This is an optimization exercise on Yosys and OpenROAD, whose aim is small area, a short achievable clock period and few clock cycles, not a production implementation. RTL that was checked went through simulation tests only; none was proved equivalent to the original. Some runs may be left out. An edit can pass the tests and still lose a function that they never use. The RTL of runs 11, 12, 14 and 15 was laid out without a check of its function.

==> flow/design.v, too long to show whole: its modules and the start of the top module <==
// module fadd_comb: 66 lines
// module FP_Multiplier: 43 lines
// module mul24_dadda: 976 lines
// module FP_DivCheck: 22 lines
// module FPU: 77 lines
module FPU
	#(
		parameter PRECISION = 32
	) (
		input [PRECISION-1:0] A,
		input [PRECISION-1:0] B,
		input Clk,
		input Reset,
		input [1:0] Operation,
		output [PRECISION-1:0] Result,
		output Done
	);
  // ...
==> flow/flow/run.sh <==
#!/bin/bash
# Standard ORFS layout (standard.sh, unchanged synthesis), with
# repair_timing asked to leave a larger setup margin than the default so the
# resizer works on the critical paths although the 40 ns clock is met.
set -euo pipefail
cd "$(dirname "$0")/.."
bash standard.sh SETUP_SLACK_MARGIN=30 finish > standard_flow.log 2>&1
==> flow/standard.sh <==
#!/bin/bash
# synth_recipe.tcl (not shown) runs the flow's synth.tcl, then flattens the netlist and writes it again
# the make line also repeats each setting of config.mk as NAME=value (left out here)
make -C /OpenROAD-flow-scripts/flow DESIGN_CONFIG=/design/flow/config.mk WORK_HOME=/design/flow/orfs CLKGATE_MAP_FILE= SYNTH_SCRIPT=/design/flow/synth_recipe.tcl "${@:-finish}"
==> flow/config.mk <==
export PLATFORM = sky130hd
export DESIGN_NAME = FPU
export DESIGN_NICKNAME = FPU
export VERILOG_FILES = /design/flow/design.v
export SDC_FILE = /design/flow/constraint.sdc
export NUM_CORES = 4
export LEC_CHECK = 0
export ABC_AREA = 1
export CAP_MARGIN = 20
export CORE_MARGIN = 2
export CORE_UTILIZATION = 40
export SLEW_MARGIN = 20
==> flow/constraint.sdc <==
create_clock -name core_clock -period 40.0 [get_ports {Clk}]
set_input_delay 8.0000 -clock core_clock [delete_from_list [all_inputs] [get_ports {Clk}]]
set_output_delay 8.0000 -clock core_clock [all_outputs]
set_load 0.01 [all_outputs]
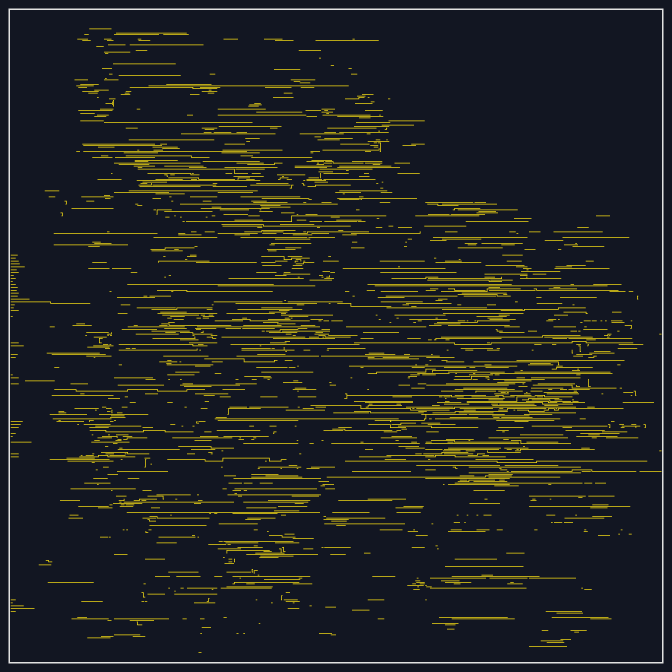
*Metal 3, run 1*
The longest straight run is 108 um. The layer carries 15,900 um of wire. 805 nets have wire on it.
met3 Usage GRT: 0.0555
drt total wl: 167 mm

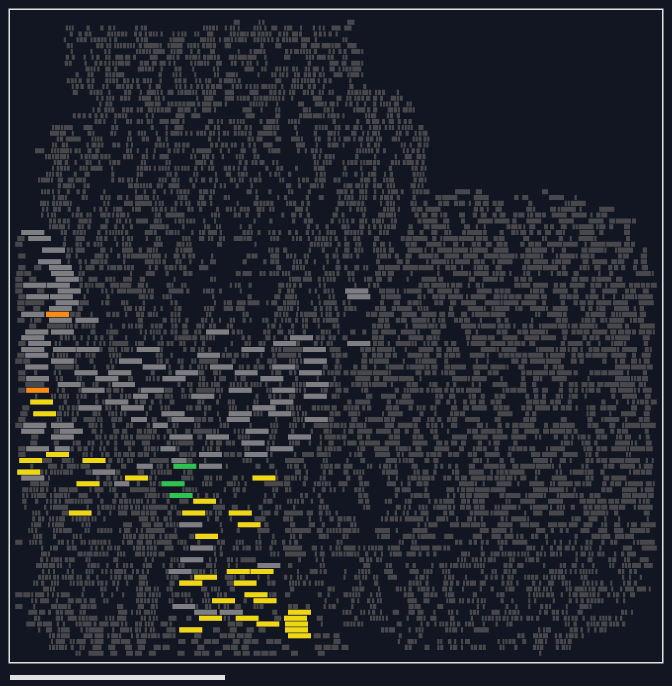
*Sequential cells coloured by netlist name, run 1*
The bar under the picture is 100 um long. Other sequential cells in the stronger grey, the rest of the logic in the fainter grey.
Key: rB = yellow [placed flops 32]; rOp = orange [placed flops 2]; iter = green [placed flops 3]
Another 104 sequential cells are not coloured.
fraction of area in registers: 0.105

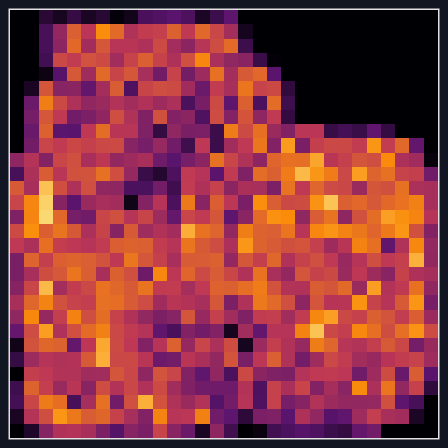
*Placement density heat map, run 1*
30 x 30 tiles, from black (low) to pale yellow (high), 0 to 100% covered.
The mean over all tiles is 41%. 3.9% of the tiles are over 75% full. 14% of the tiles are nearly empty. The fullest tile reaches 92%. The densest ninth of the die: middle right.
Core Util, Final: 0.447
core footprint: 88,600 um2

==> summary.txt, run 1 <==
CTS
  – CTS buffer count: 17
  – Clk slew on worst S/H paths: 70 ps
  – Root Buffer: clkbuf_16

Synth
  – Asr flop ratio synth: 0
  – Post-synthesis sequential area ratio: 0.116
  – Synth Area in Simple Gates: 0.244
  – Yosys Warn Count: 2
  – Synth Flop Type: edfxtp_1
  – Mapped Area: around 36,000 um2

Place
  – Placed insts: about 6,500

Setup path
  – Worst Path Required: 32,000 ps
  – R2R cell count: 42
  – Crit path max fanout: 5

Floorplanning
  – Die H: approximately 300 um
  – DIE AREA: a little over 90,000 um2

Finish
  – Post-Layout Cell Count: around 6,600
  – Commonest non-fill, non-tap cell in the layout: nand2_1
  – Leading cell kind: multi-input gates
  – # clk buffers: 18

Global route
  – Largest net degree at the start of global routing: 80
  – Grt peak-use layer: met2
  – Vias in the first global route: around 37,000
  – Grt total ovfl: 0
  – Antenna violations before repair: 4

Outcome
  – Run status: finished clean

Job
  – Max_cap viols: 0

Timing
  – Max Fclk: between 100 and 150 MHz
  – Worst-case clock skew: roughly 13 ps
  – Slew Limit Fails: 0
  – Slew @ Worst Pin: approximately 1000 ps
  – Setup violators final: 0

Detailed routing
  – Met1 WL: around 65 mm
  – Iter 0 DRT Violations: between 5,000 and 6,000
  – DR DRC count: 0
Testbench counts for the RTL of run 1, summed over its fixed seeds: cycles 81,175.
--- run 2 (diff from run 1) ---
--- a/flow/config.mk
+++ b/flow/config.mk
@@ -5,7 +5,6 @@
 export SDC_FILE = /design/flow/constraint.sdc
 export NUM_CORES = 4
 export LEC_CHECK = 0
-export ABC_AREA = 1
 export CAP_MARGIN = 20
 export CORE_MARGIN = 2
 export CORE_UTILIZATION = 40
==> summary.txt, run 2 <==
Finish
  – Leading cell kind: multi-input gates
  – Post-Layout Cell Count: 5,858
  – Layout clock area frac: 0.0140
  – Area taken by multi-input logic gates: about 31,000 um2
  – Commonest non-fill, non-tap cell in the layout: inv_1
  – # clk buffers: 17

Outcome
  – Run status: finished clean

Floorplanning
  – DIE AREA: between 90,000 and 100,000 um2
  – Die H: between 300 and 400 um

Timing
  – RSZ-0062 raised after global routing: false
  – Setup violators final: 0
  – Slew Limit Fails: 0
  – Slew @ Worst Pin: approximately 1100 ps

CTS
  – Clk slew on worst S/H paths: roughly 80 ps
  – Root Buffer: clkbuf_16
  – CTS buffer count: 17
  – # clock sinks: around 140

Global route
  – Antenna violations before repair: 5
  – Largest net degree at the start of global routing: 84
  – Global-route wire length before repair: between 200 and 250 mm
  – Grt total ovfl: 0
  – Vias in the first global route: roughly 36,000

Synth
  – Mean post-synth cell area: 7.88 um2
  – Adder-Cell Fraction of Synth Area: 0.218
  – Post-synthesis sequential area ratio: 0.112
  – Yosys cell types: 118
  – Mapped Area: 37,000 um2
  – Synth Flop Type: edfxtp_1
  – Asr flop ratio synth: 0
  – Synth Area in Simple Gates: 0.162
  – Yosys Warn Count: 2

Detailed routing
  – DR DRC count: 0
  – Wire per inst: ~29 um
  – Iter 0 DRT Violations: between 5,000 and 6,000

Setup path
  – Worst Path Required: between 30,000 and 40,000 ps
  – Crit path max fanout: 7
  – R2R cell count: 31

Worst hold path
  – Worst hold path type: flop to flop

Place
  – Hpwl dp: ~130 mm
  – Placed insts: between 5,000 and 6,000
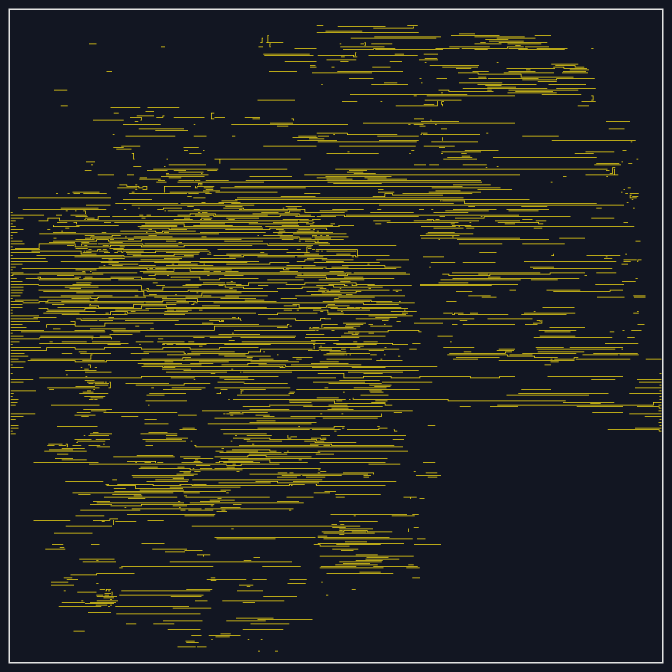
*Metal 3, run 2*
829 nets have wire on it. The longest straight run is 139 um. The layer holds 14% of the routed length. The layer carries 22.8 mm of wire.
Vias: 39,155
met3 Usage GRT: 0.0904
drt total wl: 168 mm

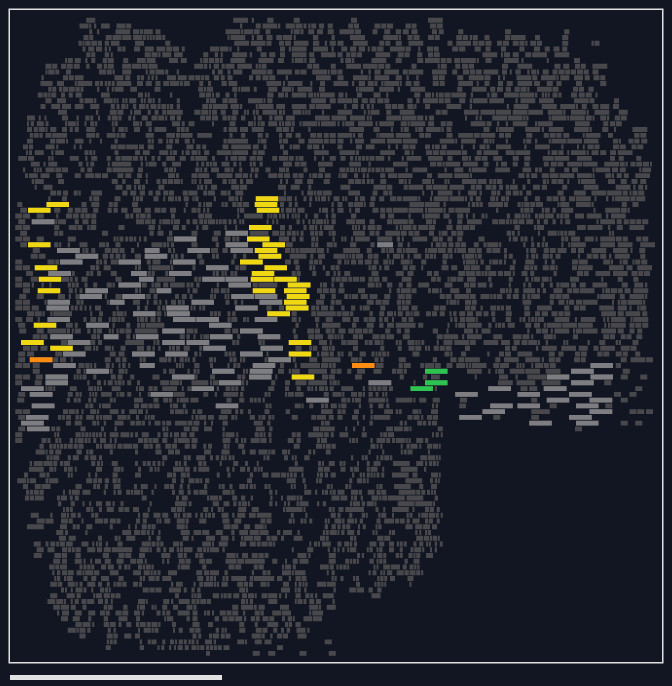
*Sequential cells coloured by netlist name, run 2*
The bar under the picture is 100 um long. Other sequential cells in the stronger grey, the rest of the logic in the fainter grey.
Reg area: 4160 um2
fraction of area in registers: 0.102

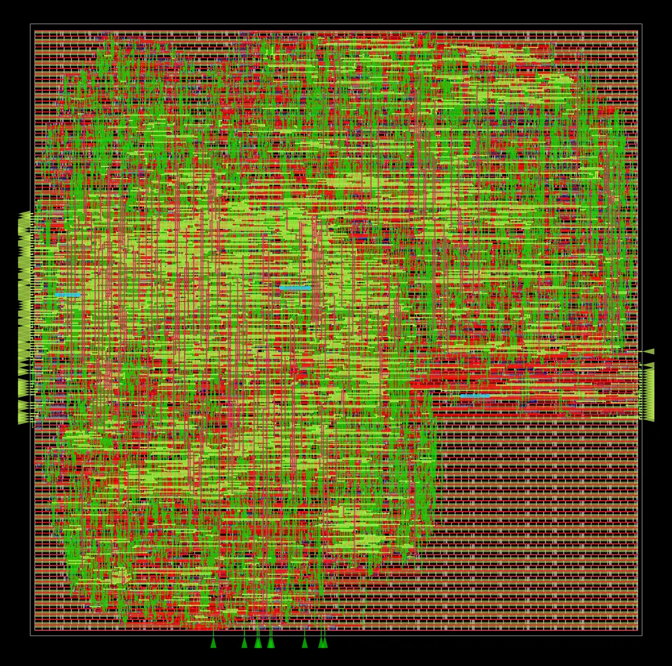
*Wires after detailed routing, run 2*
met1 WL: 67.7 mm
uppermost layer routed: met5

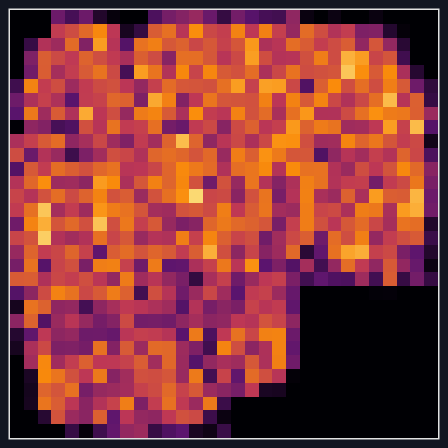
*Placement density heat map, run 2*
31 x 31 tiles, from black (low) to pale yellow (high), 0 to 100% covered.
17% of the tiles are nearly empty. The emptiest ninth of the die: lower right. The mean over all tiles is 42%.
initial core utilization: 0.404
Core Util, Final: 0.446
core footprint: 91,700 um2

--- run 3 (diff from run 2) ---
--- a/flow/flow/run.sh
+++ b/flow/flow/run.sh
@@ -4,4 +4,4 @@
 # resizer works on the critical paths although the 40 ns clock is met.
 set -euo pipefail
 cd "$(dirname "$0")/.."
-bash standard.sh SETUP_SLACK_MARGIN=30 finish > standard_flow.log 2>&1
+bash standard.sh SETUP_SLACK_MARGIN=30.8 finish > standard_flow.log 2>&1
--- a/flow/config.mk
+++ b/flow/config.mk
@@ -5,6 +5,7 @@
 export SDC_FILE = /design/flow/constraint.sdc
 export NUM_CORES = 4
 export LEC_CHECK = 0
+export ABC_AREA = 1
 export CAP_MARGIN = 20
 export CORE_MARGIN = 2
 export CORE_UTILIZATION = 40
==> summary.txt, run 3 <==
Synth
  – Commonest cells post-synth: nand2_1 (1,172), inv_1 (784), o21ai_0 (361), xor2_1 (359), nor2_1 (352)
  – Adder-Cell Fraction of Synth Area: 0.224
  – Post-synthesis sequential area ratio: 0.116
  – Mapped Area: 35,900 um2
  – Yosys Warn Count: 2
  – Synth Area in Simple Gates: 0.244
  – Yosys cell types: 66
  – Asr flop ratio synth: 0

Job
  – Max_cap viols: 0

Timing
  – Setup violators final: 0
  – Slew Limit Fails: 0
  – RSZ-0062 raised after global routing: true
  – Worst-case clock skew: approximately 16 ps
  – Slew @ Worst Pin: around 1100 ps

Setup path
  – Worst Path Required: approximately 32,000 ps
  – R2R cell count: 45
  – CP Data Arrival Time: about 1200 ps

CTS
  – Root Buffer: clkbuf_16
  – Clk slew on worst S/H paths: roughly 70 ps
  – # clock sinks: ~140
  – CTS buffer count: 17

Floorplanning
  – DIE AREA: just over 90,000 um2
  – Die H: ~300 um

Global route
  – Grt total ovfl: 0
  – Gr usage total: 0.346
  – Grt peak-use layer: met2
  – Largest net degree at the start of global routing: 80
  – Global-route wire length before repair: 240 mm
  – Antenna violations before repair: 1
  – Vias in the first global route: ~37,000

Finish
  – Area taken by multi-input logic gates: 28,400 um2
  – Post-Layout Cell Count: roughly 6,700
  – Reg area: 4170 um2
  – Signal buffers: about 320
  – Leading cell kind: multi-input gates
  – # clk buffers: 17
  – Commonest non-fill, non-tap cell in the layout: nand2_1

Detailed routing
  – DR DRC count: 0
  – Uppermost layer routed: met5
  – Met2 WL post-DR: ~72 mm
  – Met1 WL: roughly 64 mm
  – Wire per inst: about 25 um

Worst hold path
  – Worst hold path type: flop to flop

Place
  – Hpwl dp: 125 mm
  – Placed insts: 6,511

Outcome
  – Run status: finished clean
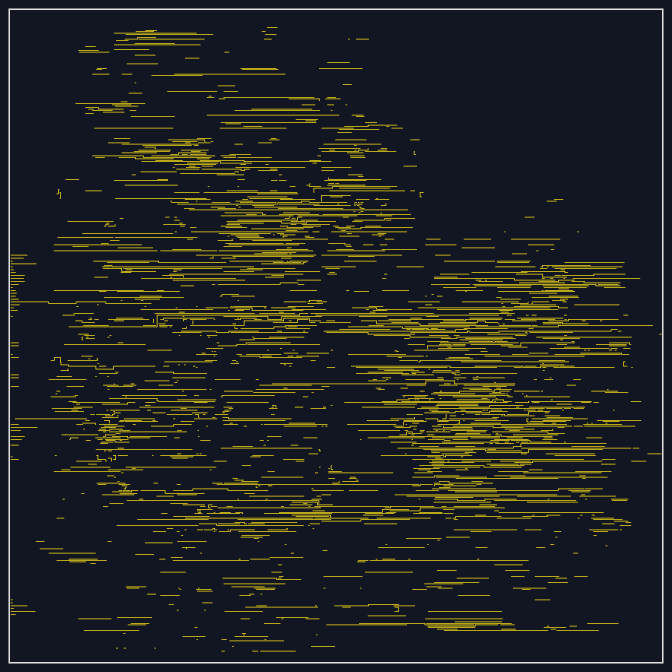
*Metal 3, run 3*
Vias: 40,686
met3 Usage GRT: 0.0621
drt total wl: 168 mm

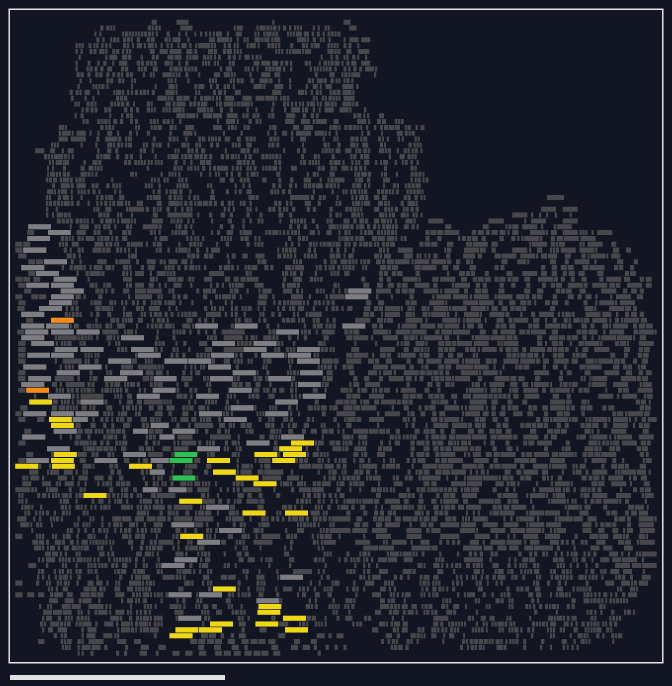
*Sequential cells coloured by netlist name, run 3*
The bar under the picture is 100 um long. Other sequential cells in the stronger grey, the rest of the logic in the fainter grey.
Key: iter = green [placed flops 3]; rB = yellow [placed flops 32]; rOp = orange [placed flops 2]
Another 104 sequential cells are not coloured.
fraction of area in registers: 0.102
Core Util, Final: 0.462

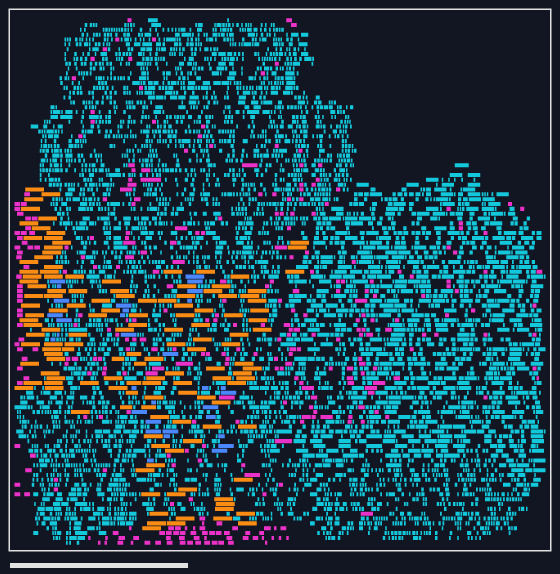
*Placement by cell class, run 3*
The bar under the picture is 100 um long.
Key: other buffers and delay cells = magenta [cells 323]; combinational and other logic = cyan [cells 5,046]; flops = orange [cells 141]; clock drivers and dummy loads = blue [cells 32]
post-route cell area: 41,000 um2
core footprint: 88,600 um2

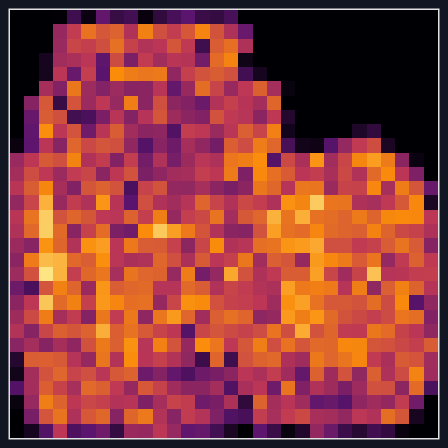
*Placement density heat map, run 3*
30 x 30 tiles, from black (low) to pale yellow (high), 0 to 100% covered.
The mean over all tiles is 43%. The fullest tile reaches 94%. 5.1% of the tiles are over 75% full. 15% of the tiles are nearly empty.
initial core utilization: 0.405

--- run 4 (diff from run 3) ---
--- a/flow/config.mk
+++ b/flow/config.mk
@@ -9,4 +9,5 @@
 export CAP_MARGIN = 20
 export CORE_MARGIN = 2
 export CORE_UTILIZATION = 40
+export PLACE_DENSITY = 0.72
 export SLEW_MARGIN = 20
==> summary.txt, run 4 <==
Outcome
  – Run status: finished clean

Finish
  – Layout clock area frac: 0.0145
  – Area taken by multi-input logic gates: between 20,000 and 30,000 um2
  – Commonest non-fill, non-tap cell in the layout: nand2_1
  – Leading cell kind: multi-input gates
  – # clk buffers: 21
  – Post-Layout Cell Count: just under 7,000
  – Reg area: about 4200 um2

Synth
  – Asr flop ratio synth: 0
  – Mean post-synth cell area: between 6 and 7 um2
  – Post-synthesis sequential area ratio: 0.116
  – Mapped Area: between 30,000 and 40,000 um2
  – Adder-Cell Fraction of Synth Area: 0.224

Setup path
  – CP Data Arrival Time: approximately 9400 ps
  – Worst Path Required: 40,160 ps
  – R2R cell count: between 40 and 50
  – Crit path max fanout: between 50 and 60

Floorplanning
  – Core footprint: 88,600 um2
  – DIE AREA: around 90,000 um2
  – Initial core utilization: 0.405

Place
  – Hpwl dp: between 100 and 150 mm
  – Placed insts: ~6,500
  – Placed Area: approximately 38,000 um2

Timing
  – Worst-case clock skew: around 13 ps
  – Max Fclk: approximately 110 MHz
  – Setup violators final: 0
  – Slew Limit Fails: 0
  – RSZ-0062 raised after global routing: true
  – Slew @ Worst Pin: ~1100 ps

Global route
  – Grt total ovfl: 0
  – Global-route wire length before repair: between 200 and 250 mm
  – Largest net degree at the start of global routing: 80
  – Antenna violations before repair: 3

Detailed routing
  – Iter 0 DRT Violations: about 6,100
  – Met2 WL post-DR: around 70 mm
  – Uppermost layer routed: met4

CTS
  – # clock sinks: roughly 140
  – CTS buffer count: 17

Worst hold path
  – Worst hold path type: flop to flop

Job
  – Max_cap viols: 0
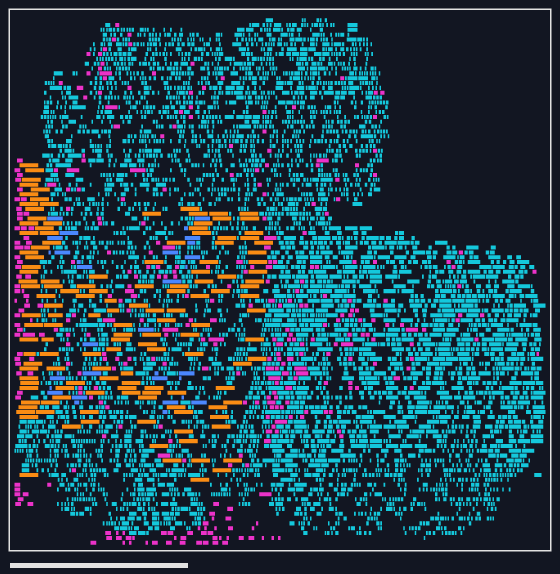
*Placement by cell class, run 4*
The bar under the picture is 100 um long.
Rows: 109
fraction of area in registers: 0.101
post-route cell area: 41,100 um2
Core Util, Final: 0.464

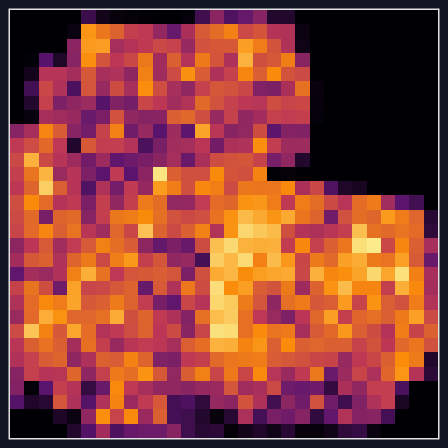
*Placement density heat map, run 4*
30 x 30 tiles, from black (low) to pale yellow (high), 0 to 100% covered.
The mean over all tiles is 43%. The emptiest ninth of the die: upper right. The densest ninth of the die: centre. The fullest tile reaches 96%.

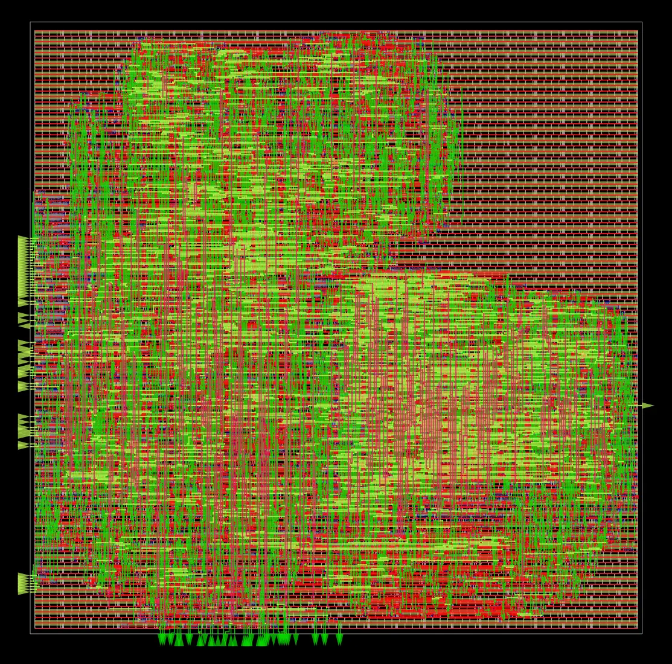
*Wires after detailed routing, run 4*
wire per inst: 25.0 um
drt total wl: 168 mm
met1 WL: 63.0 mm
gr usage total: 0.348

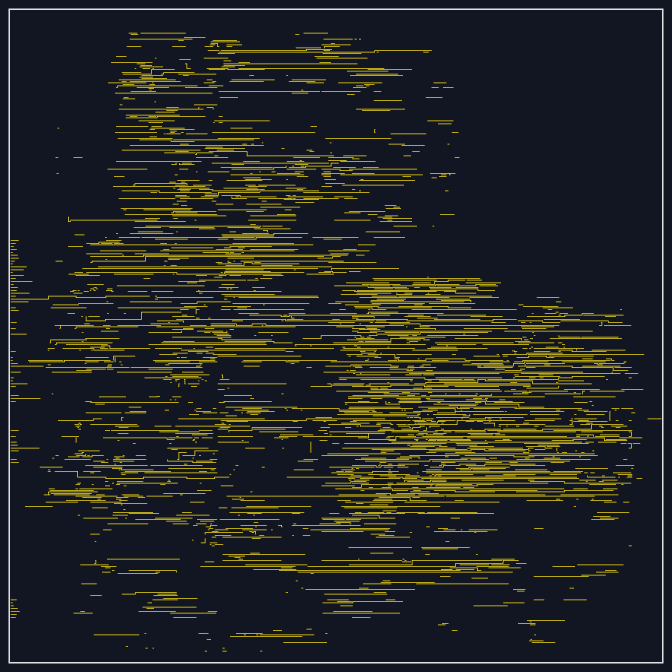
*Metal 3, run 4*
The longest straight run is 121 um. The layer holds 13% of the routed length.
met3 Usage GRT: 0.0915
Vias: 41,354

--- run 5 (diff from run 4) ---
--- a/flow/design.v
+++ b/flow/design.v
@@ -10,17 +10,18 @@
 	wire       sB = inB[31] ^ op;
 	wire [7:0] eB = inB[30:23];
 	wire [23:0] mB = {1'b1, inB[22:0]};
-	wire Aisbig = inA[30:0] > inB[30:0];
+	wire eGt = eA > eB;
+	wire eEq = eA == eB;
+	wire Aisbig = eGt | (eEq & (mA > mB));
 	wire diffSign = sA ^ sB;
 	wire [7:0] dAB = eA - eB;
 	wire [7:0] dBA = eB - eA;
-	wire [23:0] mBal = mB >> dAB[4:0];
-	wire [23:0] mAal = mA >> dBA[4:0];
 	wire sBig = Aisbig ? sA : sB;
 	wire [7:0] eBig = Aisbig ? eA : eB;
 	wire [23:0] mBig = Aisbig ? mA : mB;
-	wire [23:0] mAl = Aisbig ? mBal : mAal;
+	wire [23:0] mSmall = Aisbig ? mB : mA;
 	wire [7:0] d = Aisbig ? dAB : dBA;
+	wire [23:0] mAl = mSmall >> d[4:0];
 	wire [24:0] sum = {1'b0, mBig} + {1'b0, mAl};
 	wire [23:0] dif = mBig - mAl;
 	reg [4:0] lz;
@@ -84,14 +85,13 @@
 	wire A_nan = (A == 32'h7fffffff);
 	wire B_nan = (B == 32'h7fffffff);
 	wire [8:0] sum0 = e1 + e2;
-	wire [8:0] sum1 = e1 + e2 + 9'd1;
 	wire ov0 = sum0 > 9'd381;
-	wire ov1 = sum1 > 9'd381;
+	wire ov1 = sum0 > 9'd380;           
 	wire un0 = sum0 < 9'd127;
-	wire un1 = sum1 < 9'd127;
-	wire [7:0] x0 = sum0[7:0] - 8'd127 + expAdj;
-	wire [7:0] x1 = sum1[7:0] - 8'd127 + expAdj;
-	wire [7:0] xInf = 8'hff + expAdj;
+	wire un1 = sum0 < 9'd126;           
+	wire [7:0] x0 = sum0[7:0] + 8'd129 + expAdj;    
+	wire [7:0] x1 = x0 + 8'd1;
+	wire [7:0] xInf = expAdj - 8'd1;    
 	wire [7:0] xZero = expAdj;
 	wire nanRes = ((A_zero & B_inf) | (B_zero & A_inf)) |
 	              (~(A_inf | B_inf) & ~(A_zero | B_zero) & (A_nan | B_nan));
@@ -1136,7 +1136,7 @@
 	wire isDiv = rOp[1] & rOp[0];
 	wire [31:0] mulA = sStart ? (rOp[0] ? C32 : rA) : sT ? X : sX ? {Y[31] ^ negY, Y[30:0]} : Nq;
 	wire [31:0] mulB = (sStart | sT) ? {rB[31], ((sStart & ~rOp[0]) ? rB[30:23] : 8'd126), rB[22:0]} : X;
-	wire [7:0] mulAdj = sF ? expDiff[7:0] - 8'd254 : 8'd0;
+	wire [7:0] mulAdj = sF ? rA[30:23] - rB[30:23] : 8'd0;    
 	wire [31:0] mulR;
 	FP_Multiplier mul (.A(mulA), .B(mulB), .expAdj(mulAdj), .Result(mulR));
 	wire addDiv = rOp[1];
--- a/flow/config.mk
+++ b/flow/config.mk
@@ -8,6 +8,6 @@
 export ABC_AREA = 1
 export CAP_MARGIN = 20
 export CORE_MARGIN = 2
-export CORE_UTILIZATION = 40
-export PLACE_DENSITY = 0.72
+export CORE_UTILIZATION = 55
+export PLACE_DENSITY = 0.7
 export SLEW_MARGIN = 20
==> summary.txt, run 5 <==
Finish
  – Commonest non-fill, non-tap cell in the layout: nand2_1
  – Area taken by multi-input logic gates: between 20,000 and 30,000 um2
  – Layout clock area frac: 0.0143
  – Post-Layout Cell Count: just over 6,000
  – Most frequent cells in the layout: nand2_1 (1,054), inv_1 (734), xor2_1 (359)
  – Leading cell kind: multi-input gates
  – # clk buffers: 17
  – Post-route cell area: roughly 40,000 um2

Timing
  – Slew @ Worst Pin: around 1100 ps
  – Slew Limit Fails: 0
  – RSZ-0062 raised after global routing: true
  – Max Fclk: ~110 MHz
  – Worst-case clock skew: 16.4 ps
  – Setup violators final: 0

Setup path
  – R2R cell count: 48
  – Critical path's top delay family: flip-flops
  – Worst Path Required: about 32,000 ps
  – Crit path max fanout: 3
  – CP Data Arrival Time: ~1300 ps

Global route
  – Vias in the first global route: 36,161
  – Largest net degree at the start of global routing: between 100 and 150
  – Grt total ovfl: 0
  – Met2 usage: 0.660
  – Grt peak-use layer: met2
  – Antenna violations before repair: 0

Detailed routing
  – Uppermost layer routed: met5
  – Wire per inst: roughly 25 um
  – Iter 0 DRT Violations: around 6,400

Place
  – GPL Wtd Cong: around 1.1
  – Pre-CTS WS: between 20,000 and 30,000 ps
  – Placed Area: 36,100 um2

Synth
  – Main combinational cell family by area after synthesis: simple AND/OR/NAND/NOR gates
  – Adder-Cell Fraction of Synth Area: 0.231
  – Post-synthesis sequential area ratio: 0.120
  – Commonest cells post-synth: nand2_1 (1,085), inv_1 (769), xor2_1 (364), nand3_1 (353), nor2_1 (341)
  – Yosys cell types: slightly below 70
  – Mean post-synth cell area: ~6.7 um2
  – Asr flop ratio synth: 0
  – Yosys Warn Count: 2
  – Syn Nets: about 5,700
  – Mapped Area: between 30,000 and 40,000 um2
  – Synth Flop Type: edfxtp_1

Floorplanning
  – Die H: approximately 250 um
  – DIE AREA: between 60,000 and 70,000 um2

Job
  – Max_cap viols: 0

CTS
  – # clock sinks: between 100 and 150
  – CTS buffer count: 17
  – Root Buffer: clkbuf_16
  – Clk slew on worst S/H paths: ~70 ps

Outcome
  – Run status: finished clean
Testbench counts for the RTL of run 5, summed over its fixed seeds: cycles 81,175.
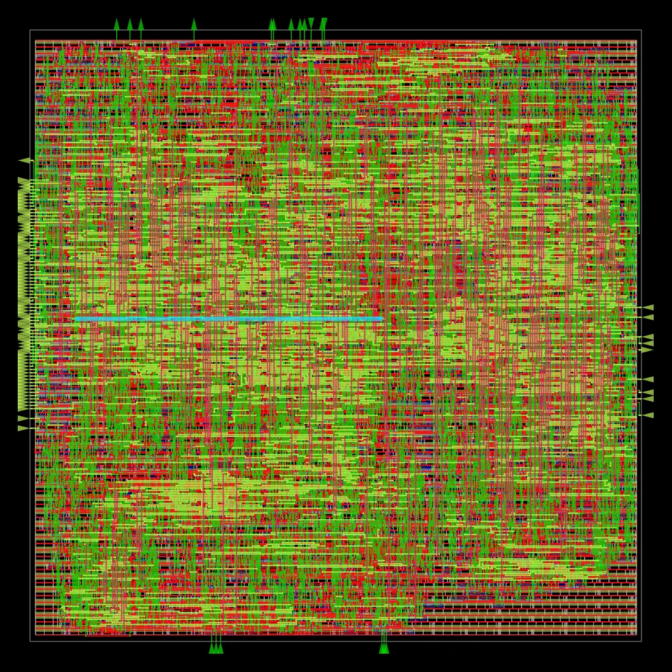
*Wires after detailed routing, run 5*
met1 WL: 54.1 mm
met2 WL post-DR: 63.4 mm
Vias: 39,754
drt total wl: 152 mm
gr usage total: 0.444

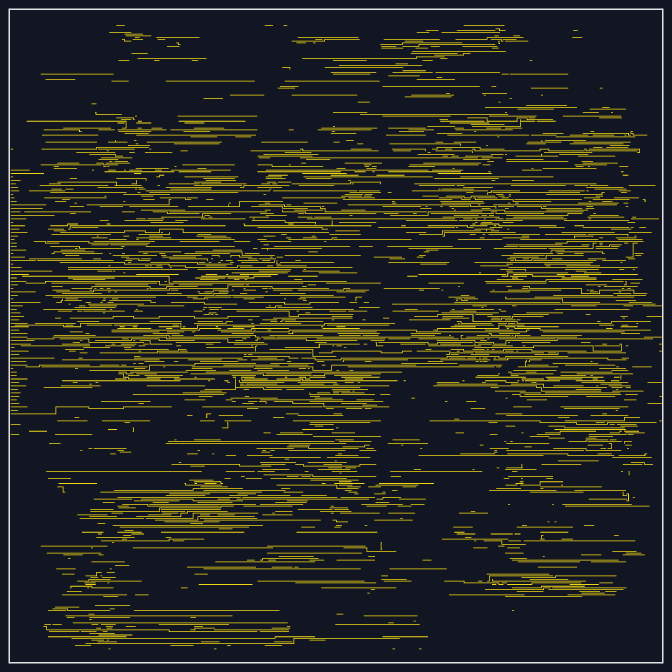
*Metal 3, run 5*
The longest straight run is 103 um. The layer carries 22.6 mm of wire. The layer holds 15% of the routed length. 960 nets have wire on it. The wires run mostly horizontal.
met3 Usage GRT: 0.139

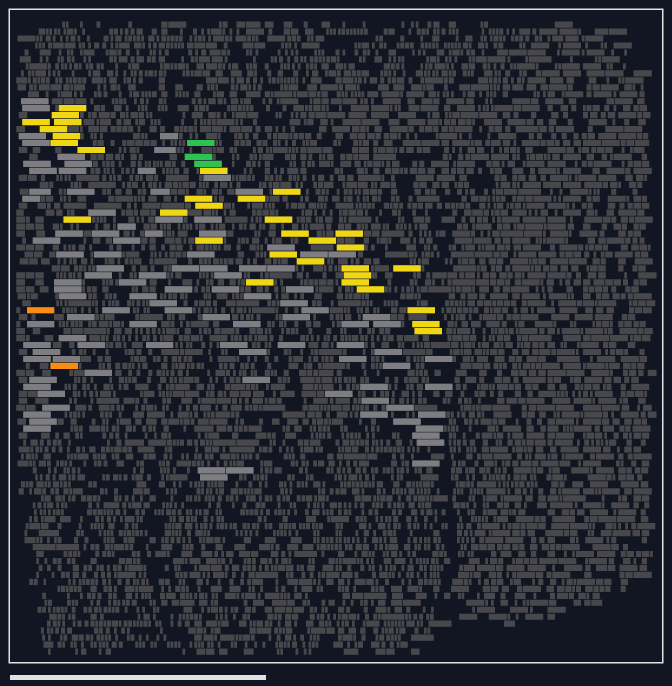
*Sequential cells coloured by netlist name, run 5*
The bar under the picture is 100 um long. Other sequential cells in the stronger grey, the rest of the logic in the fainter grey.
Key: rB = yellow [placed flops 32]; rOp = orange [placed flops 2]; iter = green [placed flops 3]
Reg area: 4160 um2

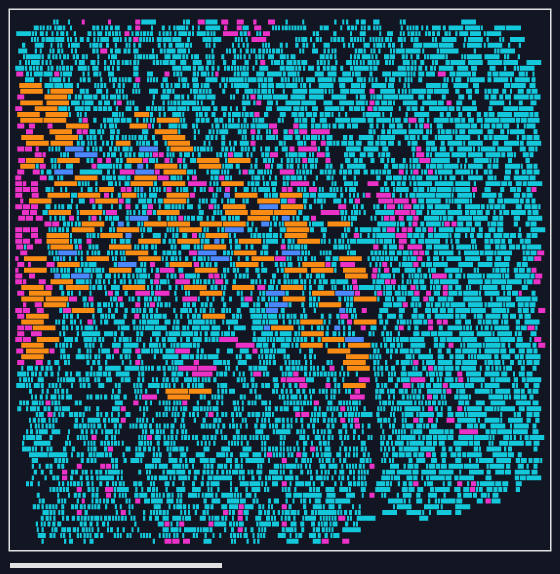
*Placement by cell class, run 5*
The bar under the picture is 100 um long.
Key: other buffers and delay cells = magenta [cells 379]; combinational and other logic = cyan [cells 4,779]; flops = orange [cells 141]; clock drivers and dummy loads = blue [cells 32]
fraction of area in registers: 0.103
core footprint: 61,900 um2
Core Util, Final: 0.653
Rows: 91

--- run 6 (diff from run 5) ---
==> flow/config.mk (replaced) <==
export PLATFORM = sky130hd
export DESIGN_NAME = FPU
export DESIGN_NICKNAME = FPU
export VERILOG_FILES = /design/flow/design.v
export SDC_FILE = /design/flow/constraint.sdc
export NUM_CORES = 4
export LEC_CHECK = 0
export CAP_MARGIN = 20
export CORE_MARGIN = 2
export CORE_UTILIZATION = 40
export SLEW_MARGIN = 20
==> summary.txt, run 6 <==
Place
  – Pre-CTS WS: around 28,000 ps

Setup path
  – R2R cell count: 47

Global route
  – Vias in the first global route: 36,154
  – Met2 usage: 0.517
  – Antenna violations before repair: 7

Synth
  – Mapped Area: ~36,000 um2
  – Synth Area in Simple Gates: 0.162
  – Commonest cells post-synth: inv_1 (444), nand2_1 (325), nor2_1 (305), xnor2_1 (291), a21oi_1 (272)
  – Yosys cell types: 120
  – Asr flop ratio synth: 0
  – Adder-Cell Fraction of Synth Area: 0.223
  – Synth Flop Type: edfxtp_1

Finish
  – # clk buffers: 18
  – Signal buffers: approximately 560

Detailed routing
  – Wire per inst: 28.9 um
  – DR DRC count: 0
  – Uppermost layer routed: met5

CTS
  – Root Buffer: clkbuf_16
  – Clk slew on worst S/H paths: 70 ps

Timing
  – Slew @ Worst Pin: approximately 1300 ps
  – Max Fclk: roughly 110 MHz

Outcome
  – Run status: finished clean

Floorplanning
  – Rows: approximately 110
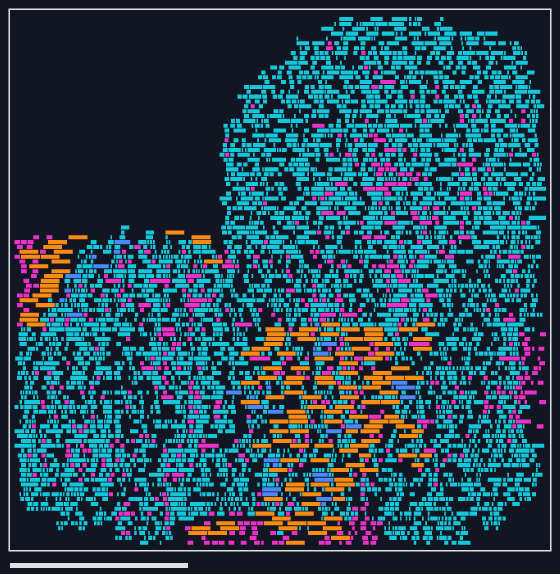
*Placement by cell class, run 6*
The bar under the picture is 100 um long.
Core Util, Final: 0.513
post-route cell area: 45,400 um2
core footprint: 88,500 um2

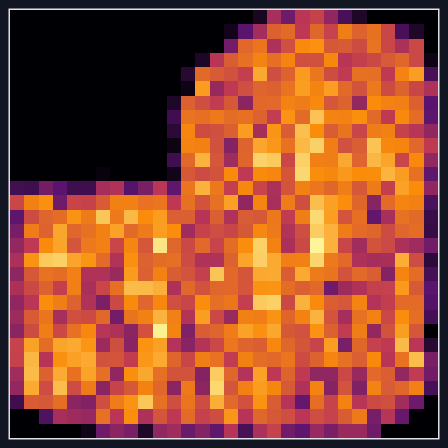
*Placement density heat map, run 6*
30 x 30 tiles, from black (low) to pale yellow (high), 0 to 100% covered.
initial core utilization: 0.404

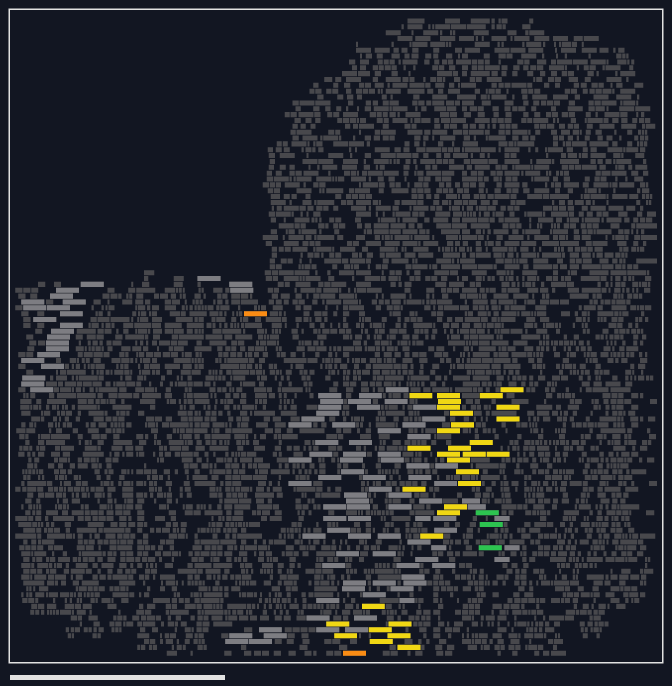
*Sequential cells coloured by netlist name, run 6*
The bar under the picture is 100 um long. Other sequential cells in the stronger grey, the rest of the logic in the fainter grey.
Key: rOp = orange [placed flops 2]; rB = yellow [placed flops 32]; iter = green [placed flops 3]
Another 104 sequential cells are not coloured.
Reg area: 4160 um2

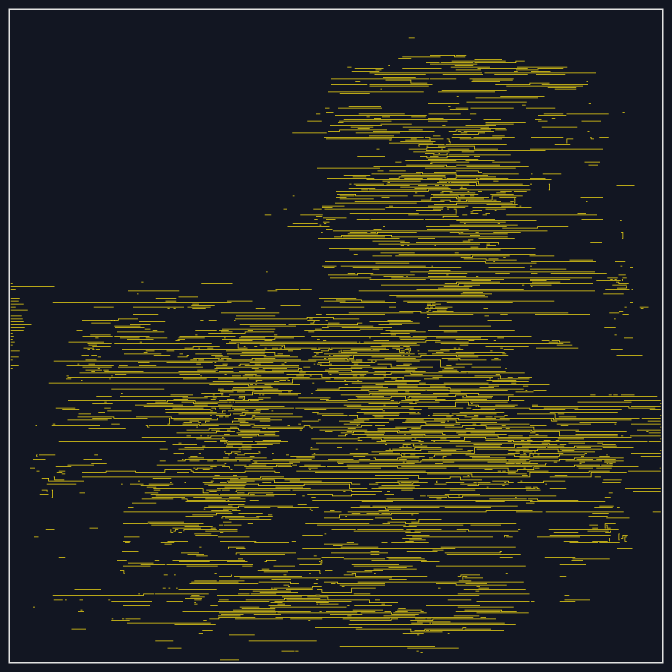
*Metal 3, run 6*
The longest straight run is 122 um. The wires run mostly horizontal. 977 nets have wire on it.
Vias: 40,046
met3 Usage GRT: 0.114
drt total wl: 173 mm

--- run 7 (diff from run 6) ---
--- a/flow/config.mk
+++ b/flow/config.mk
@@ -5,6 +5,7 @@
 export SDC_FILE = /design/flow/constraint.sdc
 export NUM_CORES = 4
 export LEC_CHECK = 0
+export ABC_AREA = 1
 export CAP_MARGIN = 20
 export CORE_MARGIN = 2
 export CORE_UTILIZATION = 40
==> summary.txt, run 7 <==
Outcome
  – Run status: finished clean

Finish
  – Commonest non-fill, non-tap cell in the layout: nand2_1
  – Signal buffers: 391
  – Area taken by multi-input logic gates: roughly 28,000 um2
  – Reg area: roughly 4200 um2
  – Leading cell kind: multi-input gates

Global route
  – Largest net degree at the start of global routing: 83
  – Global-route wire length before repair: between 200 and 250 mm
  – Met2 usage: 0.509
  – Vias in the first global route: between 30,000 and 40,000
  – Grt peak-use layer: met2

Place
  – Pre-CTS WS: 27,720 ps
  – Placed Area: around 37,000 um2

CTS
  – Root Buffer: clkbuf_16
  – CTS buffer count: 17
  – Clk slew on worst S/H paths: ~70 ps

Detailed routing
  – DR DRC count: 0
  – Met1 WL: 63.4 mm
  – Iter 0 DRT Violations: ~4,900

Floorplanning
  – Rows: ~110

Timing
  – Setup violators final: 0
  – Max Fclk: approximately 110 MHz
  – Slew Limit Fails: 0

Setup path
  – Worst Path Required: roughly 32,000 ps
  – Crit path max fanout: 2
  – R2R cell count: between 40 and 50
  – Critical path's top delay family: flip-flops

Synth
  – Main combinational cell family by area after synthesis: simple AND/OR/NAND/NOR gates
  – Mapped Area: around 35,000 um2
  – Synth Flop Type: edfxtp_1
  – Syn Nets: roughly 5,700
  – Yosys cell types: 68
  – Commonest cells post-synth: nand2_1 (1,085), inv_1 (769), xor2_1 (364), nand3_1 (353), nor2_1 (341)
  – Yosys Warn Count: 2
  – Mean post-synth cell area: around 6.7 um2
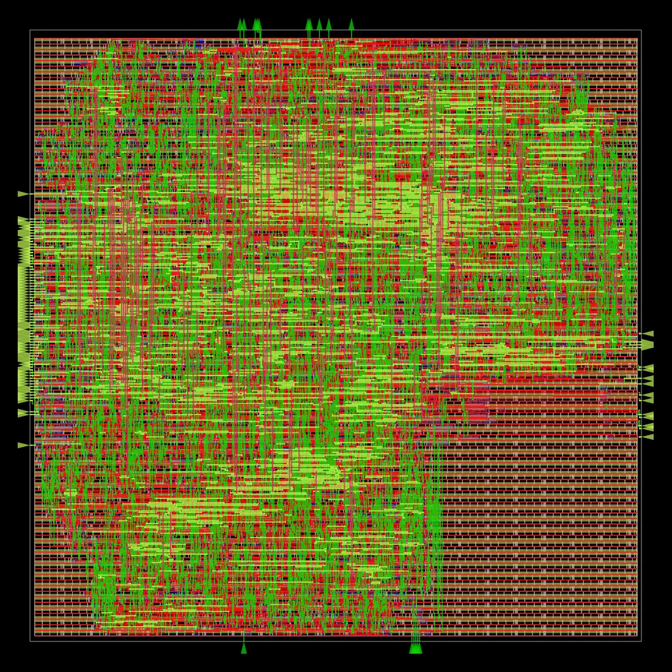
*Wires after detailed routing, run 7*
drt total wl: 156 mm
met3 WL: 18.5 mm
wire per inst: 24.0 um
met2 WL post-DR: 66.7 mm
Vias: 38,848

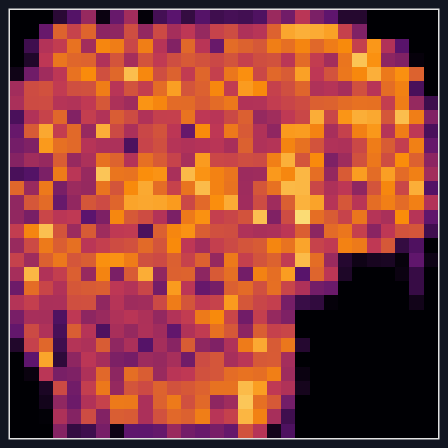
*Placement density heat map, run 7*
30 x 30 tiles, from black (low) to pale yellow (high), 0 to 100% covered.
initial core utilization: 0.404
Core Util, Final: 0.477

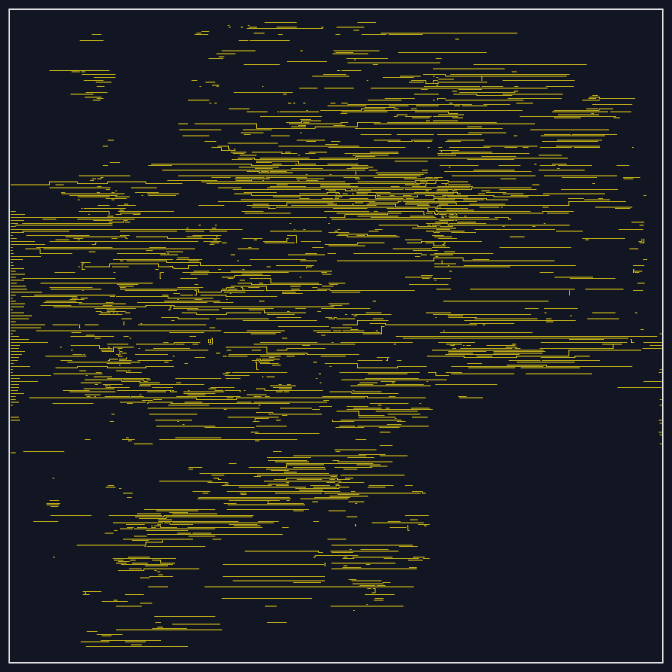
*Metal 3, run 7*
The wires run mostly horizontal. 797 nets have wire on it. The layer holds 12% of the routed length. The layer carries 18,500 um of wire.
met3 Usage GRT: 0.0825

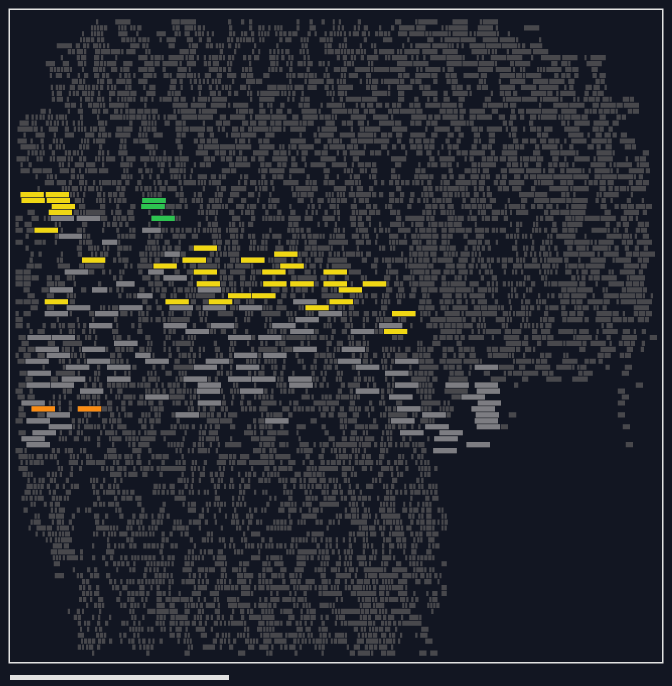
*Sequential cells coloured by netlist name, run 7*
The bar under the picture is 100 um long. Other sequential cells in the stronger grey, the rest of the logic in the fainter grey.
fraction of area in registers: 0.102

--- run 8 (diff from run 7) ---
--- a/flow/config.mk
+++ b/flow/config.mk
@@ -9,4 +9,5 @@
 export CAP_MARGIN = 20
 export CORE_MARGIN = 2
 export CORE_UTILIZATION = 40
+export GPL_ROUTABILITY_DRIVEN = 0
 export SLEW_MARGIN = 20
==> summary.txt, run 8 <==
Global route
  – Grt peak-use layer: met2
  – Global-route wire length before repair: ~220 mm
  – Met3 Usage GRT: 0.0773
  – Grt total ovfl: 0

Worst hold path
  – Worst hold path type: flop to flop

Synth
  – Asr flop ratio synth: 0
  – Synth Flop Type: edfxtp_1
  – Syn Nets: between 5,000 and 6,000
  – Yosys Warn Count: 2
  – Yosys cell types: between 60 and 70
  – Post-synthesis sequential area ratio: 0.120
  – Main combinational cell family by area after synthesis: simple AND/OR/NAND/NOR gates
  – Commonest cells post-synth: nand2_1 (1,085), inv_1 (769), xor2_1 (364), nand3_1 (353), nor2_1 (341)
  – Synth Area in Simple Gates: 0.250

CTS
  – Clk slew on worst S/H paths: about 70 ps
  – Root Buffer: clkbuf_16

Timing
  – Worst-case clock skew: around 14 ps
  – Slew @ Worst Pin: 1170 ps
  – Max Fclk: between 100 and 150 MHz
  – Slew Limit Fails: 0
  – RSZ-0062 raised after global routing: true

Finish
  – Signal buffers: roughly 350
  – Post-route cell area: around 40,000 um2
  – # clk buffers: 17
  – Most frequent cells in the layout: nand2_1 (1,059), inv_1 (741), xor2_1 (356)
  – Reg area: between 4000 and 5000 um2
  – Post-Layout Cell Count: ~6,400
  – Leading cell kind: multi-input gates
  – Area taken by multi-input logic gates: 27,500 um2

Floorplanning
  – Rows: 107
  – Initial core utilization: 0.404
  – DIE AREA: 88,700 um2

Detailed routing
  – Wire per inst: ~23 um
  – Iter 0 DRT Violations: roughly 5,300
  – Met3 WL: roughly 19 mm
  – Uppermost layer routed: met5
  – Met1 WL: between 50 and 60 mm

Place
  – Placed insts: just over 6,000
  – Hpwl dp: around 110 mm
  – Placed Area: between 30,000 and 40,000 um2

Setup path
  – Crit path max fanout: 3
  – R2R cell count: 47
  – Critical path's top delay family: flip-flops

Outcome
  – Run status: finished clean
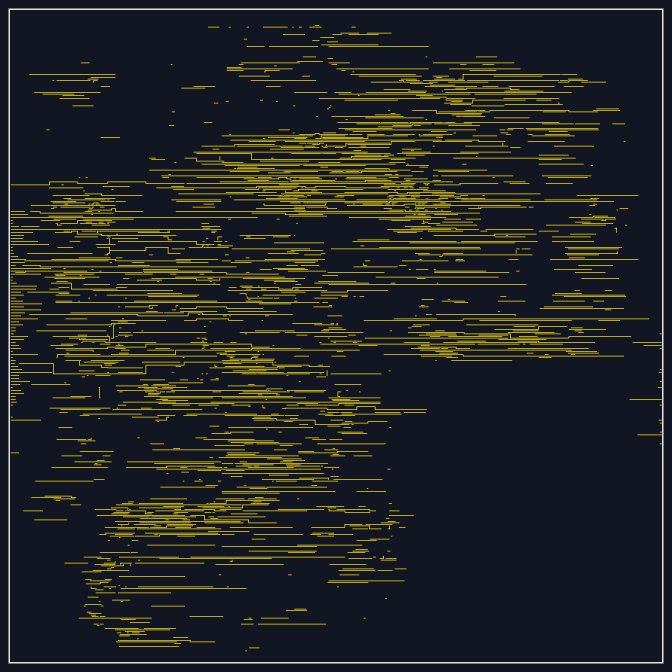
*Metal 3, run 8*
Vias: 38,539
drt total wl: 151 mm

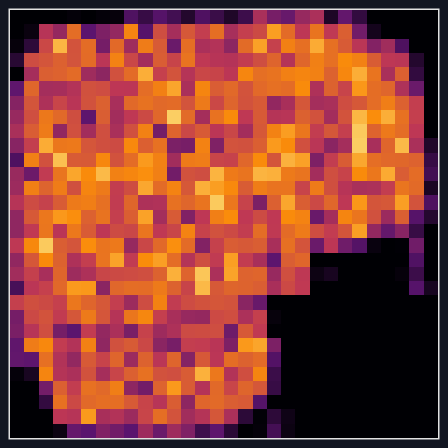
*Placement density heat map, run 8*
30 x 30 tiles, from black (low) to pale yellow (high), 0 to 100% covered.
The mean over all tiles is 44%. The fullest tile reaches 89%. The emptiest ninth of the die: lower right.
core footprint: 85,400 um2
Core Util, Final: 0.469

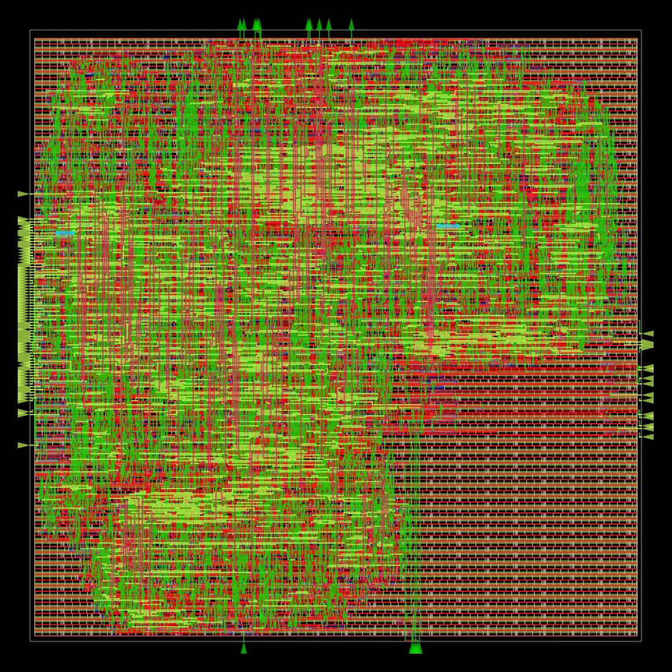
*Wires after detailed routing, run 8*
met2 WL post-DR: 63.8 mm
gr usage total: 0.327

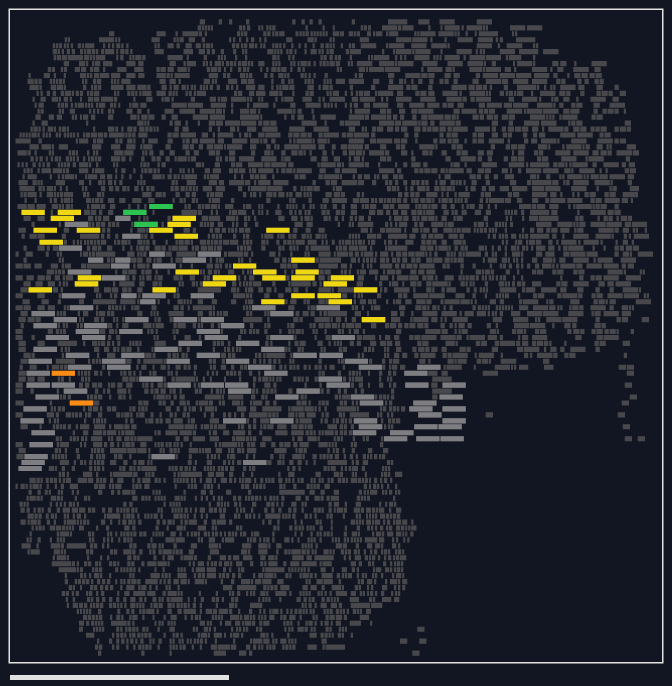
*Sequential cells coloured by netlist name, run 8*
The bar under the picture is 100 um long. Other sequential cells in the stronger grey, the rest of the logic in the fainter grey.
Key: rB = yellow [placed flops 32]; iter = green [placed flops 3]; rOp = orange [placed flops 2]
Another 104 sequential cells are not coloured.
fraction of area in registers: 0.104

--- run 9 (diff from run 8) ---
--- a/flow/config.mk
+++ b/flow/config.mk
@@ -6,8 +6,7 @@
 export NUM_CORES = 4
 export LEC_CHECK = 0
 export ABC_AREA = 1
-export CAP_MARGIN = 20
+export CAP_MARGIN = 5
 export CORE_MARGIN = 2
 export CORE_UTILIZATION = 40
-export GPL_ROUTABILITY_DRIVEN = 0
-export SLEW_MARGIN = 20
+export SLEW_MARGIN = 5
==> summary.txt, run 9 <==
Outcome
  – Run status: finished clean

Setup path
  – Worst Path Required: ~32,000 ps
  – R2R cell count: 46
  – CP Data Arrival Time: between 1000 and 1500 ps
  – Critical path's top delay family: flip-flops

Global route
  – Met3 Usage GRT: 0.0825
  – Grt peak-use layer: met2
  – Antenna violations before repair: 1
  – Vias in the first global route: between 30,000 and 40,000
  – Grt total ovfl: 0
  – Largest net degree at the start of global routing: 83
  – Global-route wire length before repair: 228 mm
  – Met2 usage: 0.509

Finish
  – Area taken by multi-input logic gates: 27,800 um2
  – Signal buffers: approximately 400
  – # clk buffers: 17
  – Commonest non-fill, non-tap cell in the layout: nand2_1
  – Most frequent cells in the layout: nand2_1 (1,035), inv_1 (732), xor2_1 (355)
  – Reg area: ~4200 um2

Synth
  – Mean post-synth cell area: roughly 6.7 um2
  – Yosys cell types: 68
  – Yosys Warn Count: 2
  – Post-synthesis sequential area ratio: 0.120
  – Commonest cells post-synth: nand2_1 (1,085), inv_1 (769), xor2_1 (364), nand3_1 (353), nor2_1 (341)
  – Synth Flop Type: edfxtp_1
  – Synth Area in Simple Gates: 0.250
  – Syn Nets: between 5,000 and 6,000
  – Main combinational cell family by area after synthesis: simple AND/OR/NAND/NOR gates

CTS
  – Root Buffer: clkbuf_16
  – CTS buffer count: 17
  – # clock sinks: approximately 140
  – Clk slew on worst S/H paths: 70 ps

Detailed routing
  – Uppermost layer routed: met4
  – Wire per inst: between 20 and 25 um
  – Iter 0 DRT Violations: just under 5,000
  – Met3 WL: around 19 mm
  – Met1 WL: approximately 63 mm

Place
  – Placed Area: 36,500 um2
  – Placed insts: between 6,000 and 7,000
  – Pre-CTS WS: 27,720 ps
  – GPL Wtd Cong: between 0.9 and 1
  – Hpwl dp: between 100 and 150 mm

Floorplanning
  – DIE AREA: between 80,000 and 90,000 um2
  – Core footprint: between 80,000 and 90,000 um2
  – Die H: between 200 and 300 um
  – Initial core utilization: 0.404

Timing
  – Max Fclk: around 110 MHz
  – Worst-case clock skew: between 15 and 20 ps
  – Setup violators final: 0
  – Slew @ Worst Pin: 1170 ps

Job
  – Max_cap viols: 0
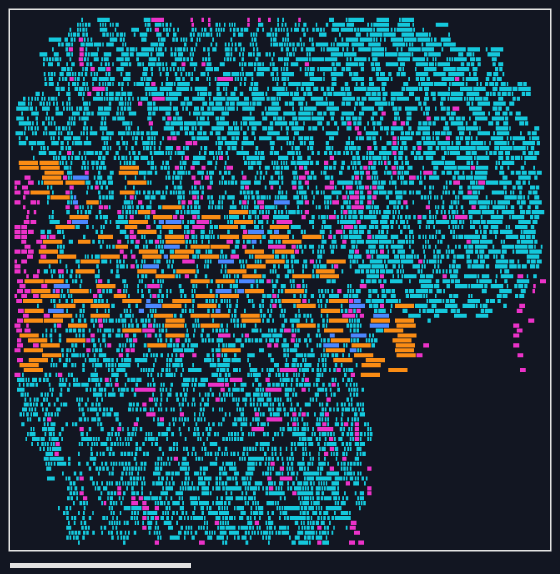
*Placement by cell class, run 9*
The bar under the picture is 100 um long.
Key: clock drivers and dummy loads = blue [cells 32]; combinational and other logic = cyan [cells 4,781]; other buffers and delay cells = magenta [cells 391]; flops = orange [cells 141]
Rows: 107
fraction of area in registers: 0.102
post-route cell area: 40,700 um2
Core Util, Final: 0.477

--- run 10 (diff from run 9) ---
--- a/flow/flow/run.sh
+++ b/flow/flow/run.sh
@@ -4,4 +4,4 @@
 # resizer works on the critical paths although the 40 ns clock is met.
 set -euo pipefail
 cd "$(dirname "$0")/.."
-bash standard.sh SETUP_SLACK_MARGIN=30.8 finish > standard_flow.log 2>&1
+bash standard.sh SETUP_SLACK_MARGIN=30.6 finish > standard_flow.log 2>&1
--- a/flow/config.mk
+++ b/flow/config.mk
@@ -6,7 +6,7 @@
 export NUM_CORES = 4
 export LEC_CHECK = 0
 export ABC_AREA = 1
-export CAP_MARGIN = 5
+export CAP_MARGIN = 20
 export CORE_MARGIN = 2
 export CORE_UTILIZATION = 40
-export SLEW_MARGIN = 5
+export SLEW_MARGIN = 20
==> summary.txt, run 10 <==
Outcome
  – Run status: finished clean

Global route
  – Global-route wire length before repair: about 230 mm
  – Grt total ovfl: 0
  – Gr usage total: 0.334
  – Grt peak-use layer: met2
  – Antenna violations before repair: 7
  – Largest net degree at the start of global routing: 78

Synth
  – Main combinational cell family by area after synthesis: simple AND/OR/NAND/NOR gates
  – Yosys cell types: approximately 70
  – Adder-Cell Fraction of Synth Area: 0.231
  – Mapped Area: 34,500 um2
  – Asr flop ratio synth: 0
  – Syn Nets: 5,719

Timing
  – Slew @ Worst Pin: 1050 ps
  – Max Fclk: roughly 110 MHz
  – Slew Limit Fails: 0
  – Setup violators final: 0

Place
  – Pre-CTS WS: roughly 28,000 ps
  – Hpwl dp: between 100 and 150 mm
  – Placed insts: around 6,200
  – Placed Area: around 37,000 um2

Finish
  – Leading cell kind: multi-input gates
  – # clk buffers: 17
  – Area taken by multi-input logic gates: 27,400 um2
  – Post-Layout Cell Count: approximately 6,400
  – Commonest non-fill, non-tap cell in the layout: nand2_1
  – Most frequent cells in the layout: nand2_1 (1,053), inv_1 (743), xor2_1 (360)

Detailed routing
  – Iter 0 DRT Violations: just under 5,000
  – Met1 WL: about 62 mm
  – Met2 WL post-DR: approximately 65 mm
  – Met3 WL: between 15 and 20 mm
  – DR DRC count: 0

CTS
  – # clock sinks: roughly 140
  – Root Buffer: clkbuf_16
  – CTS buffer count: 17

Floorplanning
  – Rows: between 100 and 150
  – Die H: a little under 300 um

Setup path
  – Crit path max fanout: 2
  – CP Data Arrival Time: roughly 1400 ps
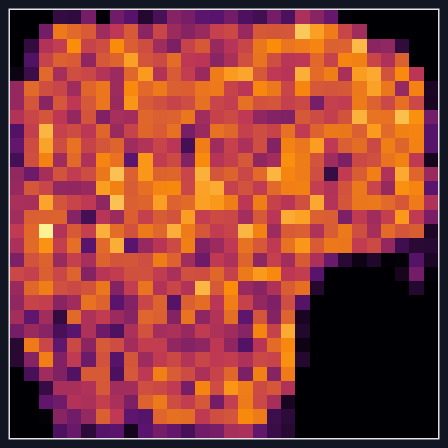
*Placement density heat map, run 10*
30 x 30 tiles, from black (low) to pale yellow (high), 0 to 100% covered.
The mean over all tiles is 44%. 6.0% of the tiles are over 75% full. 16% of the tiles are nearly empty. The emptiest ninth of the die: lower right. The fullest tile reaches 97%.
Core Util, Final: 0.469

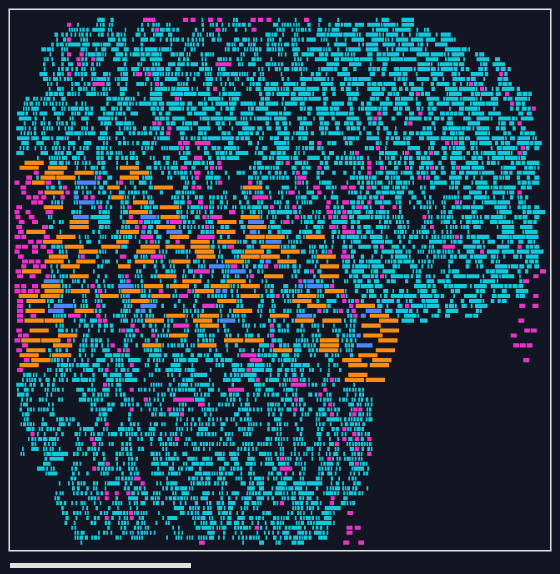
*Placement by cell class, run 10*
The bar under the picture is 100 um long.
Key: combinational and other logic = cyan [cells 4,777]; flops = orange [cells 141]; clock drivers and dummy loads = blue [cells 32]; other buffers and delay cells = magenta [cells 342]
post-route cell area: 40,100 um2
fraction of area in registers: 0.104

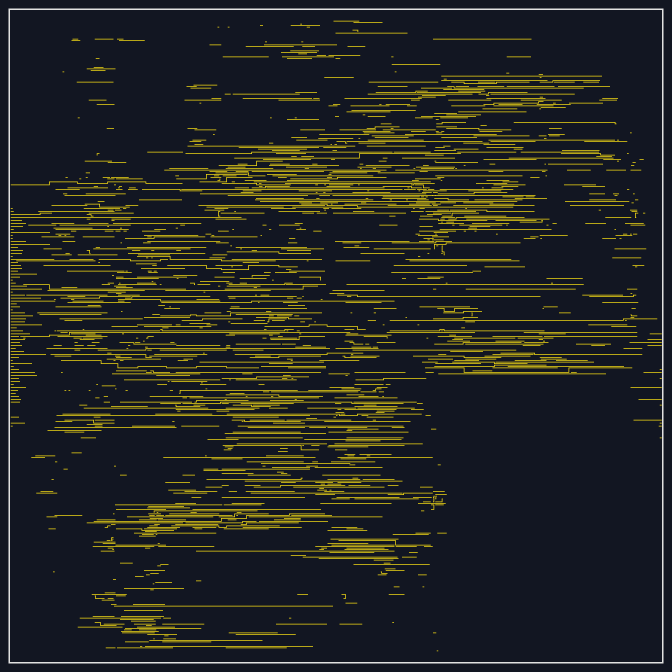
*Metal 3, run 10*
776 nets have wire on it. The wires run mostly horizontal. The layer carries 19,600 um of wire. The layer holds 13% of the routed length. The longest straight run is 128 um.
met3 Usage GRT: 0.0869
drt total wl: 156 mm
Vias: 38,581

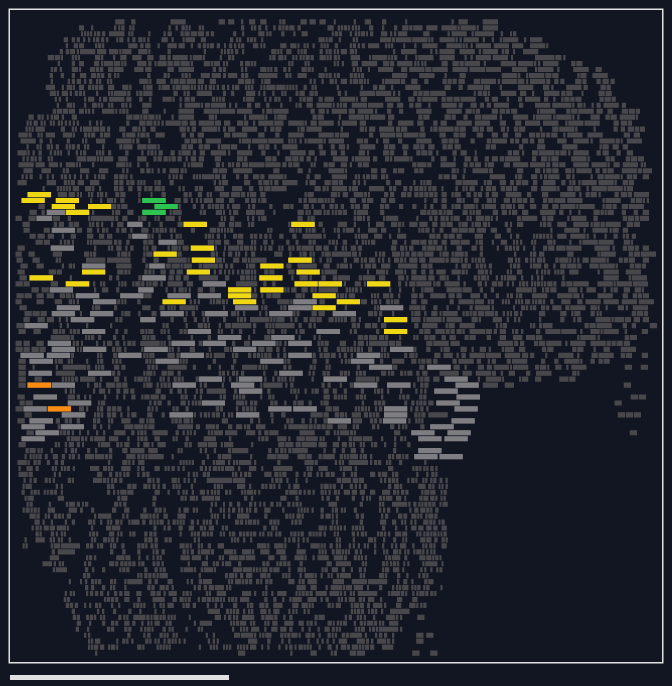
*Sequential cells coloured by netlist name, run 10*
The bar under the picture is 100 um long. Other sequential cells in the stronger grey, the rest of the logic in the fainter grey.

--- run 11 (diff from run 10) ---
--- a/flow/design.v
+++ b/flow/design.v
@@ -22,8 +22,9 @@
 	wire [23:0] mSmall = Aisbig ? mB : mA;
 	wire [7:0] d = Aisbig ? dAB : dBA;
 	wire [23:0] mAl = mSmall >> d[4:0];
-	wire [24:0] sum = {1'b0, mBig} + {1'b0, mAl};
-	wire [23:0] dif = mBig - mAl;
+	wire [24:0] sd = {1'b0, mBig} + {1'b0, mAl ^ {24{diffSign}}} + {24'd0, diffSign};
+	wire [24:0] sum = sd;
+	wire [23:0] dif = sd[23:0];
 	reg [4:0] lz;
 	integer i;
 	always @(*) begin
--- a/flow/flow/run.sh
+++ b/flow/flow/run.sh
@@ -4,4 +4,4 @@
 # resizer works on the critical paths although the 40 ns clock is met.
 set -euo pipefail
 cd "$(dirname "$0")/.."
-bash standard.sh SETUP_SLACK_MARGIN=30.6 finish > standard_flow.log 2>&1
+bash standard.sh SETUP_SLACK_MARGIN=31 finish > standard_flow.log 2>&1
==> summary.txt, run 11 <==
Outcome
  – Run status: finished clean

Global route
  – Largest net degree at the start of global routing: 78
  – Grt peak-use layer: met2
  – Met2 usage: 0.519
  – Global-route wire length before repair: ~220 mm
  – Vias in the first global route: roughly 35,000
  – Antenna violations before repair: 1

Detailed routing
  – Vias: 38,085
  – Uppermost layer routed: met5
  – Drt total wl: approximately 160 mm
  – Met1 WL: 61.3 mm
  – DR DRC count: 0

Finish
  – Area taken by multi-input logic gates: around 28,000 um2
  – Most frequent cells in the layout: nand2_1 (851), inv_1 (590), xor2_1 (353)
  – Leading cell kind: multi-input gates
  – # clk buffers: 17

Synth
  – Yosys cell types: between 70 and 80
  – Mapped Area: approximately 33,000 um2
  – Asr flop ratio synth: 0
  – Synth Area in Simple Gates: 0.233
  – Synth Flop Type: edfxtp_1
  – Syn Nets: between 5,000 and 6,000

Place
  – GPL Wtd Cong: about 1.0
  – Placed Area: between 30,000 and 40,000 um2
  – Pre-CTS WS: ~28,000 ps

Timing
  – RSZ-0062 raised after global routing: true
  – Max Fclk: roughly 110 MHz
  – Slew @ Worst Pin: ~1200 ps
  – Setup violators final: 0
  – Worst-case clock skew: between 15 and 20 ps

Setup path
  – Critical path's top delay family: flip-flops
  – Worst Path Required: approximately 32,000 ps
  – CP Data Arrival Time: 1240 ps

Worst hold path
  – Worst hold path type: flop to flop

CTS
  – Clk slew on worst S/H paths: about 70 ps
  – Root Buffer: clkbuf_16
  – # clock sinks: around 140
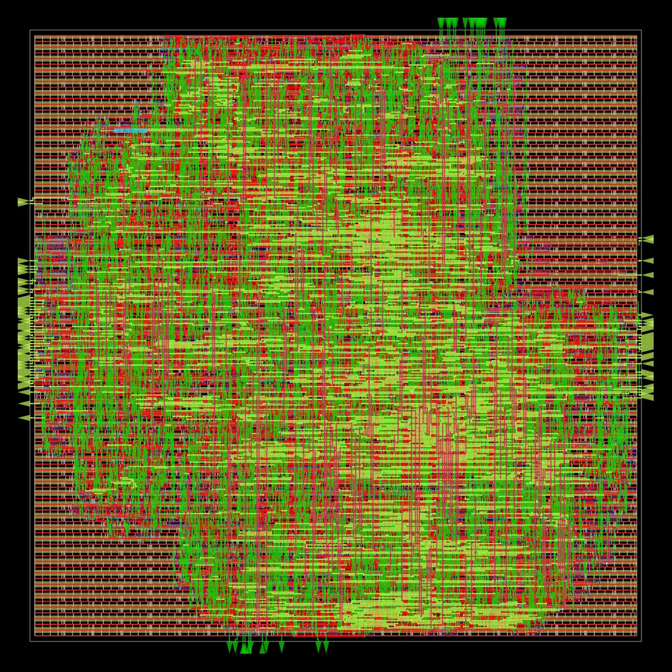
*Wires after detailed routing, run 11*
met2 WL post-DR: 66.5 mm
met3 WL: 21.8 mm
gr usage total: 0.348
wire per inst: 25.5 um

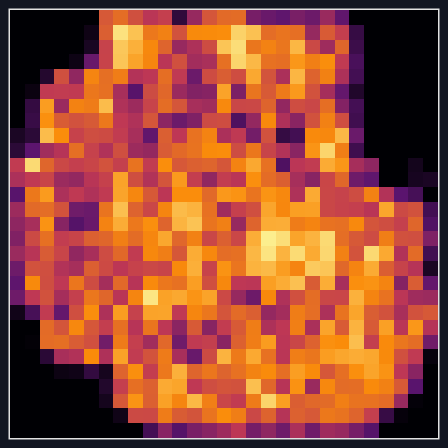
*Placement density heat map, run 11*
29 x 29 tiles, from black (low) to pale yellow (high), 0 to 100% covered.
16% of the tiles are nearly empty. 16% of the tiles are over 75% full. The mean over all tiles is 49%. The densest ninth of the die: centre. The fullest tile reaches 96%. The emptiest ninth of the die: upper right.
core footprint: 81,800 um2
Core Util, Final: 0.520
initial core utilization: 0.403

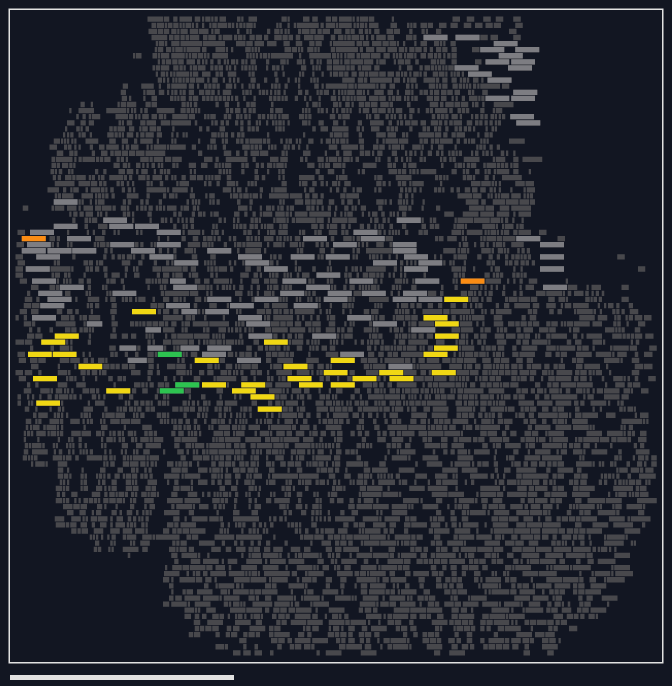
*Sequential cells coloured by netlist name, run 11*
The bar under the picture is 100 um long. Other sequential cells in the stronger grey, the rest of the logic in the fainter grey.
Key: rB = yellow [placed flops 32]; rOp = orange [placed flops 2]; iter = green [placed flops 3]
Another 104 sequential cells are not coloured.
Reg area: 4160 um2
fraction of area in registers: 0.0978

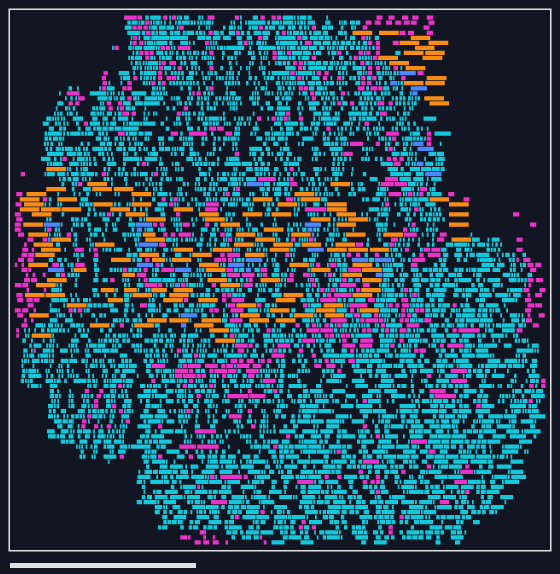
*Placement by cell class, run 11*
The bar under the picture is 100 um long.
Rows: 105
post-route cell area: 42,600 um2

--- run 12 (diff from run 11) ---
--- a/flow/flow/run.sh
+++ b/flow/flow/run.sh
@@ -4,4 +4,4 @@
 # resizer works on the critical paths although the 40 ns clock is met.
 set -euo pipefail
 cd "$(dirname "$0")/.."
-bash standard.sh SETUP_SLACK_MARGIN=31 finish > standard_flow.log 2>&1
+bash standard.sh SETUP_SLACK_MARGIN=30.8 finish > standard_flow.log 2>&1
==> summary.txt, run 12 <==
Setup path
  – R2R cell count: 69
  – Worst Path Required: just over 40,000 ps
  – Crit path max fanout: 11
  – Critical path's top delay family: simple AND/OR/NAND/NOR gates

Timing
  – RSZ-0062 raised after global routing: true
  – Setup violators final: 0
  – Worst-case clock skew: about 24 ps
  – Slew @ Worst Pin: ~1200 ps
  – Max Fclk: between 100 and 150 MHz

Global route
  – Met3 Usage GRT: 0.0927
  – Grt total ovfl: 0
  – Antenna violations before repair: 7
  – Grt peak-use layer: met2

Floorplanning
  – DIE AREA: about 85,000 um2
  – Initial core utilization: 0.403

Finish
  – # clk buffers: 18
  – Signal buffers: 500
  – Commonest non-fill, non-tap cell in the layout: nand2_1
  – Area taken by multi-input logic gates: ~28,000 um2
  – Post-Layout Cell Count: between 6,000 and 7,000

Synth
  – Yosys cell types: slightly above 70
  – Commonest cells post-synth: nand2_1 (941), inv_1 (662), xor2_1 (374), nand3_1 (348), o22ai_1 (271)
  – Mapped Area: between 30,000 and 40,000 um2
  – Synth Flop Type: edfxtp_1
  – Yosys Warn Count: 2
  – Synth Area in Simple Gates: 0.233
  – Asr flop ratio synth: 0
  – Main combinational cell family by area after synthesis: simple AND/OR/NAND/NOR gates

Place
  – Placed insts: 5,764
  – Pre-CTS WS: 27,380 ps
  – Placed Area: ~35,000 um2
  – GPL Wtd Cong: just over 1

Detailed routing
  – Wire per inst: roughly 26 um
  – Met1 WL: approximately 63 mm
  – Iter 0 DRT Violations: between 5,000 and 6,000
  – DR DRC count: 0

Job
  – Max_cap viols: 0

Outcome
  – Run status: finished clean

Worst hold path
  – Worst hold path type: flop to flop

CTS
  – Root Buffer: clkbuf_16
  – Clk slew on worst S/H paths: about 80 ps
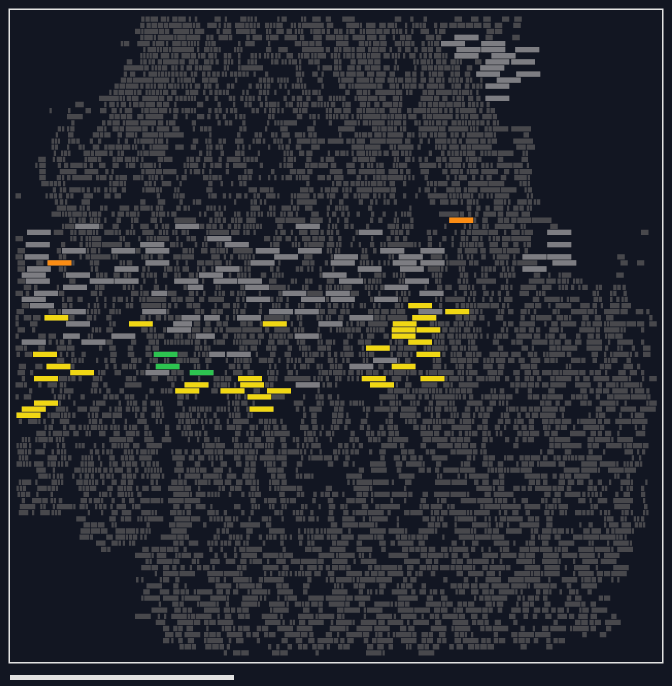
*Sequential cells coloured by netlist name, run 12*
The bar under the picture is 100 um long. Other sequential cells in the stronger grey, the rest of the logic in the fainter grey.
Key: rOp = orange [placed flops 2]; iter = green [placed flops 3]; rB = yellow [placed flops 32]
Another 104 sequential cells are not coloured.
Reg area: 4170 um2
fraction of area in registers: 0.100

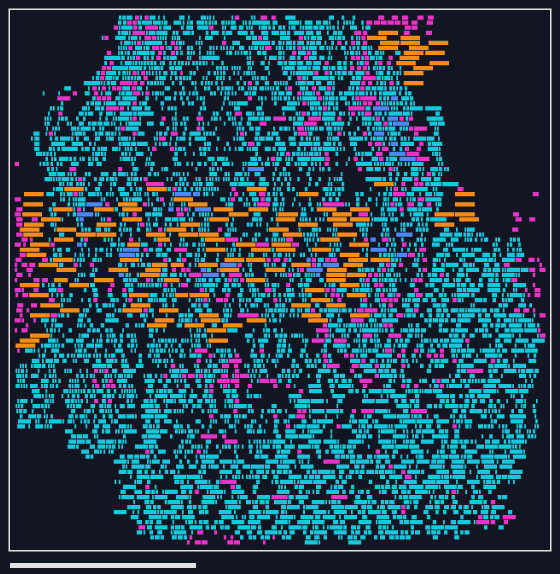
*Placement by cell class, run 12*
The bar under the picture is 100 um long.
Key: other buffers and delay cells = magenta [cells 500]; combinational and other logic = cyan [cells 4,392]; clock drivers and dummy loads = blue [cells 32]; flops = orange [cells 141]
Core Util, Final: 0.507
post-route cell area: 41,500 um2

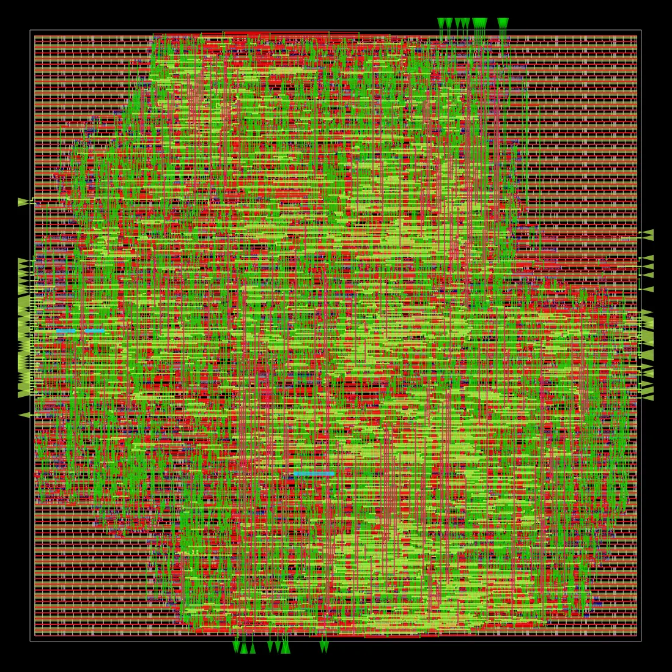
*Wires after detailed routing, run 12*
met2 WL post-DR: 66.6 mm
met3 WL: 21.3 mm

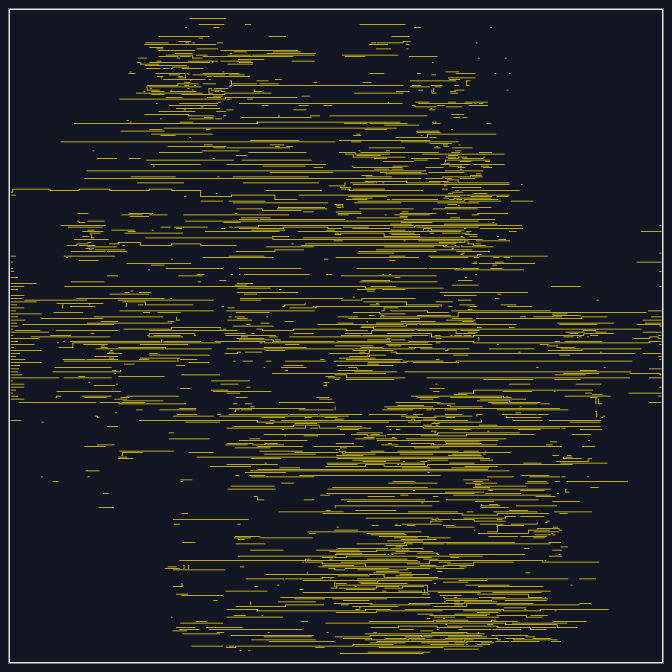
*Metal 3, run 12*
820 nets have wire on it. The longest straight run is 151 um. The layer holds 13% of the routed length. The wires run mostly horizontal.
drt total wl: 158 mm
Vias: 37,507

--- run 13 (diff from run 12) ---
--- a/flow/design.v
+++ b/flow/design.v
@@ -22,9 +22,8 @@
 	wire [23:0] mSmall = Aisbig ? mB : mA;
 	wire [7:0] d = Aisbig ? dAB : dBA;
 	wire [23:0] mAl = mSmall >> d[4:0];
-	wire [24:0] sd = {1'b0, mBig} + {1'b0, mAl ^ {24{diffSign}}} + {24'd0, diffSign};
-	wire [24:0] sum = sd;
-	wire [23:0] dif = sd[23:0];
+	wire [24:0] sum = {1'b0, mBig} + {1'b0, mAl};
+	wire [23:0] dif = mBig - mAl;
 	reg [4:0] lz;
 	integer i;
 	always @(*) begin
==> flow/run.sh (new file) <==
#!/bin/bash
# synth_recipe.tcl (not shown) runs the flow's synth.tcl, then flattens the netlist and writes it again
# the make line also repeats each setting of config.mk as NAME=value (left out here)
make -C /OpenROAD-flow-scripts/flow DESIGN_CONFIG=/design/flow/config.mk WORK_HOME=/design/flow/orfs CLKGATE_MAP_FILE= SYNTH_SCRIPT=/design/flow/synth_recipe.tcl finish
removed: flow/flow/run.sh
removed: flow/standard.sh
==> summary.txt, run 13 <==
Outcome
  – Run status: finished clean

Global route
  – Grt peak-use layer: met2
  – Global-route wire length before repair: between 200 and 250 mm
  – Met2 usage: 0.494
  – Antenna violations before repair: 1
  – Vias in the first global route: ~35,000

Timing
  – Max Fclk: 82.9 MHz
  – Slew @ Worst Pin: 1200 ps
  – Slew Limit Fails: 0
  – Setup violators final: 0

Finish
  – Signal buffers: 185
  – Reg area: just over 4000 um2
  – Most frequent cells in the layout: nand2_1 (1,085), inv_1 (768), xor2_1 (364)
  – # clk buffers: 17
  – Leading cell kind: multi-input gates
  – Area taken by multi-input logic gates: 26,300 um2

Synth
  – Synth Flop Type: edfxtp_1
  – Asr flop ratio synth: 0
  – Yosys cell types: between 60 and 70
  – Mean post-synth cell area: 6.68 um2
  – Post-synthesis sequential area ratio: 0.120
  – Synth Area in Simple Gates: 0.250
  – Adder-Cell Fraction of Synth Area: 0.231

Setup path
  – R2R cell count: between 50 and 60
  – Worst Path Required: about 40,000 ps

Place
  – Pre-CTS WS: between 20,000 and 30,000 ps
  – Placed insts: approximately 6,200
  – Hpwl dp: about 120 mm
  – Placed Area: ~37,000 um2

Job
  – Max_cap viols: 0

Floorplanning
  – Die H: approximately 300 um

CTS
  – Root Buffer: clkbuf_16

Detailed routing
  – Iter 0 DRT Violations: around 4,600
  – Wire per inst: between 20 and 25 um
Testbench counts for the RTL of run 13, summed over its fixed seeds: cycles 81,175.
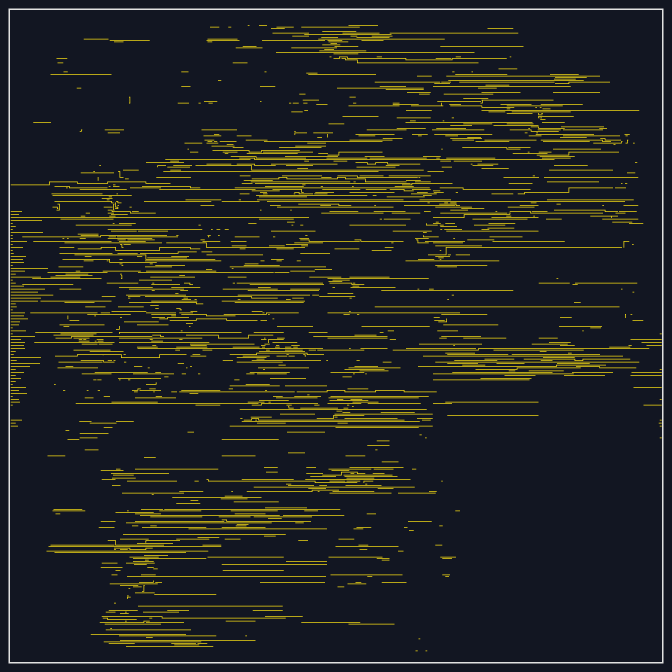
*Metal 3, run 13*
Vias: 37,166
drt total wl: 149 mm
met3 Usage GRT: 0.0774

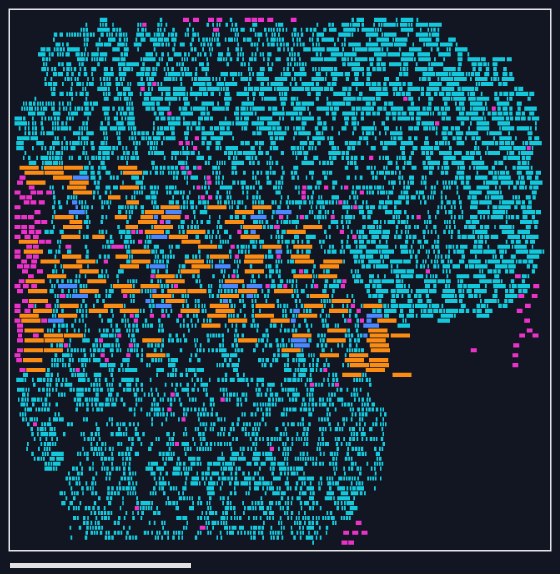
*Placement by cell class, run 13*
The bar under the picture is 100 um long.
Key: flops = orange [cells 141]; combinational and other logic = cyan [cells 4,763]; clock drivers and dummy loads = blue [cells 32]; other buffers and delay cells = magenta [cells 185]
fraction of area in registers: 0.112
Core Util, Final: 0.435
Rows: 107
post-route cell area: 37,100 um2
core footprint: 85,400 um2

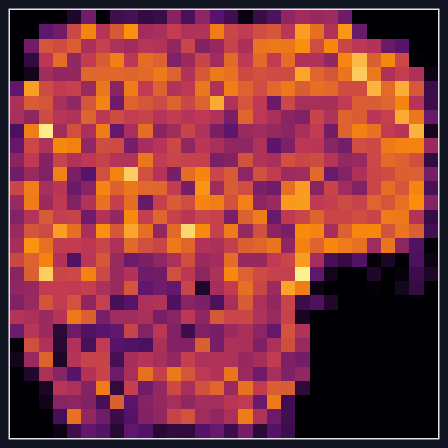
*Placement density heat map, run 13*
30 x 30 tiles, from black (low) to pale yellow (high), 0 to 100% covered.
The fullest tile reaches 97%. 3.2% of the tiles are over 75% full. The emptiest ninth of the die: lower right.
initial core utilization: 0.404

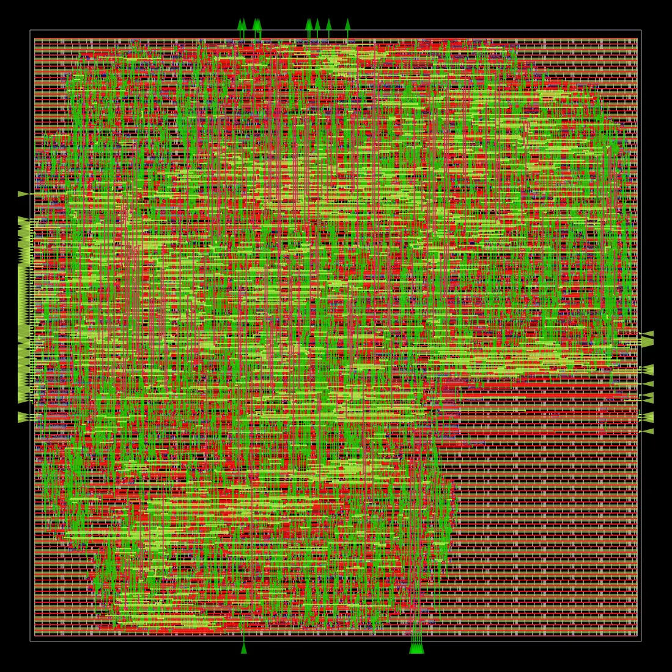
*Wires after detailed routing, run 13*
met2 WL post-DR: 62.5 mm
gr usage total: 0.329
met1 WL: 61.8 mm
uppermost layer routed: met4
met3 WL: 17.2 mm

--- run 14 (diff from run 13) ---
--- a/flow/design.v
+++ b/flow/design.v
@@ -2,7 +2,7 @@
 	input  [31:0] inA,
 	input  [31:0] inB,
 	input         op,
-	output reg [31:0] out
+	output [31:0] out
 );
 	wire       sA = inA[31];
 	wire [7:0] eA = inA[30:23];
@@ -10,60 +10,78 @@
 	wire       sB = inB[31] ^ op;
 	wire [7:0] eB = inB[30:23];
 	wire [23:0] mB = {1'b1, inB[22:0]};
-	wire eGt = eA > eB;
-	wire eEq = eA == eB;
-	wire Aisbig = eGt | (eEq & (mA > mB));
 	wire diffSign = sA ^ sB;
-	wire [7:0] dAB = eA - eB;
+	wire [8:0] dAB9 = {1'b0, eA} - {1'b0, eB};
 	wire [7:0] dBA = eB - eA;
-	wire sBig = Aisbig ? sA : sB;
-	wire [7:0] eBig = Aisbig ? eA : eB;
-	wire [23:0] mBig = Aisbig ? mA : mB;
-	wire [23:0] mSmall = Aisbig ? mB : mA;
-	wire [7:0] d = Aisbig ? dAB : dBA;
-	wire [23:0] mAl = mSmall >> d[4:0];
-	wire [24:0] sum = {1'b0, mBig} + {1'b0, mAl};
-	wire [23:0] dif = mBig - mAl;
+	wire eALt = dAB9[8];                
+	wire eEq = (eA == eB);
+	wire [7:0] d = eALt ? dBA : dAB9[7:0];
+	wire neglect = (d > 8'd23);
+	wire A_qnan = (eA == 8'hff) & inA[22];
+	wire B_qnan = (eB == 8'hff) & inB[22];
+	wire A_inf = (eA == 8'hff) & (inA[22:0] == 23'd0);
+	wire B_ff = (eB == 8'hff);
+	wire B_inf = B_ff & (inB[22:0] == 23'd0);
+	wire A_zero = (eA == 8'd0) & (inA[22:0] == 23'd0);
+	wire B_zero = (eB == 8'd0) & (inB[22:0] == 23'd0);
+	reg [31:0] special;
+	reg isSpecial;
+	always @(*) begin
+		isSpecial = 1'b1;
+		if (A_qnan | B_qnan)
+			special = 32'h7fffffff;
+		else if (A_inf)
+			special = (B_inf & diffSign) ? 32'h7fffffff : {sA, 8'hff, 23'd0};
+		else if (B_ff)
+			special = {sB, 8'hff, 23'd0};
+		else if (A_zero)
+			special = {sB, eB, inB[22:0]};
+		else if (B_zero)
+			special = {sA, eA, inA[22:0]};
+		else begin
+			special = 32'd0;
+			isSpecial = 1'b0;
+		end
+	end
+	wire        fS = eALt ? sB : sA;
+	wire [7:0]  fE = eALt ? eB : eA;
+	wire [23:0] fBig = eALt ? mB : mA;
+	wire [23:0] fSmall = eALt ? mA : mB;
+	wire [23:0] fAl = fSmall >> d[4:0];
+	wire [24:0] fSum = {1'b0, fBig} + {1'b0, fAl};
+	wire [23:0] fDif = fBig - fAl;
+	reg [31:0] far;
+	always @(*) begin
+		if (diffSign)
+			far = fDif[23] ? {fS, fE, fDif[22:0]} : {fS, fE - 8'd1, fDif[21:0], 1'b0};
+		else if (fE == 8'hfe)
+			far = {fS, 8'hff, 23'd0};
+		else if (fSum[24])
+			far = {fS, fE + 8'd1, fSum[23:1]};
+		else
+			far = {fS, fE, fSum[22:0]};
+	end
+	wire [23:0] nP = eALt ? mB : mA;
+	wire [23:0] nQ = eEq ? mB : (eALt ? {1'b0, mA[23:1]} : {1'b0, mB[23:1]});
+	wire [24:0] nR1 = {1'b0, nP} - {1'b0, nQ};
+	wire [23:0] nR2 = mB - mA;
+	wire useR2 = eEq & (nR1[24] | (nR1[23:0] == 24'd0));
+	wire [23:0] nDif = useR2 ? nR2 : nR1[23:0];
+	wire nS = eEq ? (useR2 ? sB : sA) : fS;
 	reg [4:0] lz;
 	integer i;
 	always @(*) begin
 		lz = 5'd24;
 		for (i = 0; i < 24; i = i + 1)
-			if (dif[i]) lz = 5'd23 - i[4:0];
-	end
-	wire [23:0] difN = dif << lz;
-	always @(*) begin
-		if ((eA == 8'hff && inA[22]) || (eB == 8'hff && inB[22]))
-			out = 32'h7fffffff;
-		else if (eA == 8'hff && inA[22:0] == 23'd0) begin
-			if (eB == 8'hff && inB[22:0] == 23'd0 && diffSign)
-				out = 32'h7fffffff;
-			else
-				out = {sA, 8'hff, 23'd0};
-		end
-		else if (eB == 8'hff)
-			out = {sB, 8'hff, 23'd0};
-		else if (eA == 8'd0 && inA[22:0] == 23'd0)
-			out = {sB, eB, inB[22:0]};
-		else if (eB == 8'd0 && inB[22:0] == 23'd0)
-			out = {sA, eA, inA[22:0]};
-		else if (d > 8'd23)
-			out = {sBig, eBig, mBig[22:0]};
-		else if (diffSign) begin
-			if (dif == 24'd0 || eBig < {3'd0, lz})
-				out = {sBig, 8'd0, 23'd0};
-			else
-				out = {sBig, eBig - {3'd0, lz}, difN[22:0]};
-		end
-		else begin
-			if (eBig == 8'hfe)
-				out = {sBig, 8'hff, 23'd0};
-			else if (sum[24])
-				out = {sBig, eBig + 8'd1, sum[23:1]};
-			else
-				out = {sBig, eBig, sum[22:0]};
-		end
+			if (nDif[i]) lz = 5'd23 - i[4:0];
 	end
+	wire [23:0] nNorm = nDif << lz;
+	wire nZero = (nDif == 24'd0) | (fE < {3'd0, lz});
+	wire [31:0] near = nZero ? {nS, 31'd0} : {nS, fE - {3'd0, lz}, nNorm[22:0]};
+	wire useNear = diffSign & (d[7:1] == 7'd0);
+	assign out = isSpecial ? special :
+	             neglect ? (eALt ? {sB, eB, inB[22:0]} : {sA, eA, inA[22:0]}) :
+	             useNear ? near : far;
 endmodule
 module FP_Multiplier (
 	input  [31:0] A,
==> flow/flow/run.sh (new file) <==
#!/bin/bash
# Standard ORFS layout (standard.sh, unchanged synthesis), with
# repair_timing asked to leave a larger setup margin than the default so the
# resizer works on the critical paths although the 40 ns clock is met.
set -euo pipefail
cd "$(dirname "$0")/.."
bash standard.sh SETUP_SLACK_MARGIN=30.8 finish > standard_flow.log 2>&1
==> flow/standard.sh (new file) <==
#!/bin/bash
# synth_recipe.tcl (not shown) runs the flow's synth.tcl, then flattens the netlist and writes it again
# the make line also repeats each setting of config.mk as NAME=value (left out here)
make -C /OpenROAD-flow-scripts/flow DESIGN_CONFIG=/design/flow/config.mk WORK_HOME=/design/flow/orfs CLKGATE_MAP_FILE= SYNTH_SCRIPT=/design/flow/synth_recipe.tcl "${@:-finish}"
removed: flow/run.sh
==> summary.txt, run 14 <==
Outcome
  – Run status: finished clean

Floorplanning
  – Initial core utilization: 0.405
  – Die H: around 300 um
  – DIE AREA: between 90,000 and 100,000 um2

Global route
  – Antenna violations before repair: 4
  – Grt total ovfl: 0
  – Largest net degree at the start of global routing: 60
  – Grt peak-use layer: met2
  – Vias in the first global route: 38,236

Timing
  – Slew @ Worst Pin: approximately 1100 ps
  – RSZ-0062 raised after global routing: true
  – Max Fclk: roughly 110 MHz
  – Worst-case clock skew: 11.2 ps
  – Setup violators final: 0
  – Setup TNS: 0 ps
  – Slew Limit Fails: 0

Setup path
  – Worst Path Required: between 30,000 and 40,000 ps
  – Crit path max fanout: 3
  – CP Data Arrival Time: about 1200 ps
  – R2R cell count: between 40 and 50
  – Critical path's top delay family: flip-flops

Finish
  – Area taken by multi-input logic gates: 29,500 um2
  – Layout clock area frac: 0.0135
  – Most frequent cells in the layout: nand2_1 (956), inv_1 (712), xor2_1 (386)
  – # clk buffers: 18
  – Post-Layout Cell Count: about 6,700
  – Commonest non-fill, non-tap cell in the layout: nand2_1
  – Leading cell kind: multi-input gates
  – Signal buffers: roughly 430

Synth
  – Syn Nets: roughly 5,800
  – Yosys cell types: 78
  – Yosys Warn Count: 2
  – Commonest cells post-synth: nand2_1 (995), inv_1 (767), xor2_1 (394), o21ai_0 (344), a21oi_1 (325)
  – Asr flop ratio synth: 0
  – Adder-Cell Fraction of Synth Area: 0.230
  – Main combinational cell family by area after synthesis: adder cells
  – Mapped Area: roughly 36,000 um2
  – Mean post-synth cell area: just under 7 um2
  – Post-synthesis sequential area ratio: 0.115

Place
  – Pre-CTS WS: 27,510 ps
  – Placed Area: 38,100 um2
  – Placed insts: around 6,400
  – GPL Wtd Cong: slightly above 1

Worst hold path
  – Worst hold path type: flop to flop

Detailed routing
  – Iter 0 DRT Violations: 5,186
  – Met2 WL post-DR: approximately 78 mm
  – DR DRC count: 0
  – Uppermost layer routed: met4

CTS
  – Later-pin clock latency in the skew report: about 460 ps

Job
  – Max_cap viols: 0
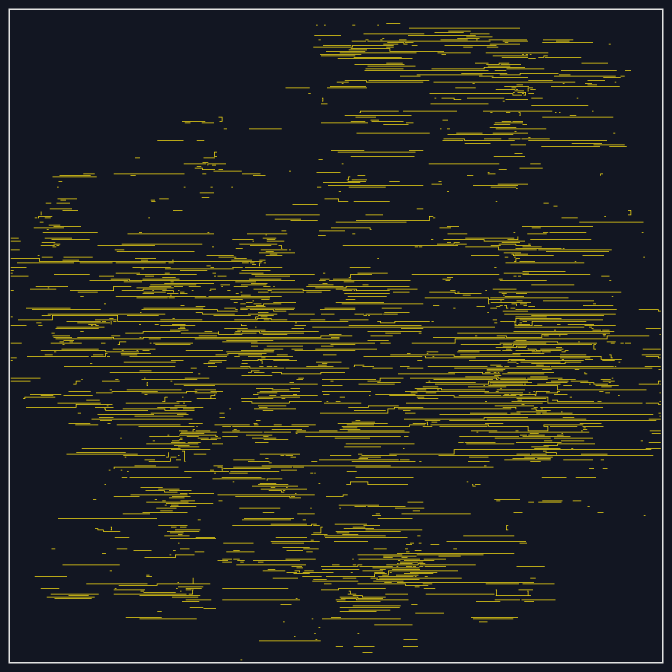
*Metal 3, run 14*
The wires run mostly horizontal. 820 nets have wire on it. The longest straight run is 107 um.
Vias: 40,621
drt total wl: 175 mm
met3 Usage GRT: 0.0676

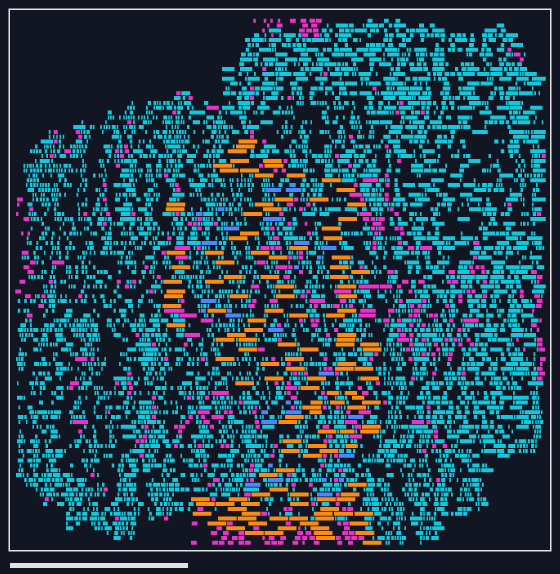
*Placement by cell class, run 14*
The bar under the picture is 100 um long.
Key: clock drivers and dummy loads = blue [cells 32]; combinational and other logic = cyan [cells 4,884]; flops = orange [cells 141]; other buffers and delay cells = magenta [cells 433]
fraction of area in registers: 0.0967
core footprint: 88,800 um2
Rows: 109
Core Util, Final: 0.485
post-route cell area: 43,000 um2

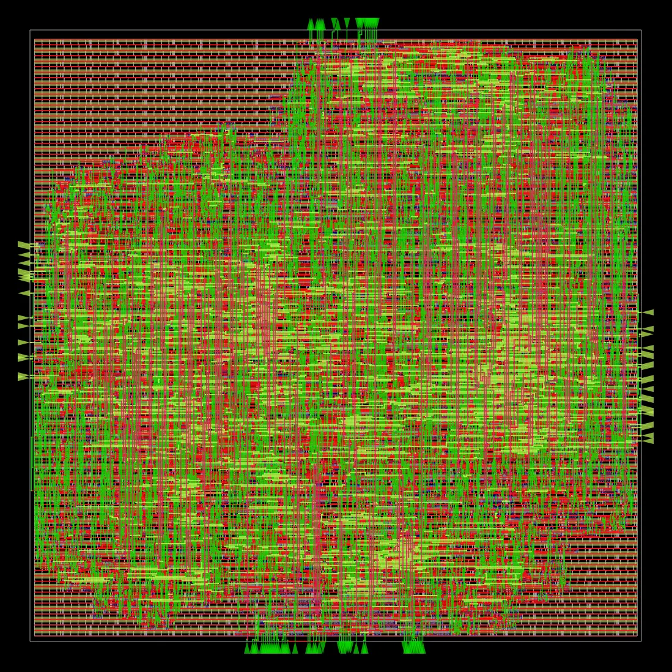
*Wires after detailed routing, run 14*
met1 WL: 65.0 mm
met3 WL: 17.9 mm
wire per inst: 26.3 um
gr usage total: 0.360

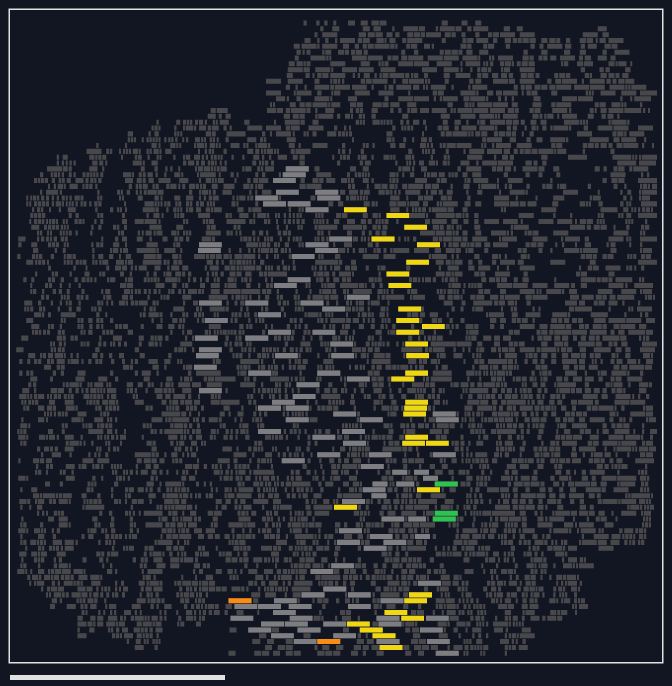
*Sequential cells coloured by netlist name, run 14*
The bar under the picture is 100 um long. Other sequential cells in the stronger grey, the rest of the logic in the fainter grey.
Key: rB = yellow [placed flops 32]; iter = green [placed flops 3]; rOp = orange [placed flops 2]
Another 104 sequential cells are not coloured.
Reg area: 4160 um2

--- run 15 (diff from run 14) ---
--- a/flow/design.v
+++ b/flow/design.v
@@ -103,13 +103,14 @@
 	wire A_nan = (A == 32'h7fffffff);
 	wire B_nan = (B == 32'h7fffffff);
 	wire [8:0] sum0 = e1 + e2;
+	wire [8:0] sum1 = e1 + e2 + 9'd1;
 	wire ov0 = sum0 > 9'd381;
-	wire ov1 = sum0 > 9'd380;           
+	wire ov1 = sum1 > 9'd381;
 	wire un0 = sum0 < 9'd127;
-	wire un1 = sum0 < 9'd126;           
-	wire [7:0] x0 = sum0[7:0] + 8'd129 + expAdj;    
-	wire [7:0] x1 = x0 + 8'd1;
-	wire [7:0] xInf = expAdj - 8'd1;    
+	wire un1 = sum1 < 9'd127;
+	wire [7:0] x0 = sum0[7:0] - 8'd127 + expAdj;
+	wire [7:0] x1 = sum1[7:0] - 8'd127 + expAdj;
+	wire [7:0] xInf = 8'hff + expAdj;
 	wire [7:0] xZero = expAdj;
 	wire nanRes = ((A_zero & B_inf) | (B_zero & A_inf)) |
 	              (~(A_inf | B_inf) & ~(A_zero | B_zero) & (A_nan | B_nan));
@@ -1144,7 +1145,6 @@
 	reg [2:0] iter;
 	reg D;
 	reg sStart, sA0, sT, sS, sX, sF;
-	reg negY;
 	wire [31:0] Nq = {rA[31], 8'd126, rA[22:0]};
 	wire [31:0] Dq = {rB[31], 8'd126, rB[22:0]};
 	wire divSpecial;
@@ -1152,20 +1152,19 @@
 	wire [8:0] expDiff;
 	FP_DivCheck chk (.A(rA), .B(rB), .special(divSpecial), .specialResult(divSpecialResult), .expDiff(expDiff));
 	wire isDiv = rOp[1] & rOp[0];
-	wire [31:0] mulA = sStart ? (rOp[0] ? C32 : rA) : sT ? X : sX ? {Y[31] ^ negY, Y[30:0]} : Nq;
+	wire [31:0] mulA = sStart ? (rOp[0] ? C32 : rA) : sT ? X : sX ? Y : Nq;
 	wire [31:0] mulB = (sStart | sT) ? {rB[31], ((sStart & ~rOp[0]) ? rB[30:23] : 8'd126), rB[22:0]} : X;
-	wire [7:0] mulAdj = sF ? rA[30:23] - rB[30:23] : 8'd0;    
+	wire [7:0] mulAdj = sF ? expDiff[7:0] - 8'd254 : 8'd0;
 	wire [31:0] mulR;
 	FP_Multiplier mul (.A(mulA), .B(mulB), .expAdj(mulAdj), .Result(mulR));
 	wire addDiv = rOp[1];
 	wire [31:0] addA = addDiv ? (sA0 ? C48 : TWO) : rA;
-	wire [31:0] addB = Y;
+	wire [31:0] addB = addDiv ? Y : rB;
 	wire addOp = addDiv | rOp[0];
 	wire [31:0] addR;
 	fadd_comb add (.inA(addA), .inB(addB), .op(addOp), .out(addR));
 	wire converged = (mulR[31:1] == 31'h1fc00000);
 	wire stop = (mulR == X) | (iter == 3'd6);
-	wire bigT = (mulR[30:23] >= 8'd152) & (mulR[30:23] != 8'hff);
 	always @(posedge Clk) begin
 		if (Reset) begin
 			rA <= A;
@@ -1175,9 +1174,8 @@
 		sStart <= Reset;
 		sA0 <= ~Reset & sStart & isDiv & ~divSpecial;
 		sT <= ~Reset & (sA0 | (sX & ~stop));
-		sS <= ~Reset & sT & ~converged & ~bigT;
-		sX <= ~Reset & (sS | (sT & ~converged & bigT));
-		negY <= sT;
+		sS <= ~Reset & sT & ~converged;
+		sX <= ~Reset & sS;
 		sF <= ~Reset & ((sT & converged) | (sX & stop));
 		D <= ~Reset & (D | (sStart & ~(isDiv & ~divSpecial)) | sF);
 		if (sStart)
@@ -1190,8 +1188,6 @@
 			Y <= mulR;
 		if (sS)
 			Y <= addR;
-		if (Reset)
-			Y <= B;
 		if (sA0)
 			iter <= 3'd1;
 		if (sX)
--- a/flow/flow/run.sh
+++ b/flow/flow/run.sh
@@ -4,4 +4,4 @@
 # resizer works on the critical paths although the 40 ns clock is met.
 set -euo pipefail
 cd "$(dirname "$0")/.."
-bash standard.sh SETUP_SLACK_MARGIN=30.8 finish > standard_flow.log 2>&1
+bash standard.sh SETUP_SLACK_MARGIN=30 finish > standard_flow.log 2>&1
--- a/flow/config.mk
+++ b/flow/config.mk
@@ -5,7 +5,6 @@
 export SDC_FILE = /design/flow/constraint.sdc
 export NUM_CORES = 4
 export LEC_CHECK = 0
-export ABC_AREA = 1
 export CAP_MARGIN = 20
 export CORE_MARGIN = 2
 export CORE_UTILIZATION = 40
==> summary.txt, run 15 <==
Outcome
  – Run status: finished clean

Setup path
  – R2R cell count: 42
  – CP Data Arrival Time: 1990 ps
  – Critical path's top delay family: flip-flops
  – Crit path max fanout: 8
  – Worst Path Required: ~32,000 ps

Finish
  – Leading cell kind: multi-input gates
  – Layout clock area frac: 0.0131
  – Reg area: just over 4000 um2
  – Most frequent cells in the layout: inv_1 (461), nor2_1 (360), xnor2_1 (321)
  – Commonest non-fill, non-tap cell in the layout: inv_1
  – Area taken by multi-input logic gates: roughly 32,000 um2

Synth
  – Mean post-synth cell area: a little under 8 um2
  – Mapped Area: roughly 37,000 um2
  – Adder-Cell Fraction of Synth Area: 0.226
  – Syn Nets: 5,406
  – Main combinational cell family by area after synthesis: compound AO/OA/AOI/OAI gates
  – Synth Area in Simple Gates: 0.157
  – Post-synthesis sequential area ratio: 0.111
  – Yosys cell types: about 100
  – Commonest cells post-synth: inv_1 (473), nor2_1 (379), a21oi_1 (347), nand2_1 (328), xnor2_1 (327)

Global route
  – Largest net degree at the start of global routing: 46
  – Vias in the first global route: roughly 37,000
  – Grt total ovfl: 0
  – Antenna violations before repair: 1
  – Met2 usage: 0.533

Floorplanning
  – Initial core utilization: 0.402
  – Core footprint: 92,900 um2
  – Die H: 310 um

Timing
  – Worst-case clock skew: about 23 ps
  – Setup TNS: 0 ps
  – Max Fclk: 100 MHz
  – Setup violators final: 0

Detailed routing
  – Uppermost layer routed: met4
  – DR DRC count: 0

Place
  – GPL Wtd Cong: between 1 and 1.5
  – Placed Area: 40,100 um2
  – Pre-CTS WS: 26,160 ps

CTS
  – Later-pin clock latency in the skew report: 500 ps
  – CTS buffer count: 17
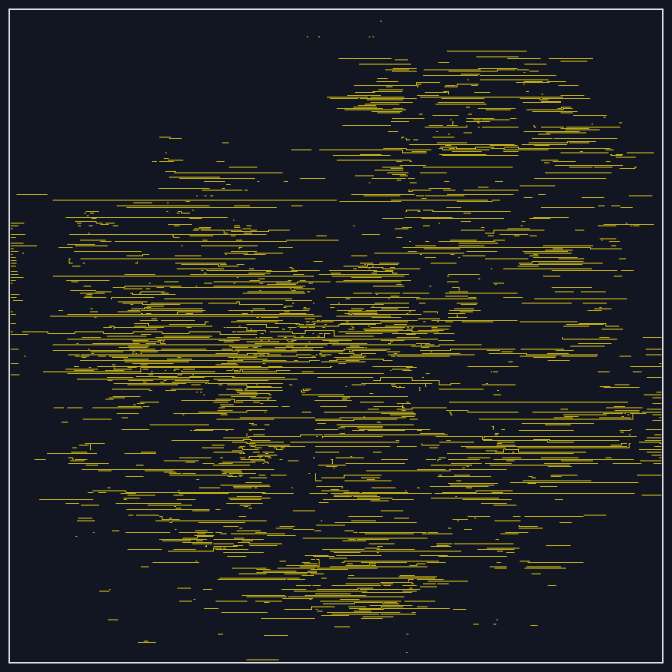
*Metal 3, run 15*
The layer carries 19,100 um of wire. The longest straight run is 176 um. The layer holds 11% of the routed length. The wires run mostly horizontal.
drt total wl: 171 mm
Vias: 39,731

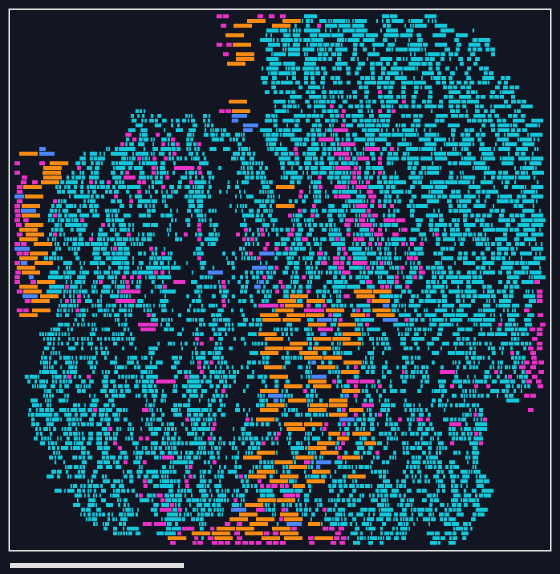
*Placement by cell class, run 15*
The bar under the picture is 100 um long.
Key: combinational and other logic = cyan [cells 4,380]; flops = orange [cells 140]; clock drivers and dummy loads = blue [cells 32]; other buffers and delay cells = magenta [cells 404]
Rows: 112
fraction of area in registers: 0.0937

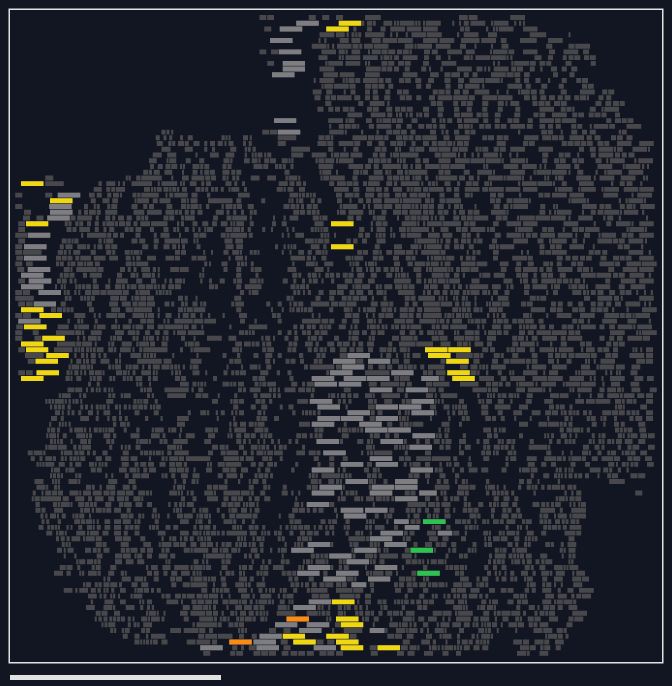
*Sequential cells coloured by netlist name, run 15*
The bar under the picture is 100 um long. Other sequential cells in the stronger grey, the rest of the logic in the fainter grey.
Key: iter = green [placed flops 3]; rB = yellow [placed flops 32, where all over the die]; rOp = orange [placed flops 2]
Another 103 sequential cells are not coloured.
Core Util, Final: 0.476

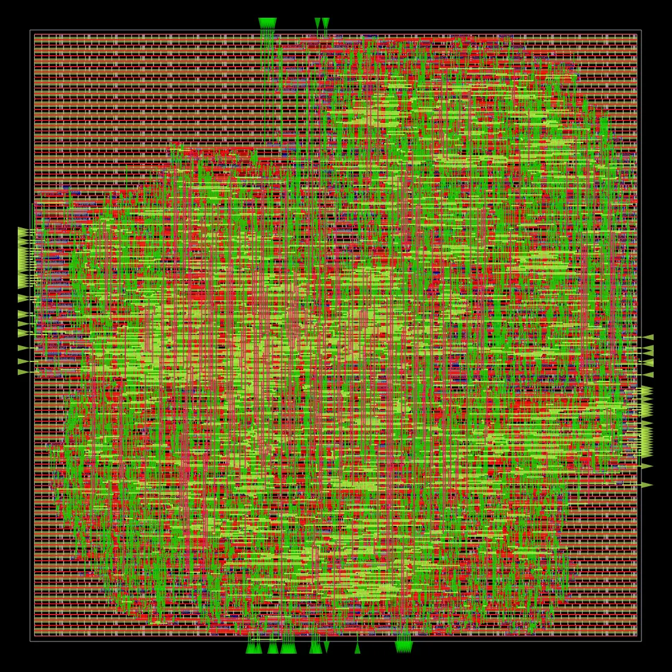
*Wires after detailed routing, run 15*
wire per inst: 27.5 um
met2 WL post-DR: 73.7 mm
met3 WL: 19.1 mm
gr usage total: 0.343
met1 WL: 66.5 mm


==> screenshots <==
Placement by cell class.
The bar under the picture is 100 um long.
picture 1
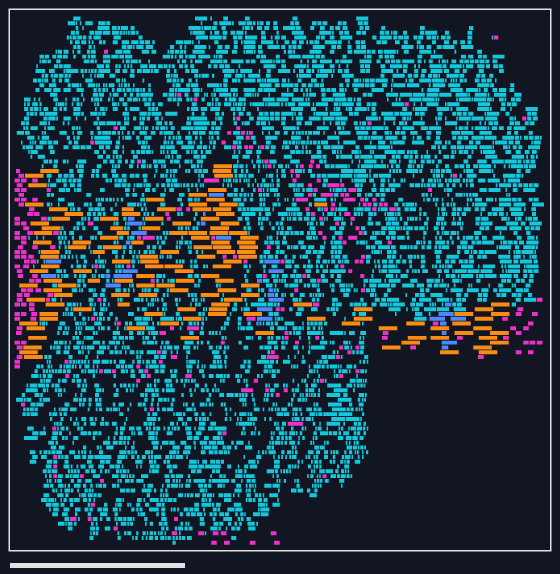
picture 2
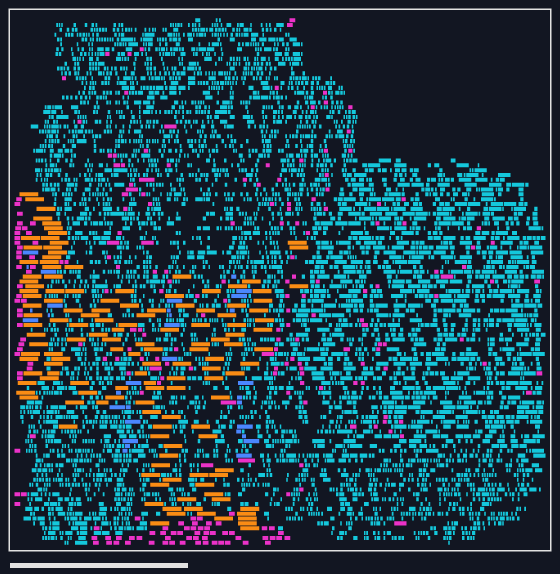
picture 3
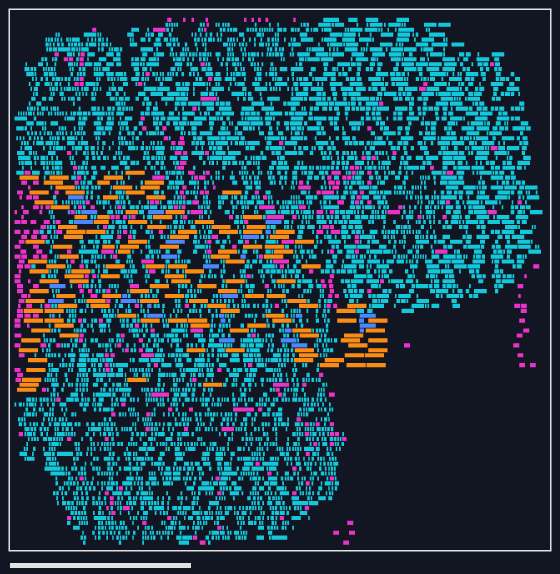
Picture 1 is run 2.
Picture 3 is run 8.
Picture 2 is run 1.

Key to picture 2:
Key: flops = orange [cells 141]; other buffers and delay cells = magenta [cells 241]; clock drivers and dummy loads = blue [cells 32]; combinational and other logic = cyan [cells 5,042]


## Gallery

Placement density heat map.
Plate I
31 x 31 tiles, from black (low) to pale yellow (high), 0 to 100% covered.
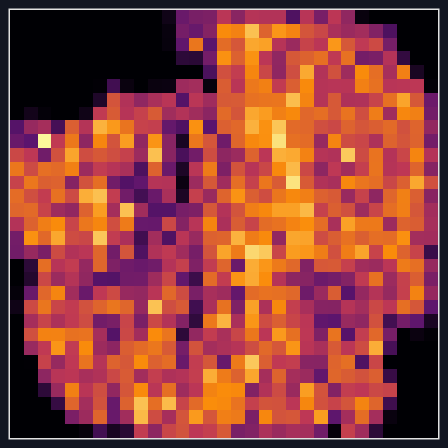
Plate II
25 x 25 tiles, from black (low) to pale yellow (high), 0 to 100% covered.
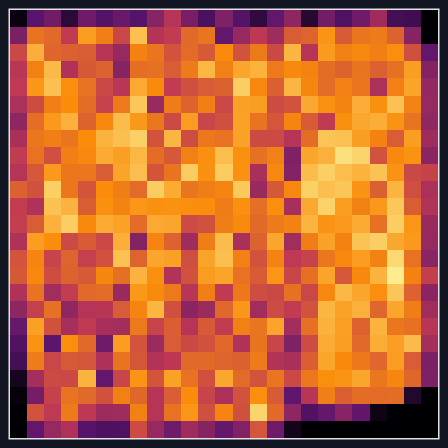
Plate III
29 x 29 tiles, from black (low) to pale yellow (high), 0 to 100% covered.
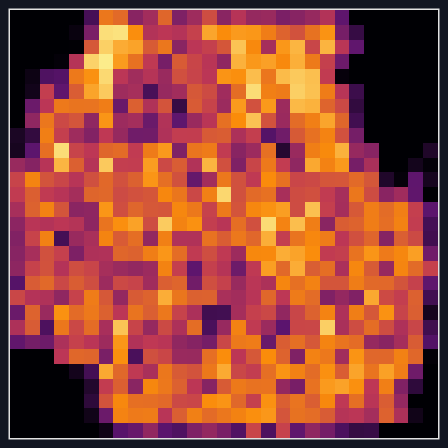
Plate IV
30 x 30 tiles, from black (low) to pale yellow (high), 0 to 100% covered.
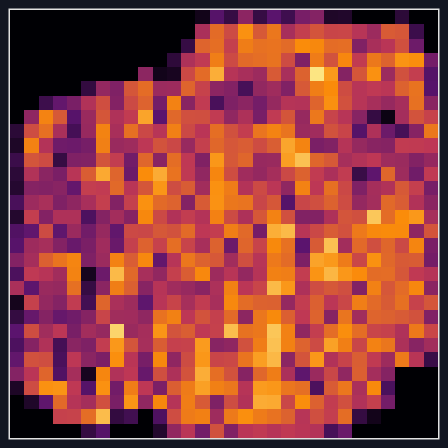
- highest utilization: Plate II
run 14: Plate IV
run 12: Plate III
run 5: Plate II
run 15: Plate I

-- static timing again, ports no longer ideal --
The flow's constraints put no driver on any port. The routed layouts listed below were extracted and timed again, unchanged, in two steps.
Step 1, drivers: a clkbuf_16 drives Clk and a buf_2 each remaining input, both assumed.
Step 2 moves the port delays by t, midway between the first and last clock arrival at a register: inputs arrive t later, outputs are due t later. That takes back most of the time a late clock gives input paths.
Three values: no drivers, after step 1, after step 2; two values: the first two.
run	t, ns	setup slack, ns	worst hold slack (ns)
run 1	0.493	30.196 / 30.144 / 29.830	0.445 / 0.445 / 0.445
run 2	0.508	29.952 / 29.897 / 29.643	0.587 / 0.587 / 0.587
run 3	0.486	30.792 / 30.742 / 30.384	0.472 / 0.472 / 0.472
run 4	0.490	30.765 / 30.750 / 30.272	0.452 / 0.452 / 0.452
run 5	0.491	30.729 / 30.680 / 30.399	0.531 / 0.531 / 0.531
run 6	0.504	30.511 / 30.511 / 30.261	0.545 / 0.545 / 0.545
run 7	0.512	30.754 / 30.697 / 30.342	0.558 / 0.558 / 0.558
run 8	0.503	30.751 / 30.695 / 30.382	0.542 / 0.542 / 0.542
run 9	0.512	30.754 / 30.697 / 30.342	0.558 / 0.558 / 0.558
run 10	0.512	30.621 / 30.565 / 30.239	0.441 / 0.441 / 0.441
run 11	0.512	30.755 / 30.706 / 30.522	0.546 / 0.546 / 0.546
run 12	0.501	30.640 / 30.640 / 30.396	0.577 / 0.577 / 0.577
run 13	0.514	27.942 / 27.942 / 27.942	0.512 / 0.512 / 0.512
run 14	0.510	30.757 / 30.706 / 30.334	0.522 / 0.522 / 0.522
run 15	0.548	30.008 / 29.950 / 30.126	0.561 / 0.561 / 0.561
After both steps setup and hold are still met in every run listed. For run 4, which loses most, drivers alone change the setup slack by -0.015 ns; drivers and shift together by -0.493 ns.
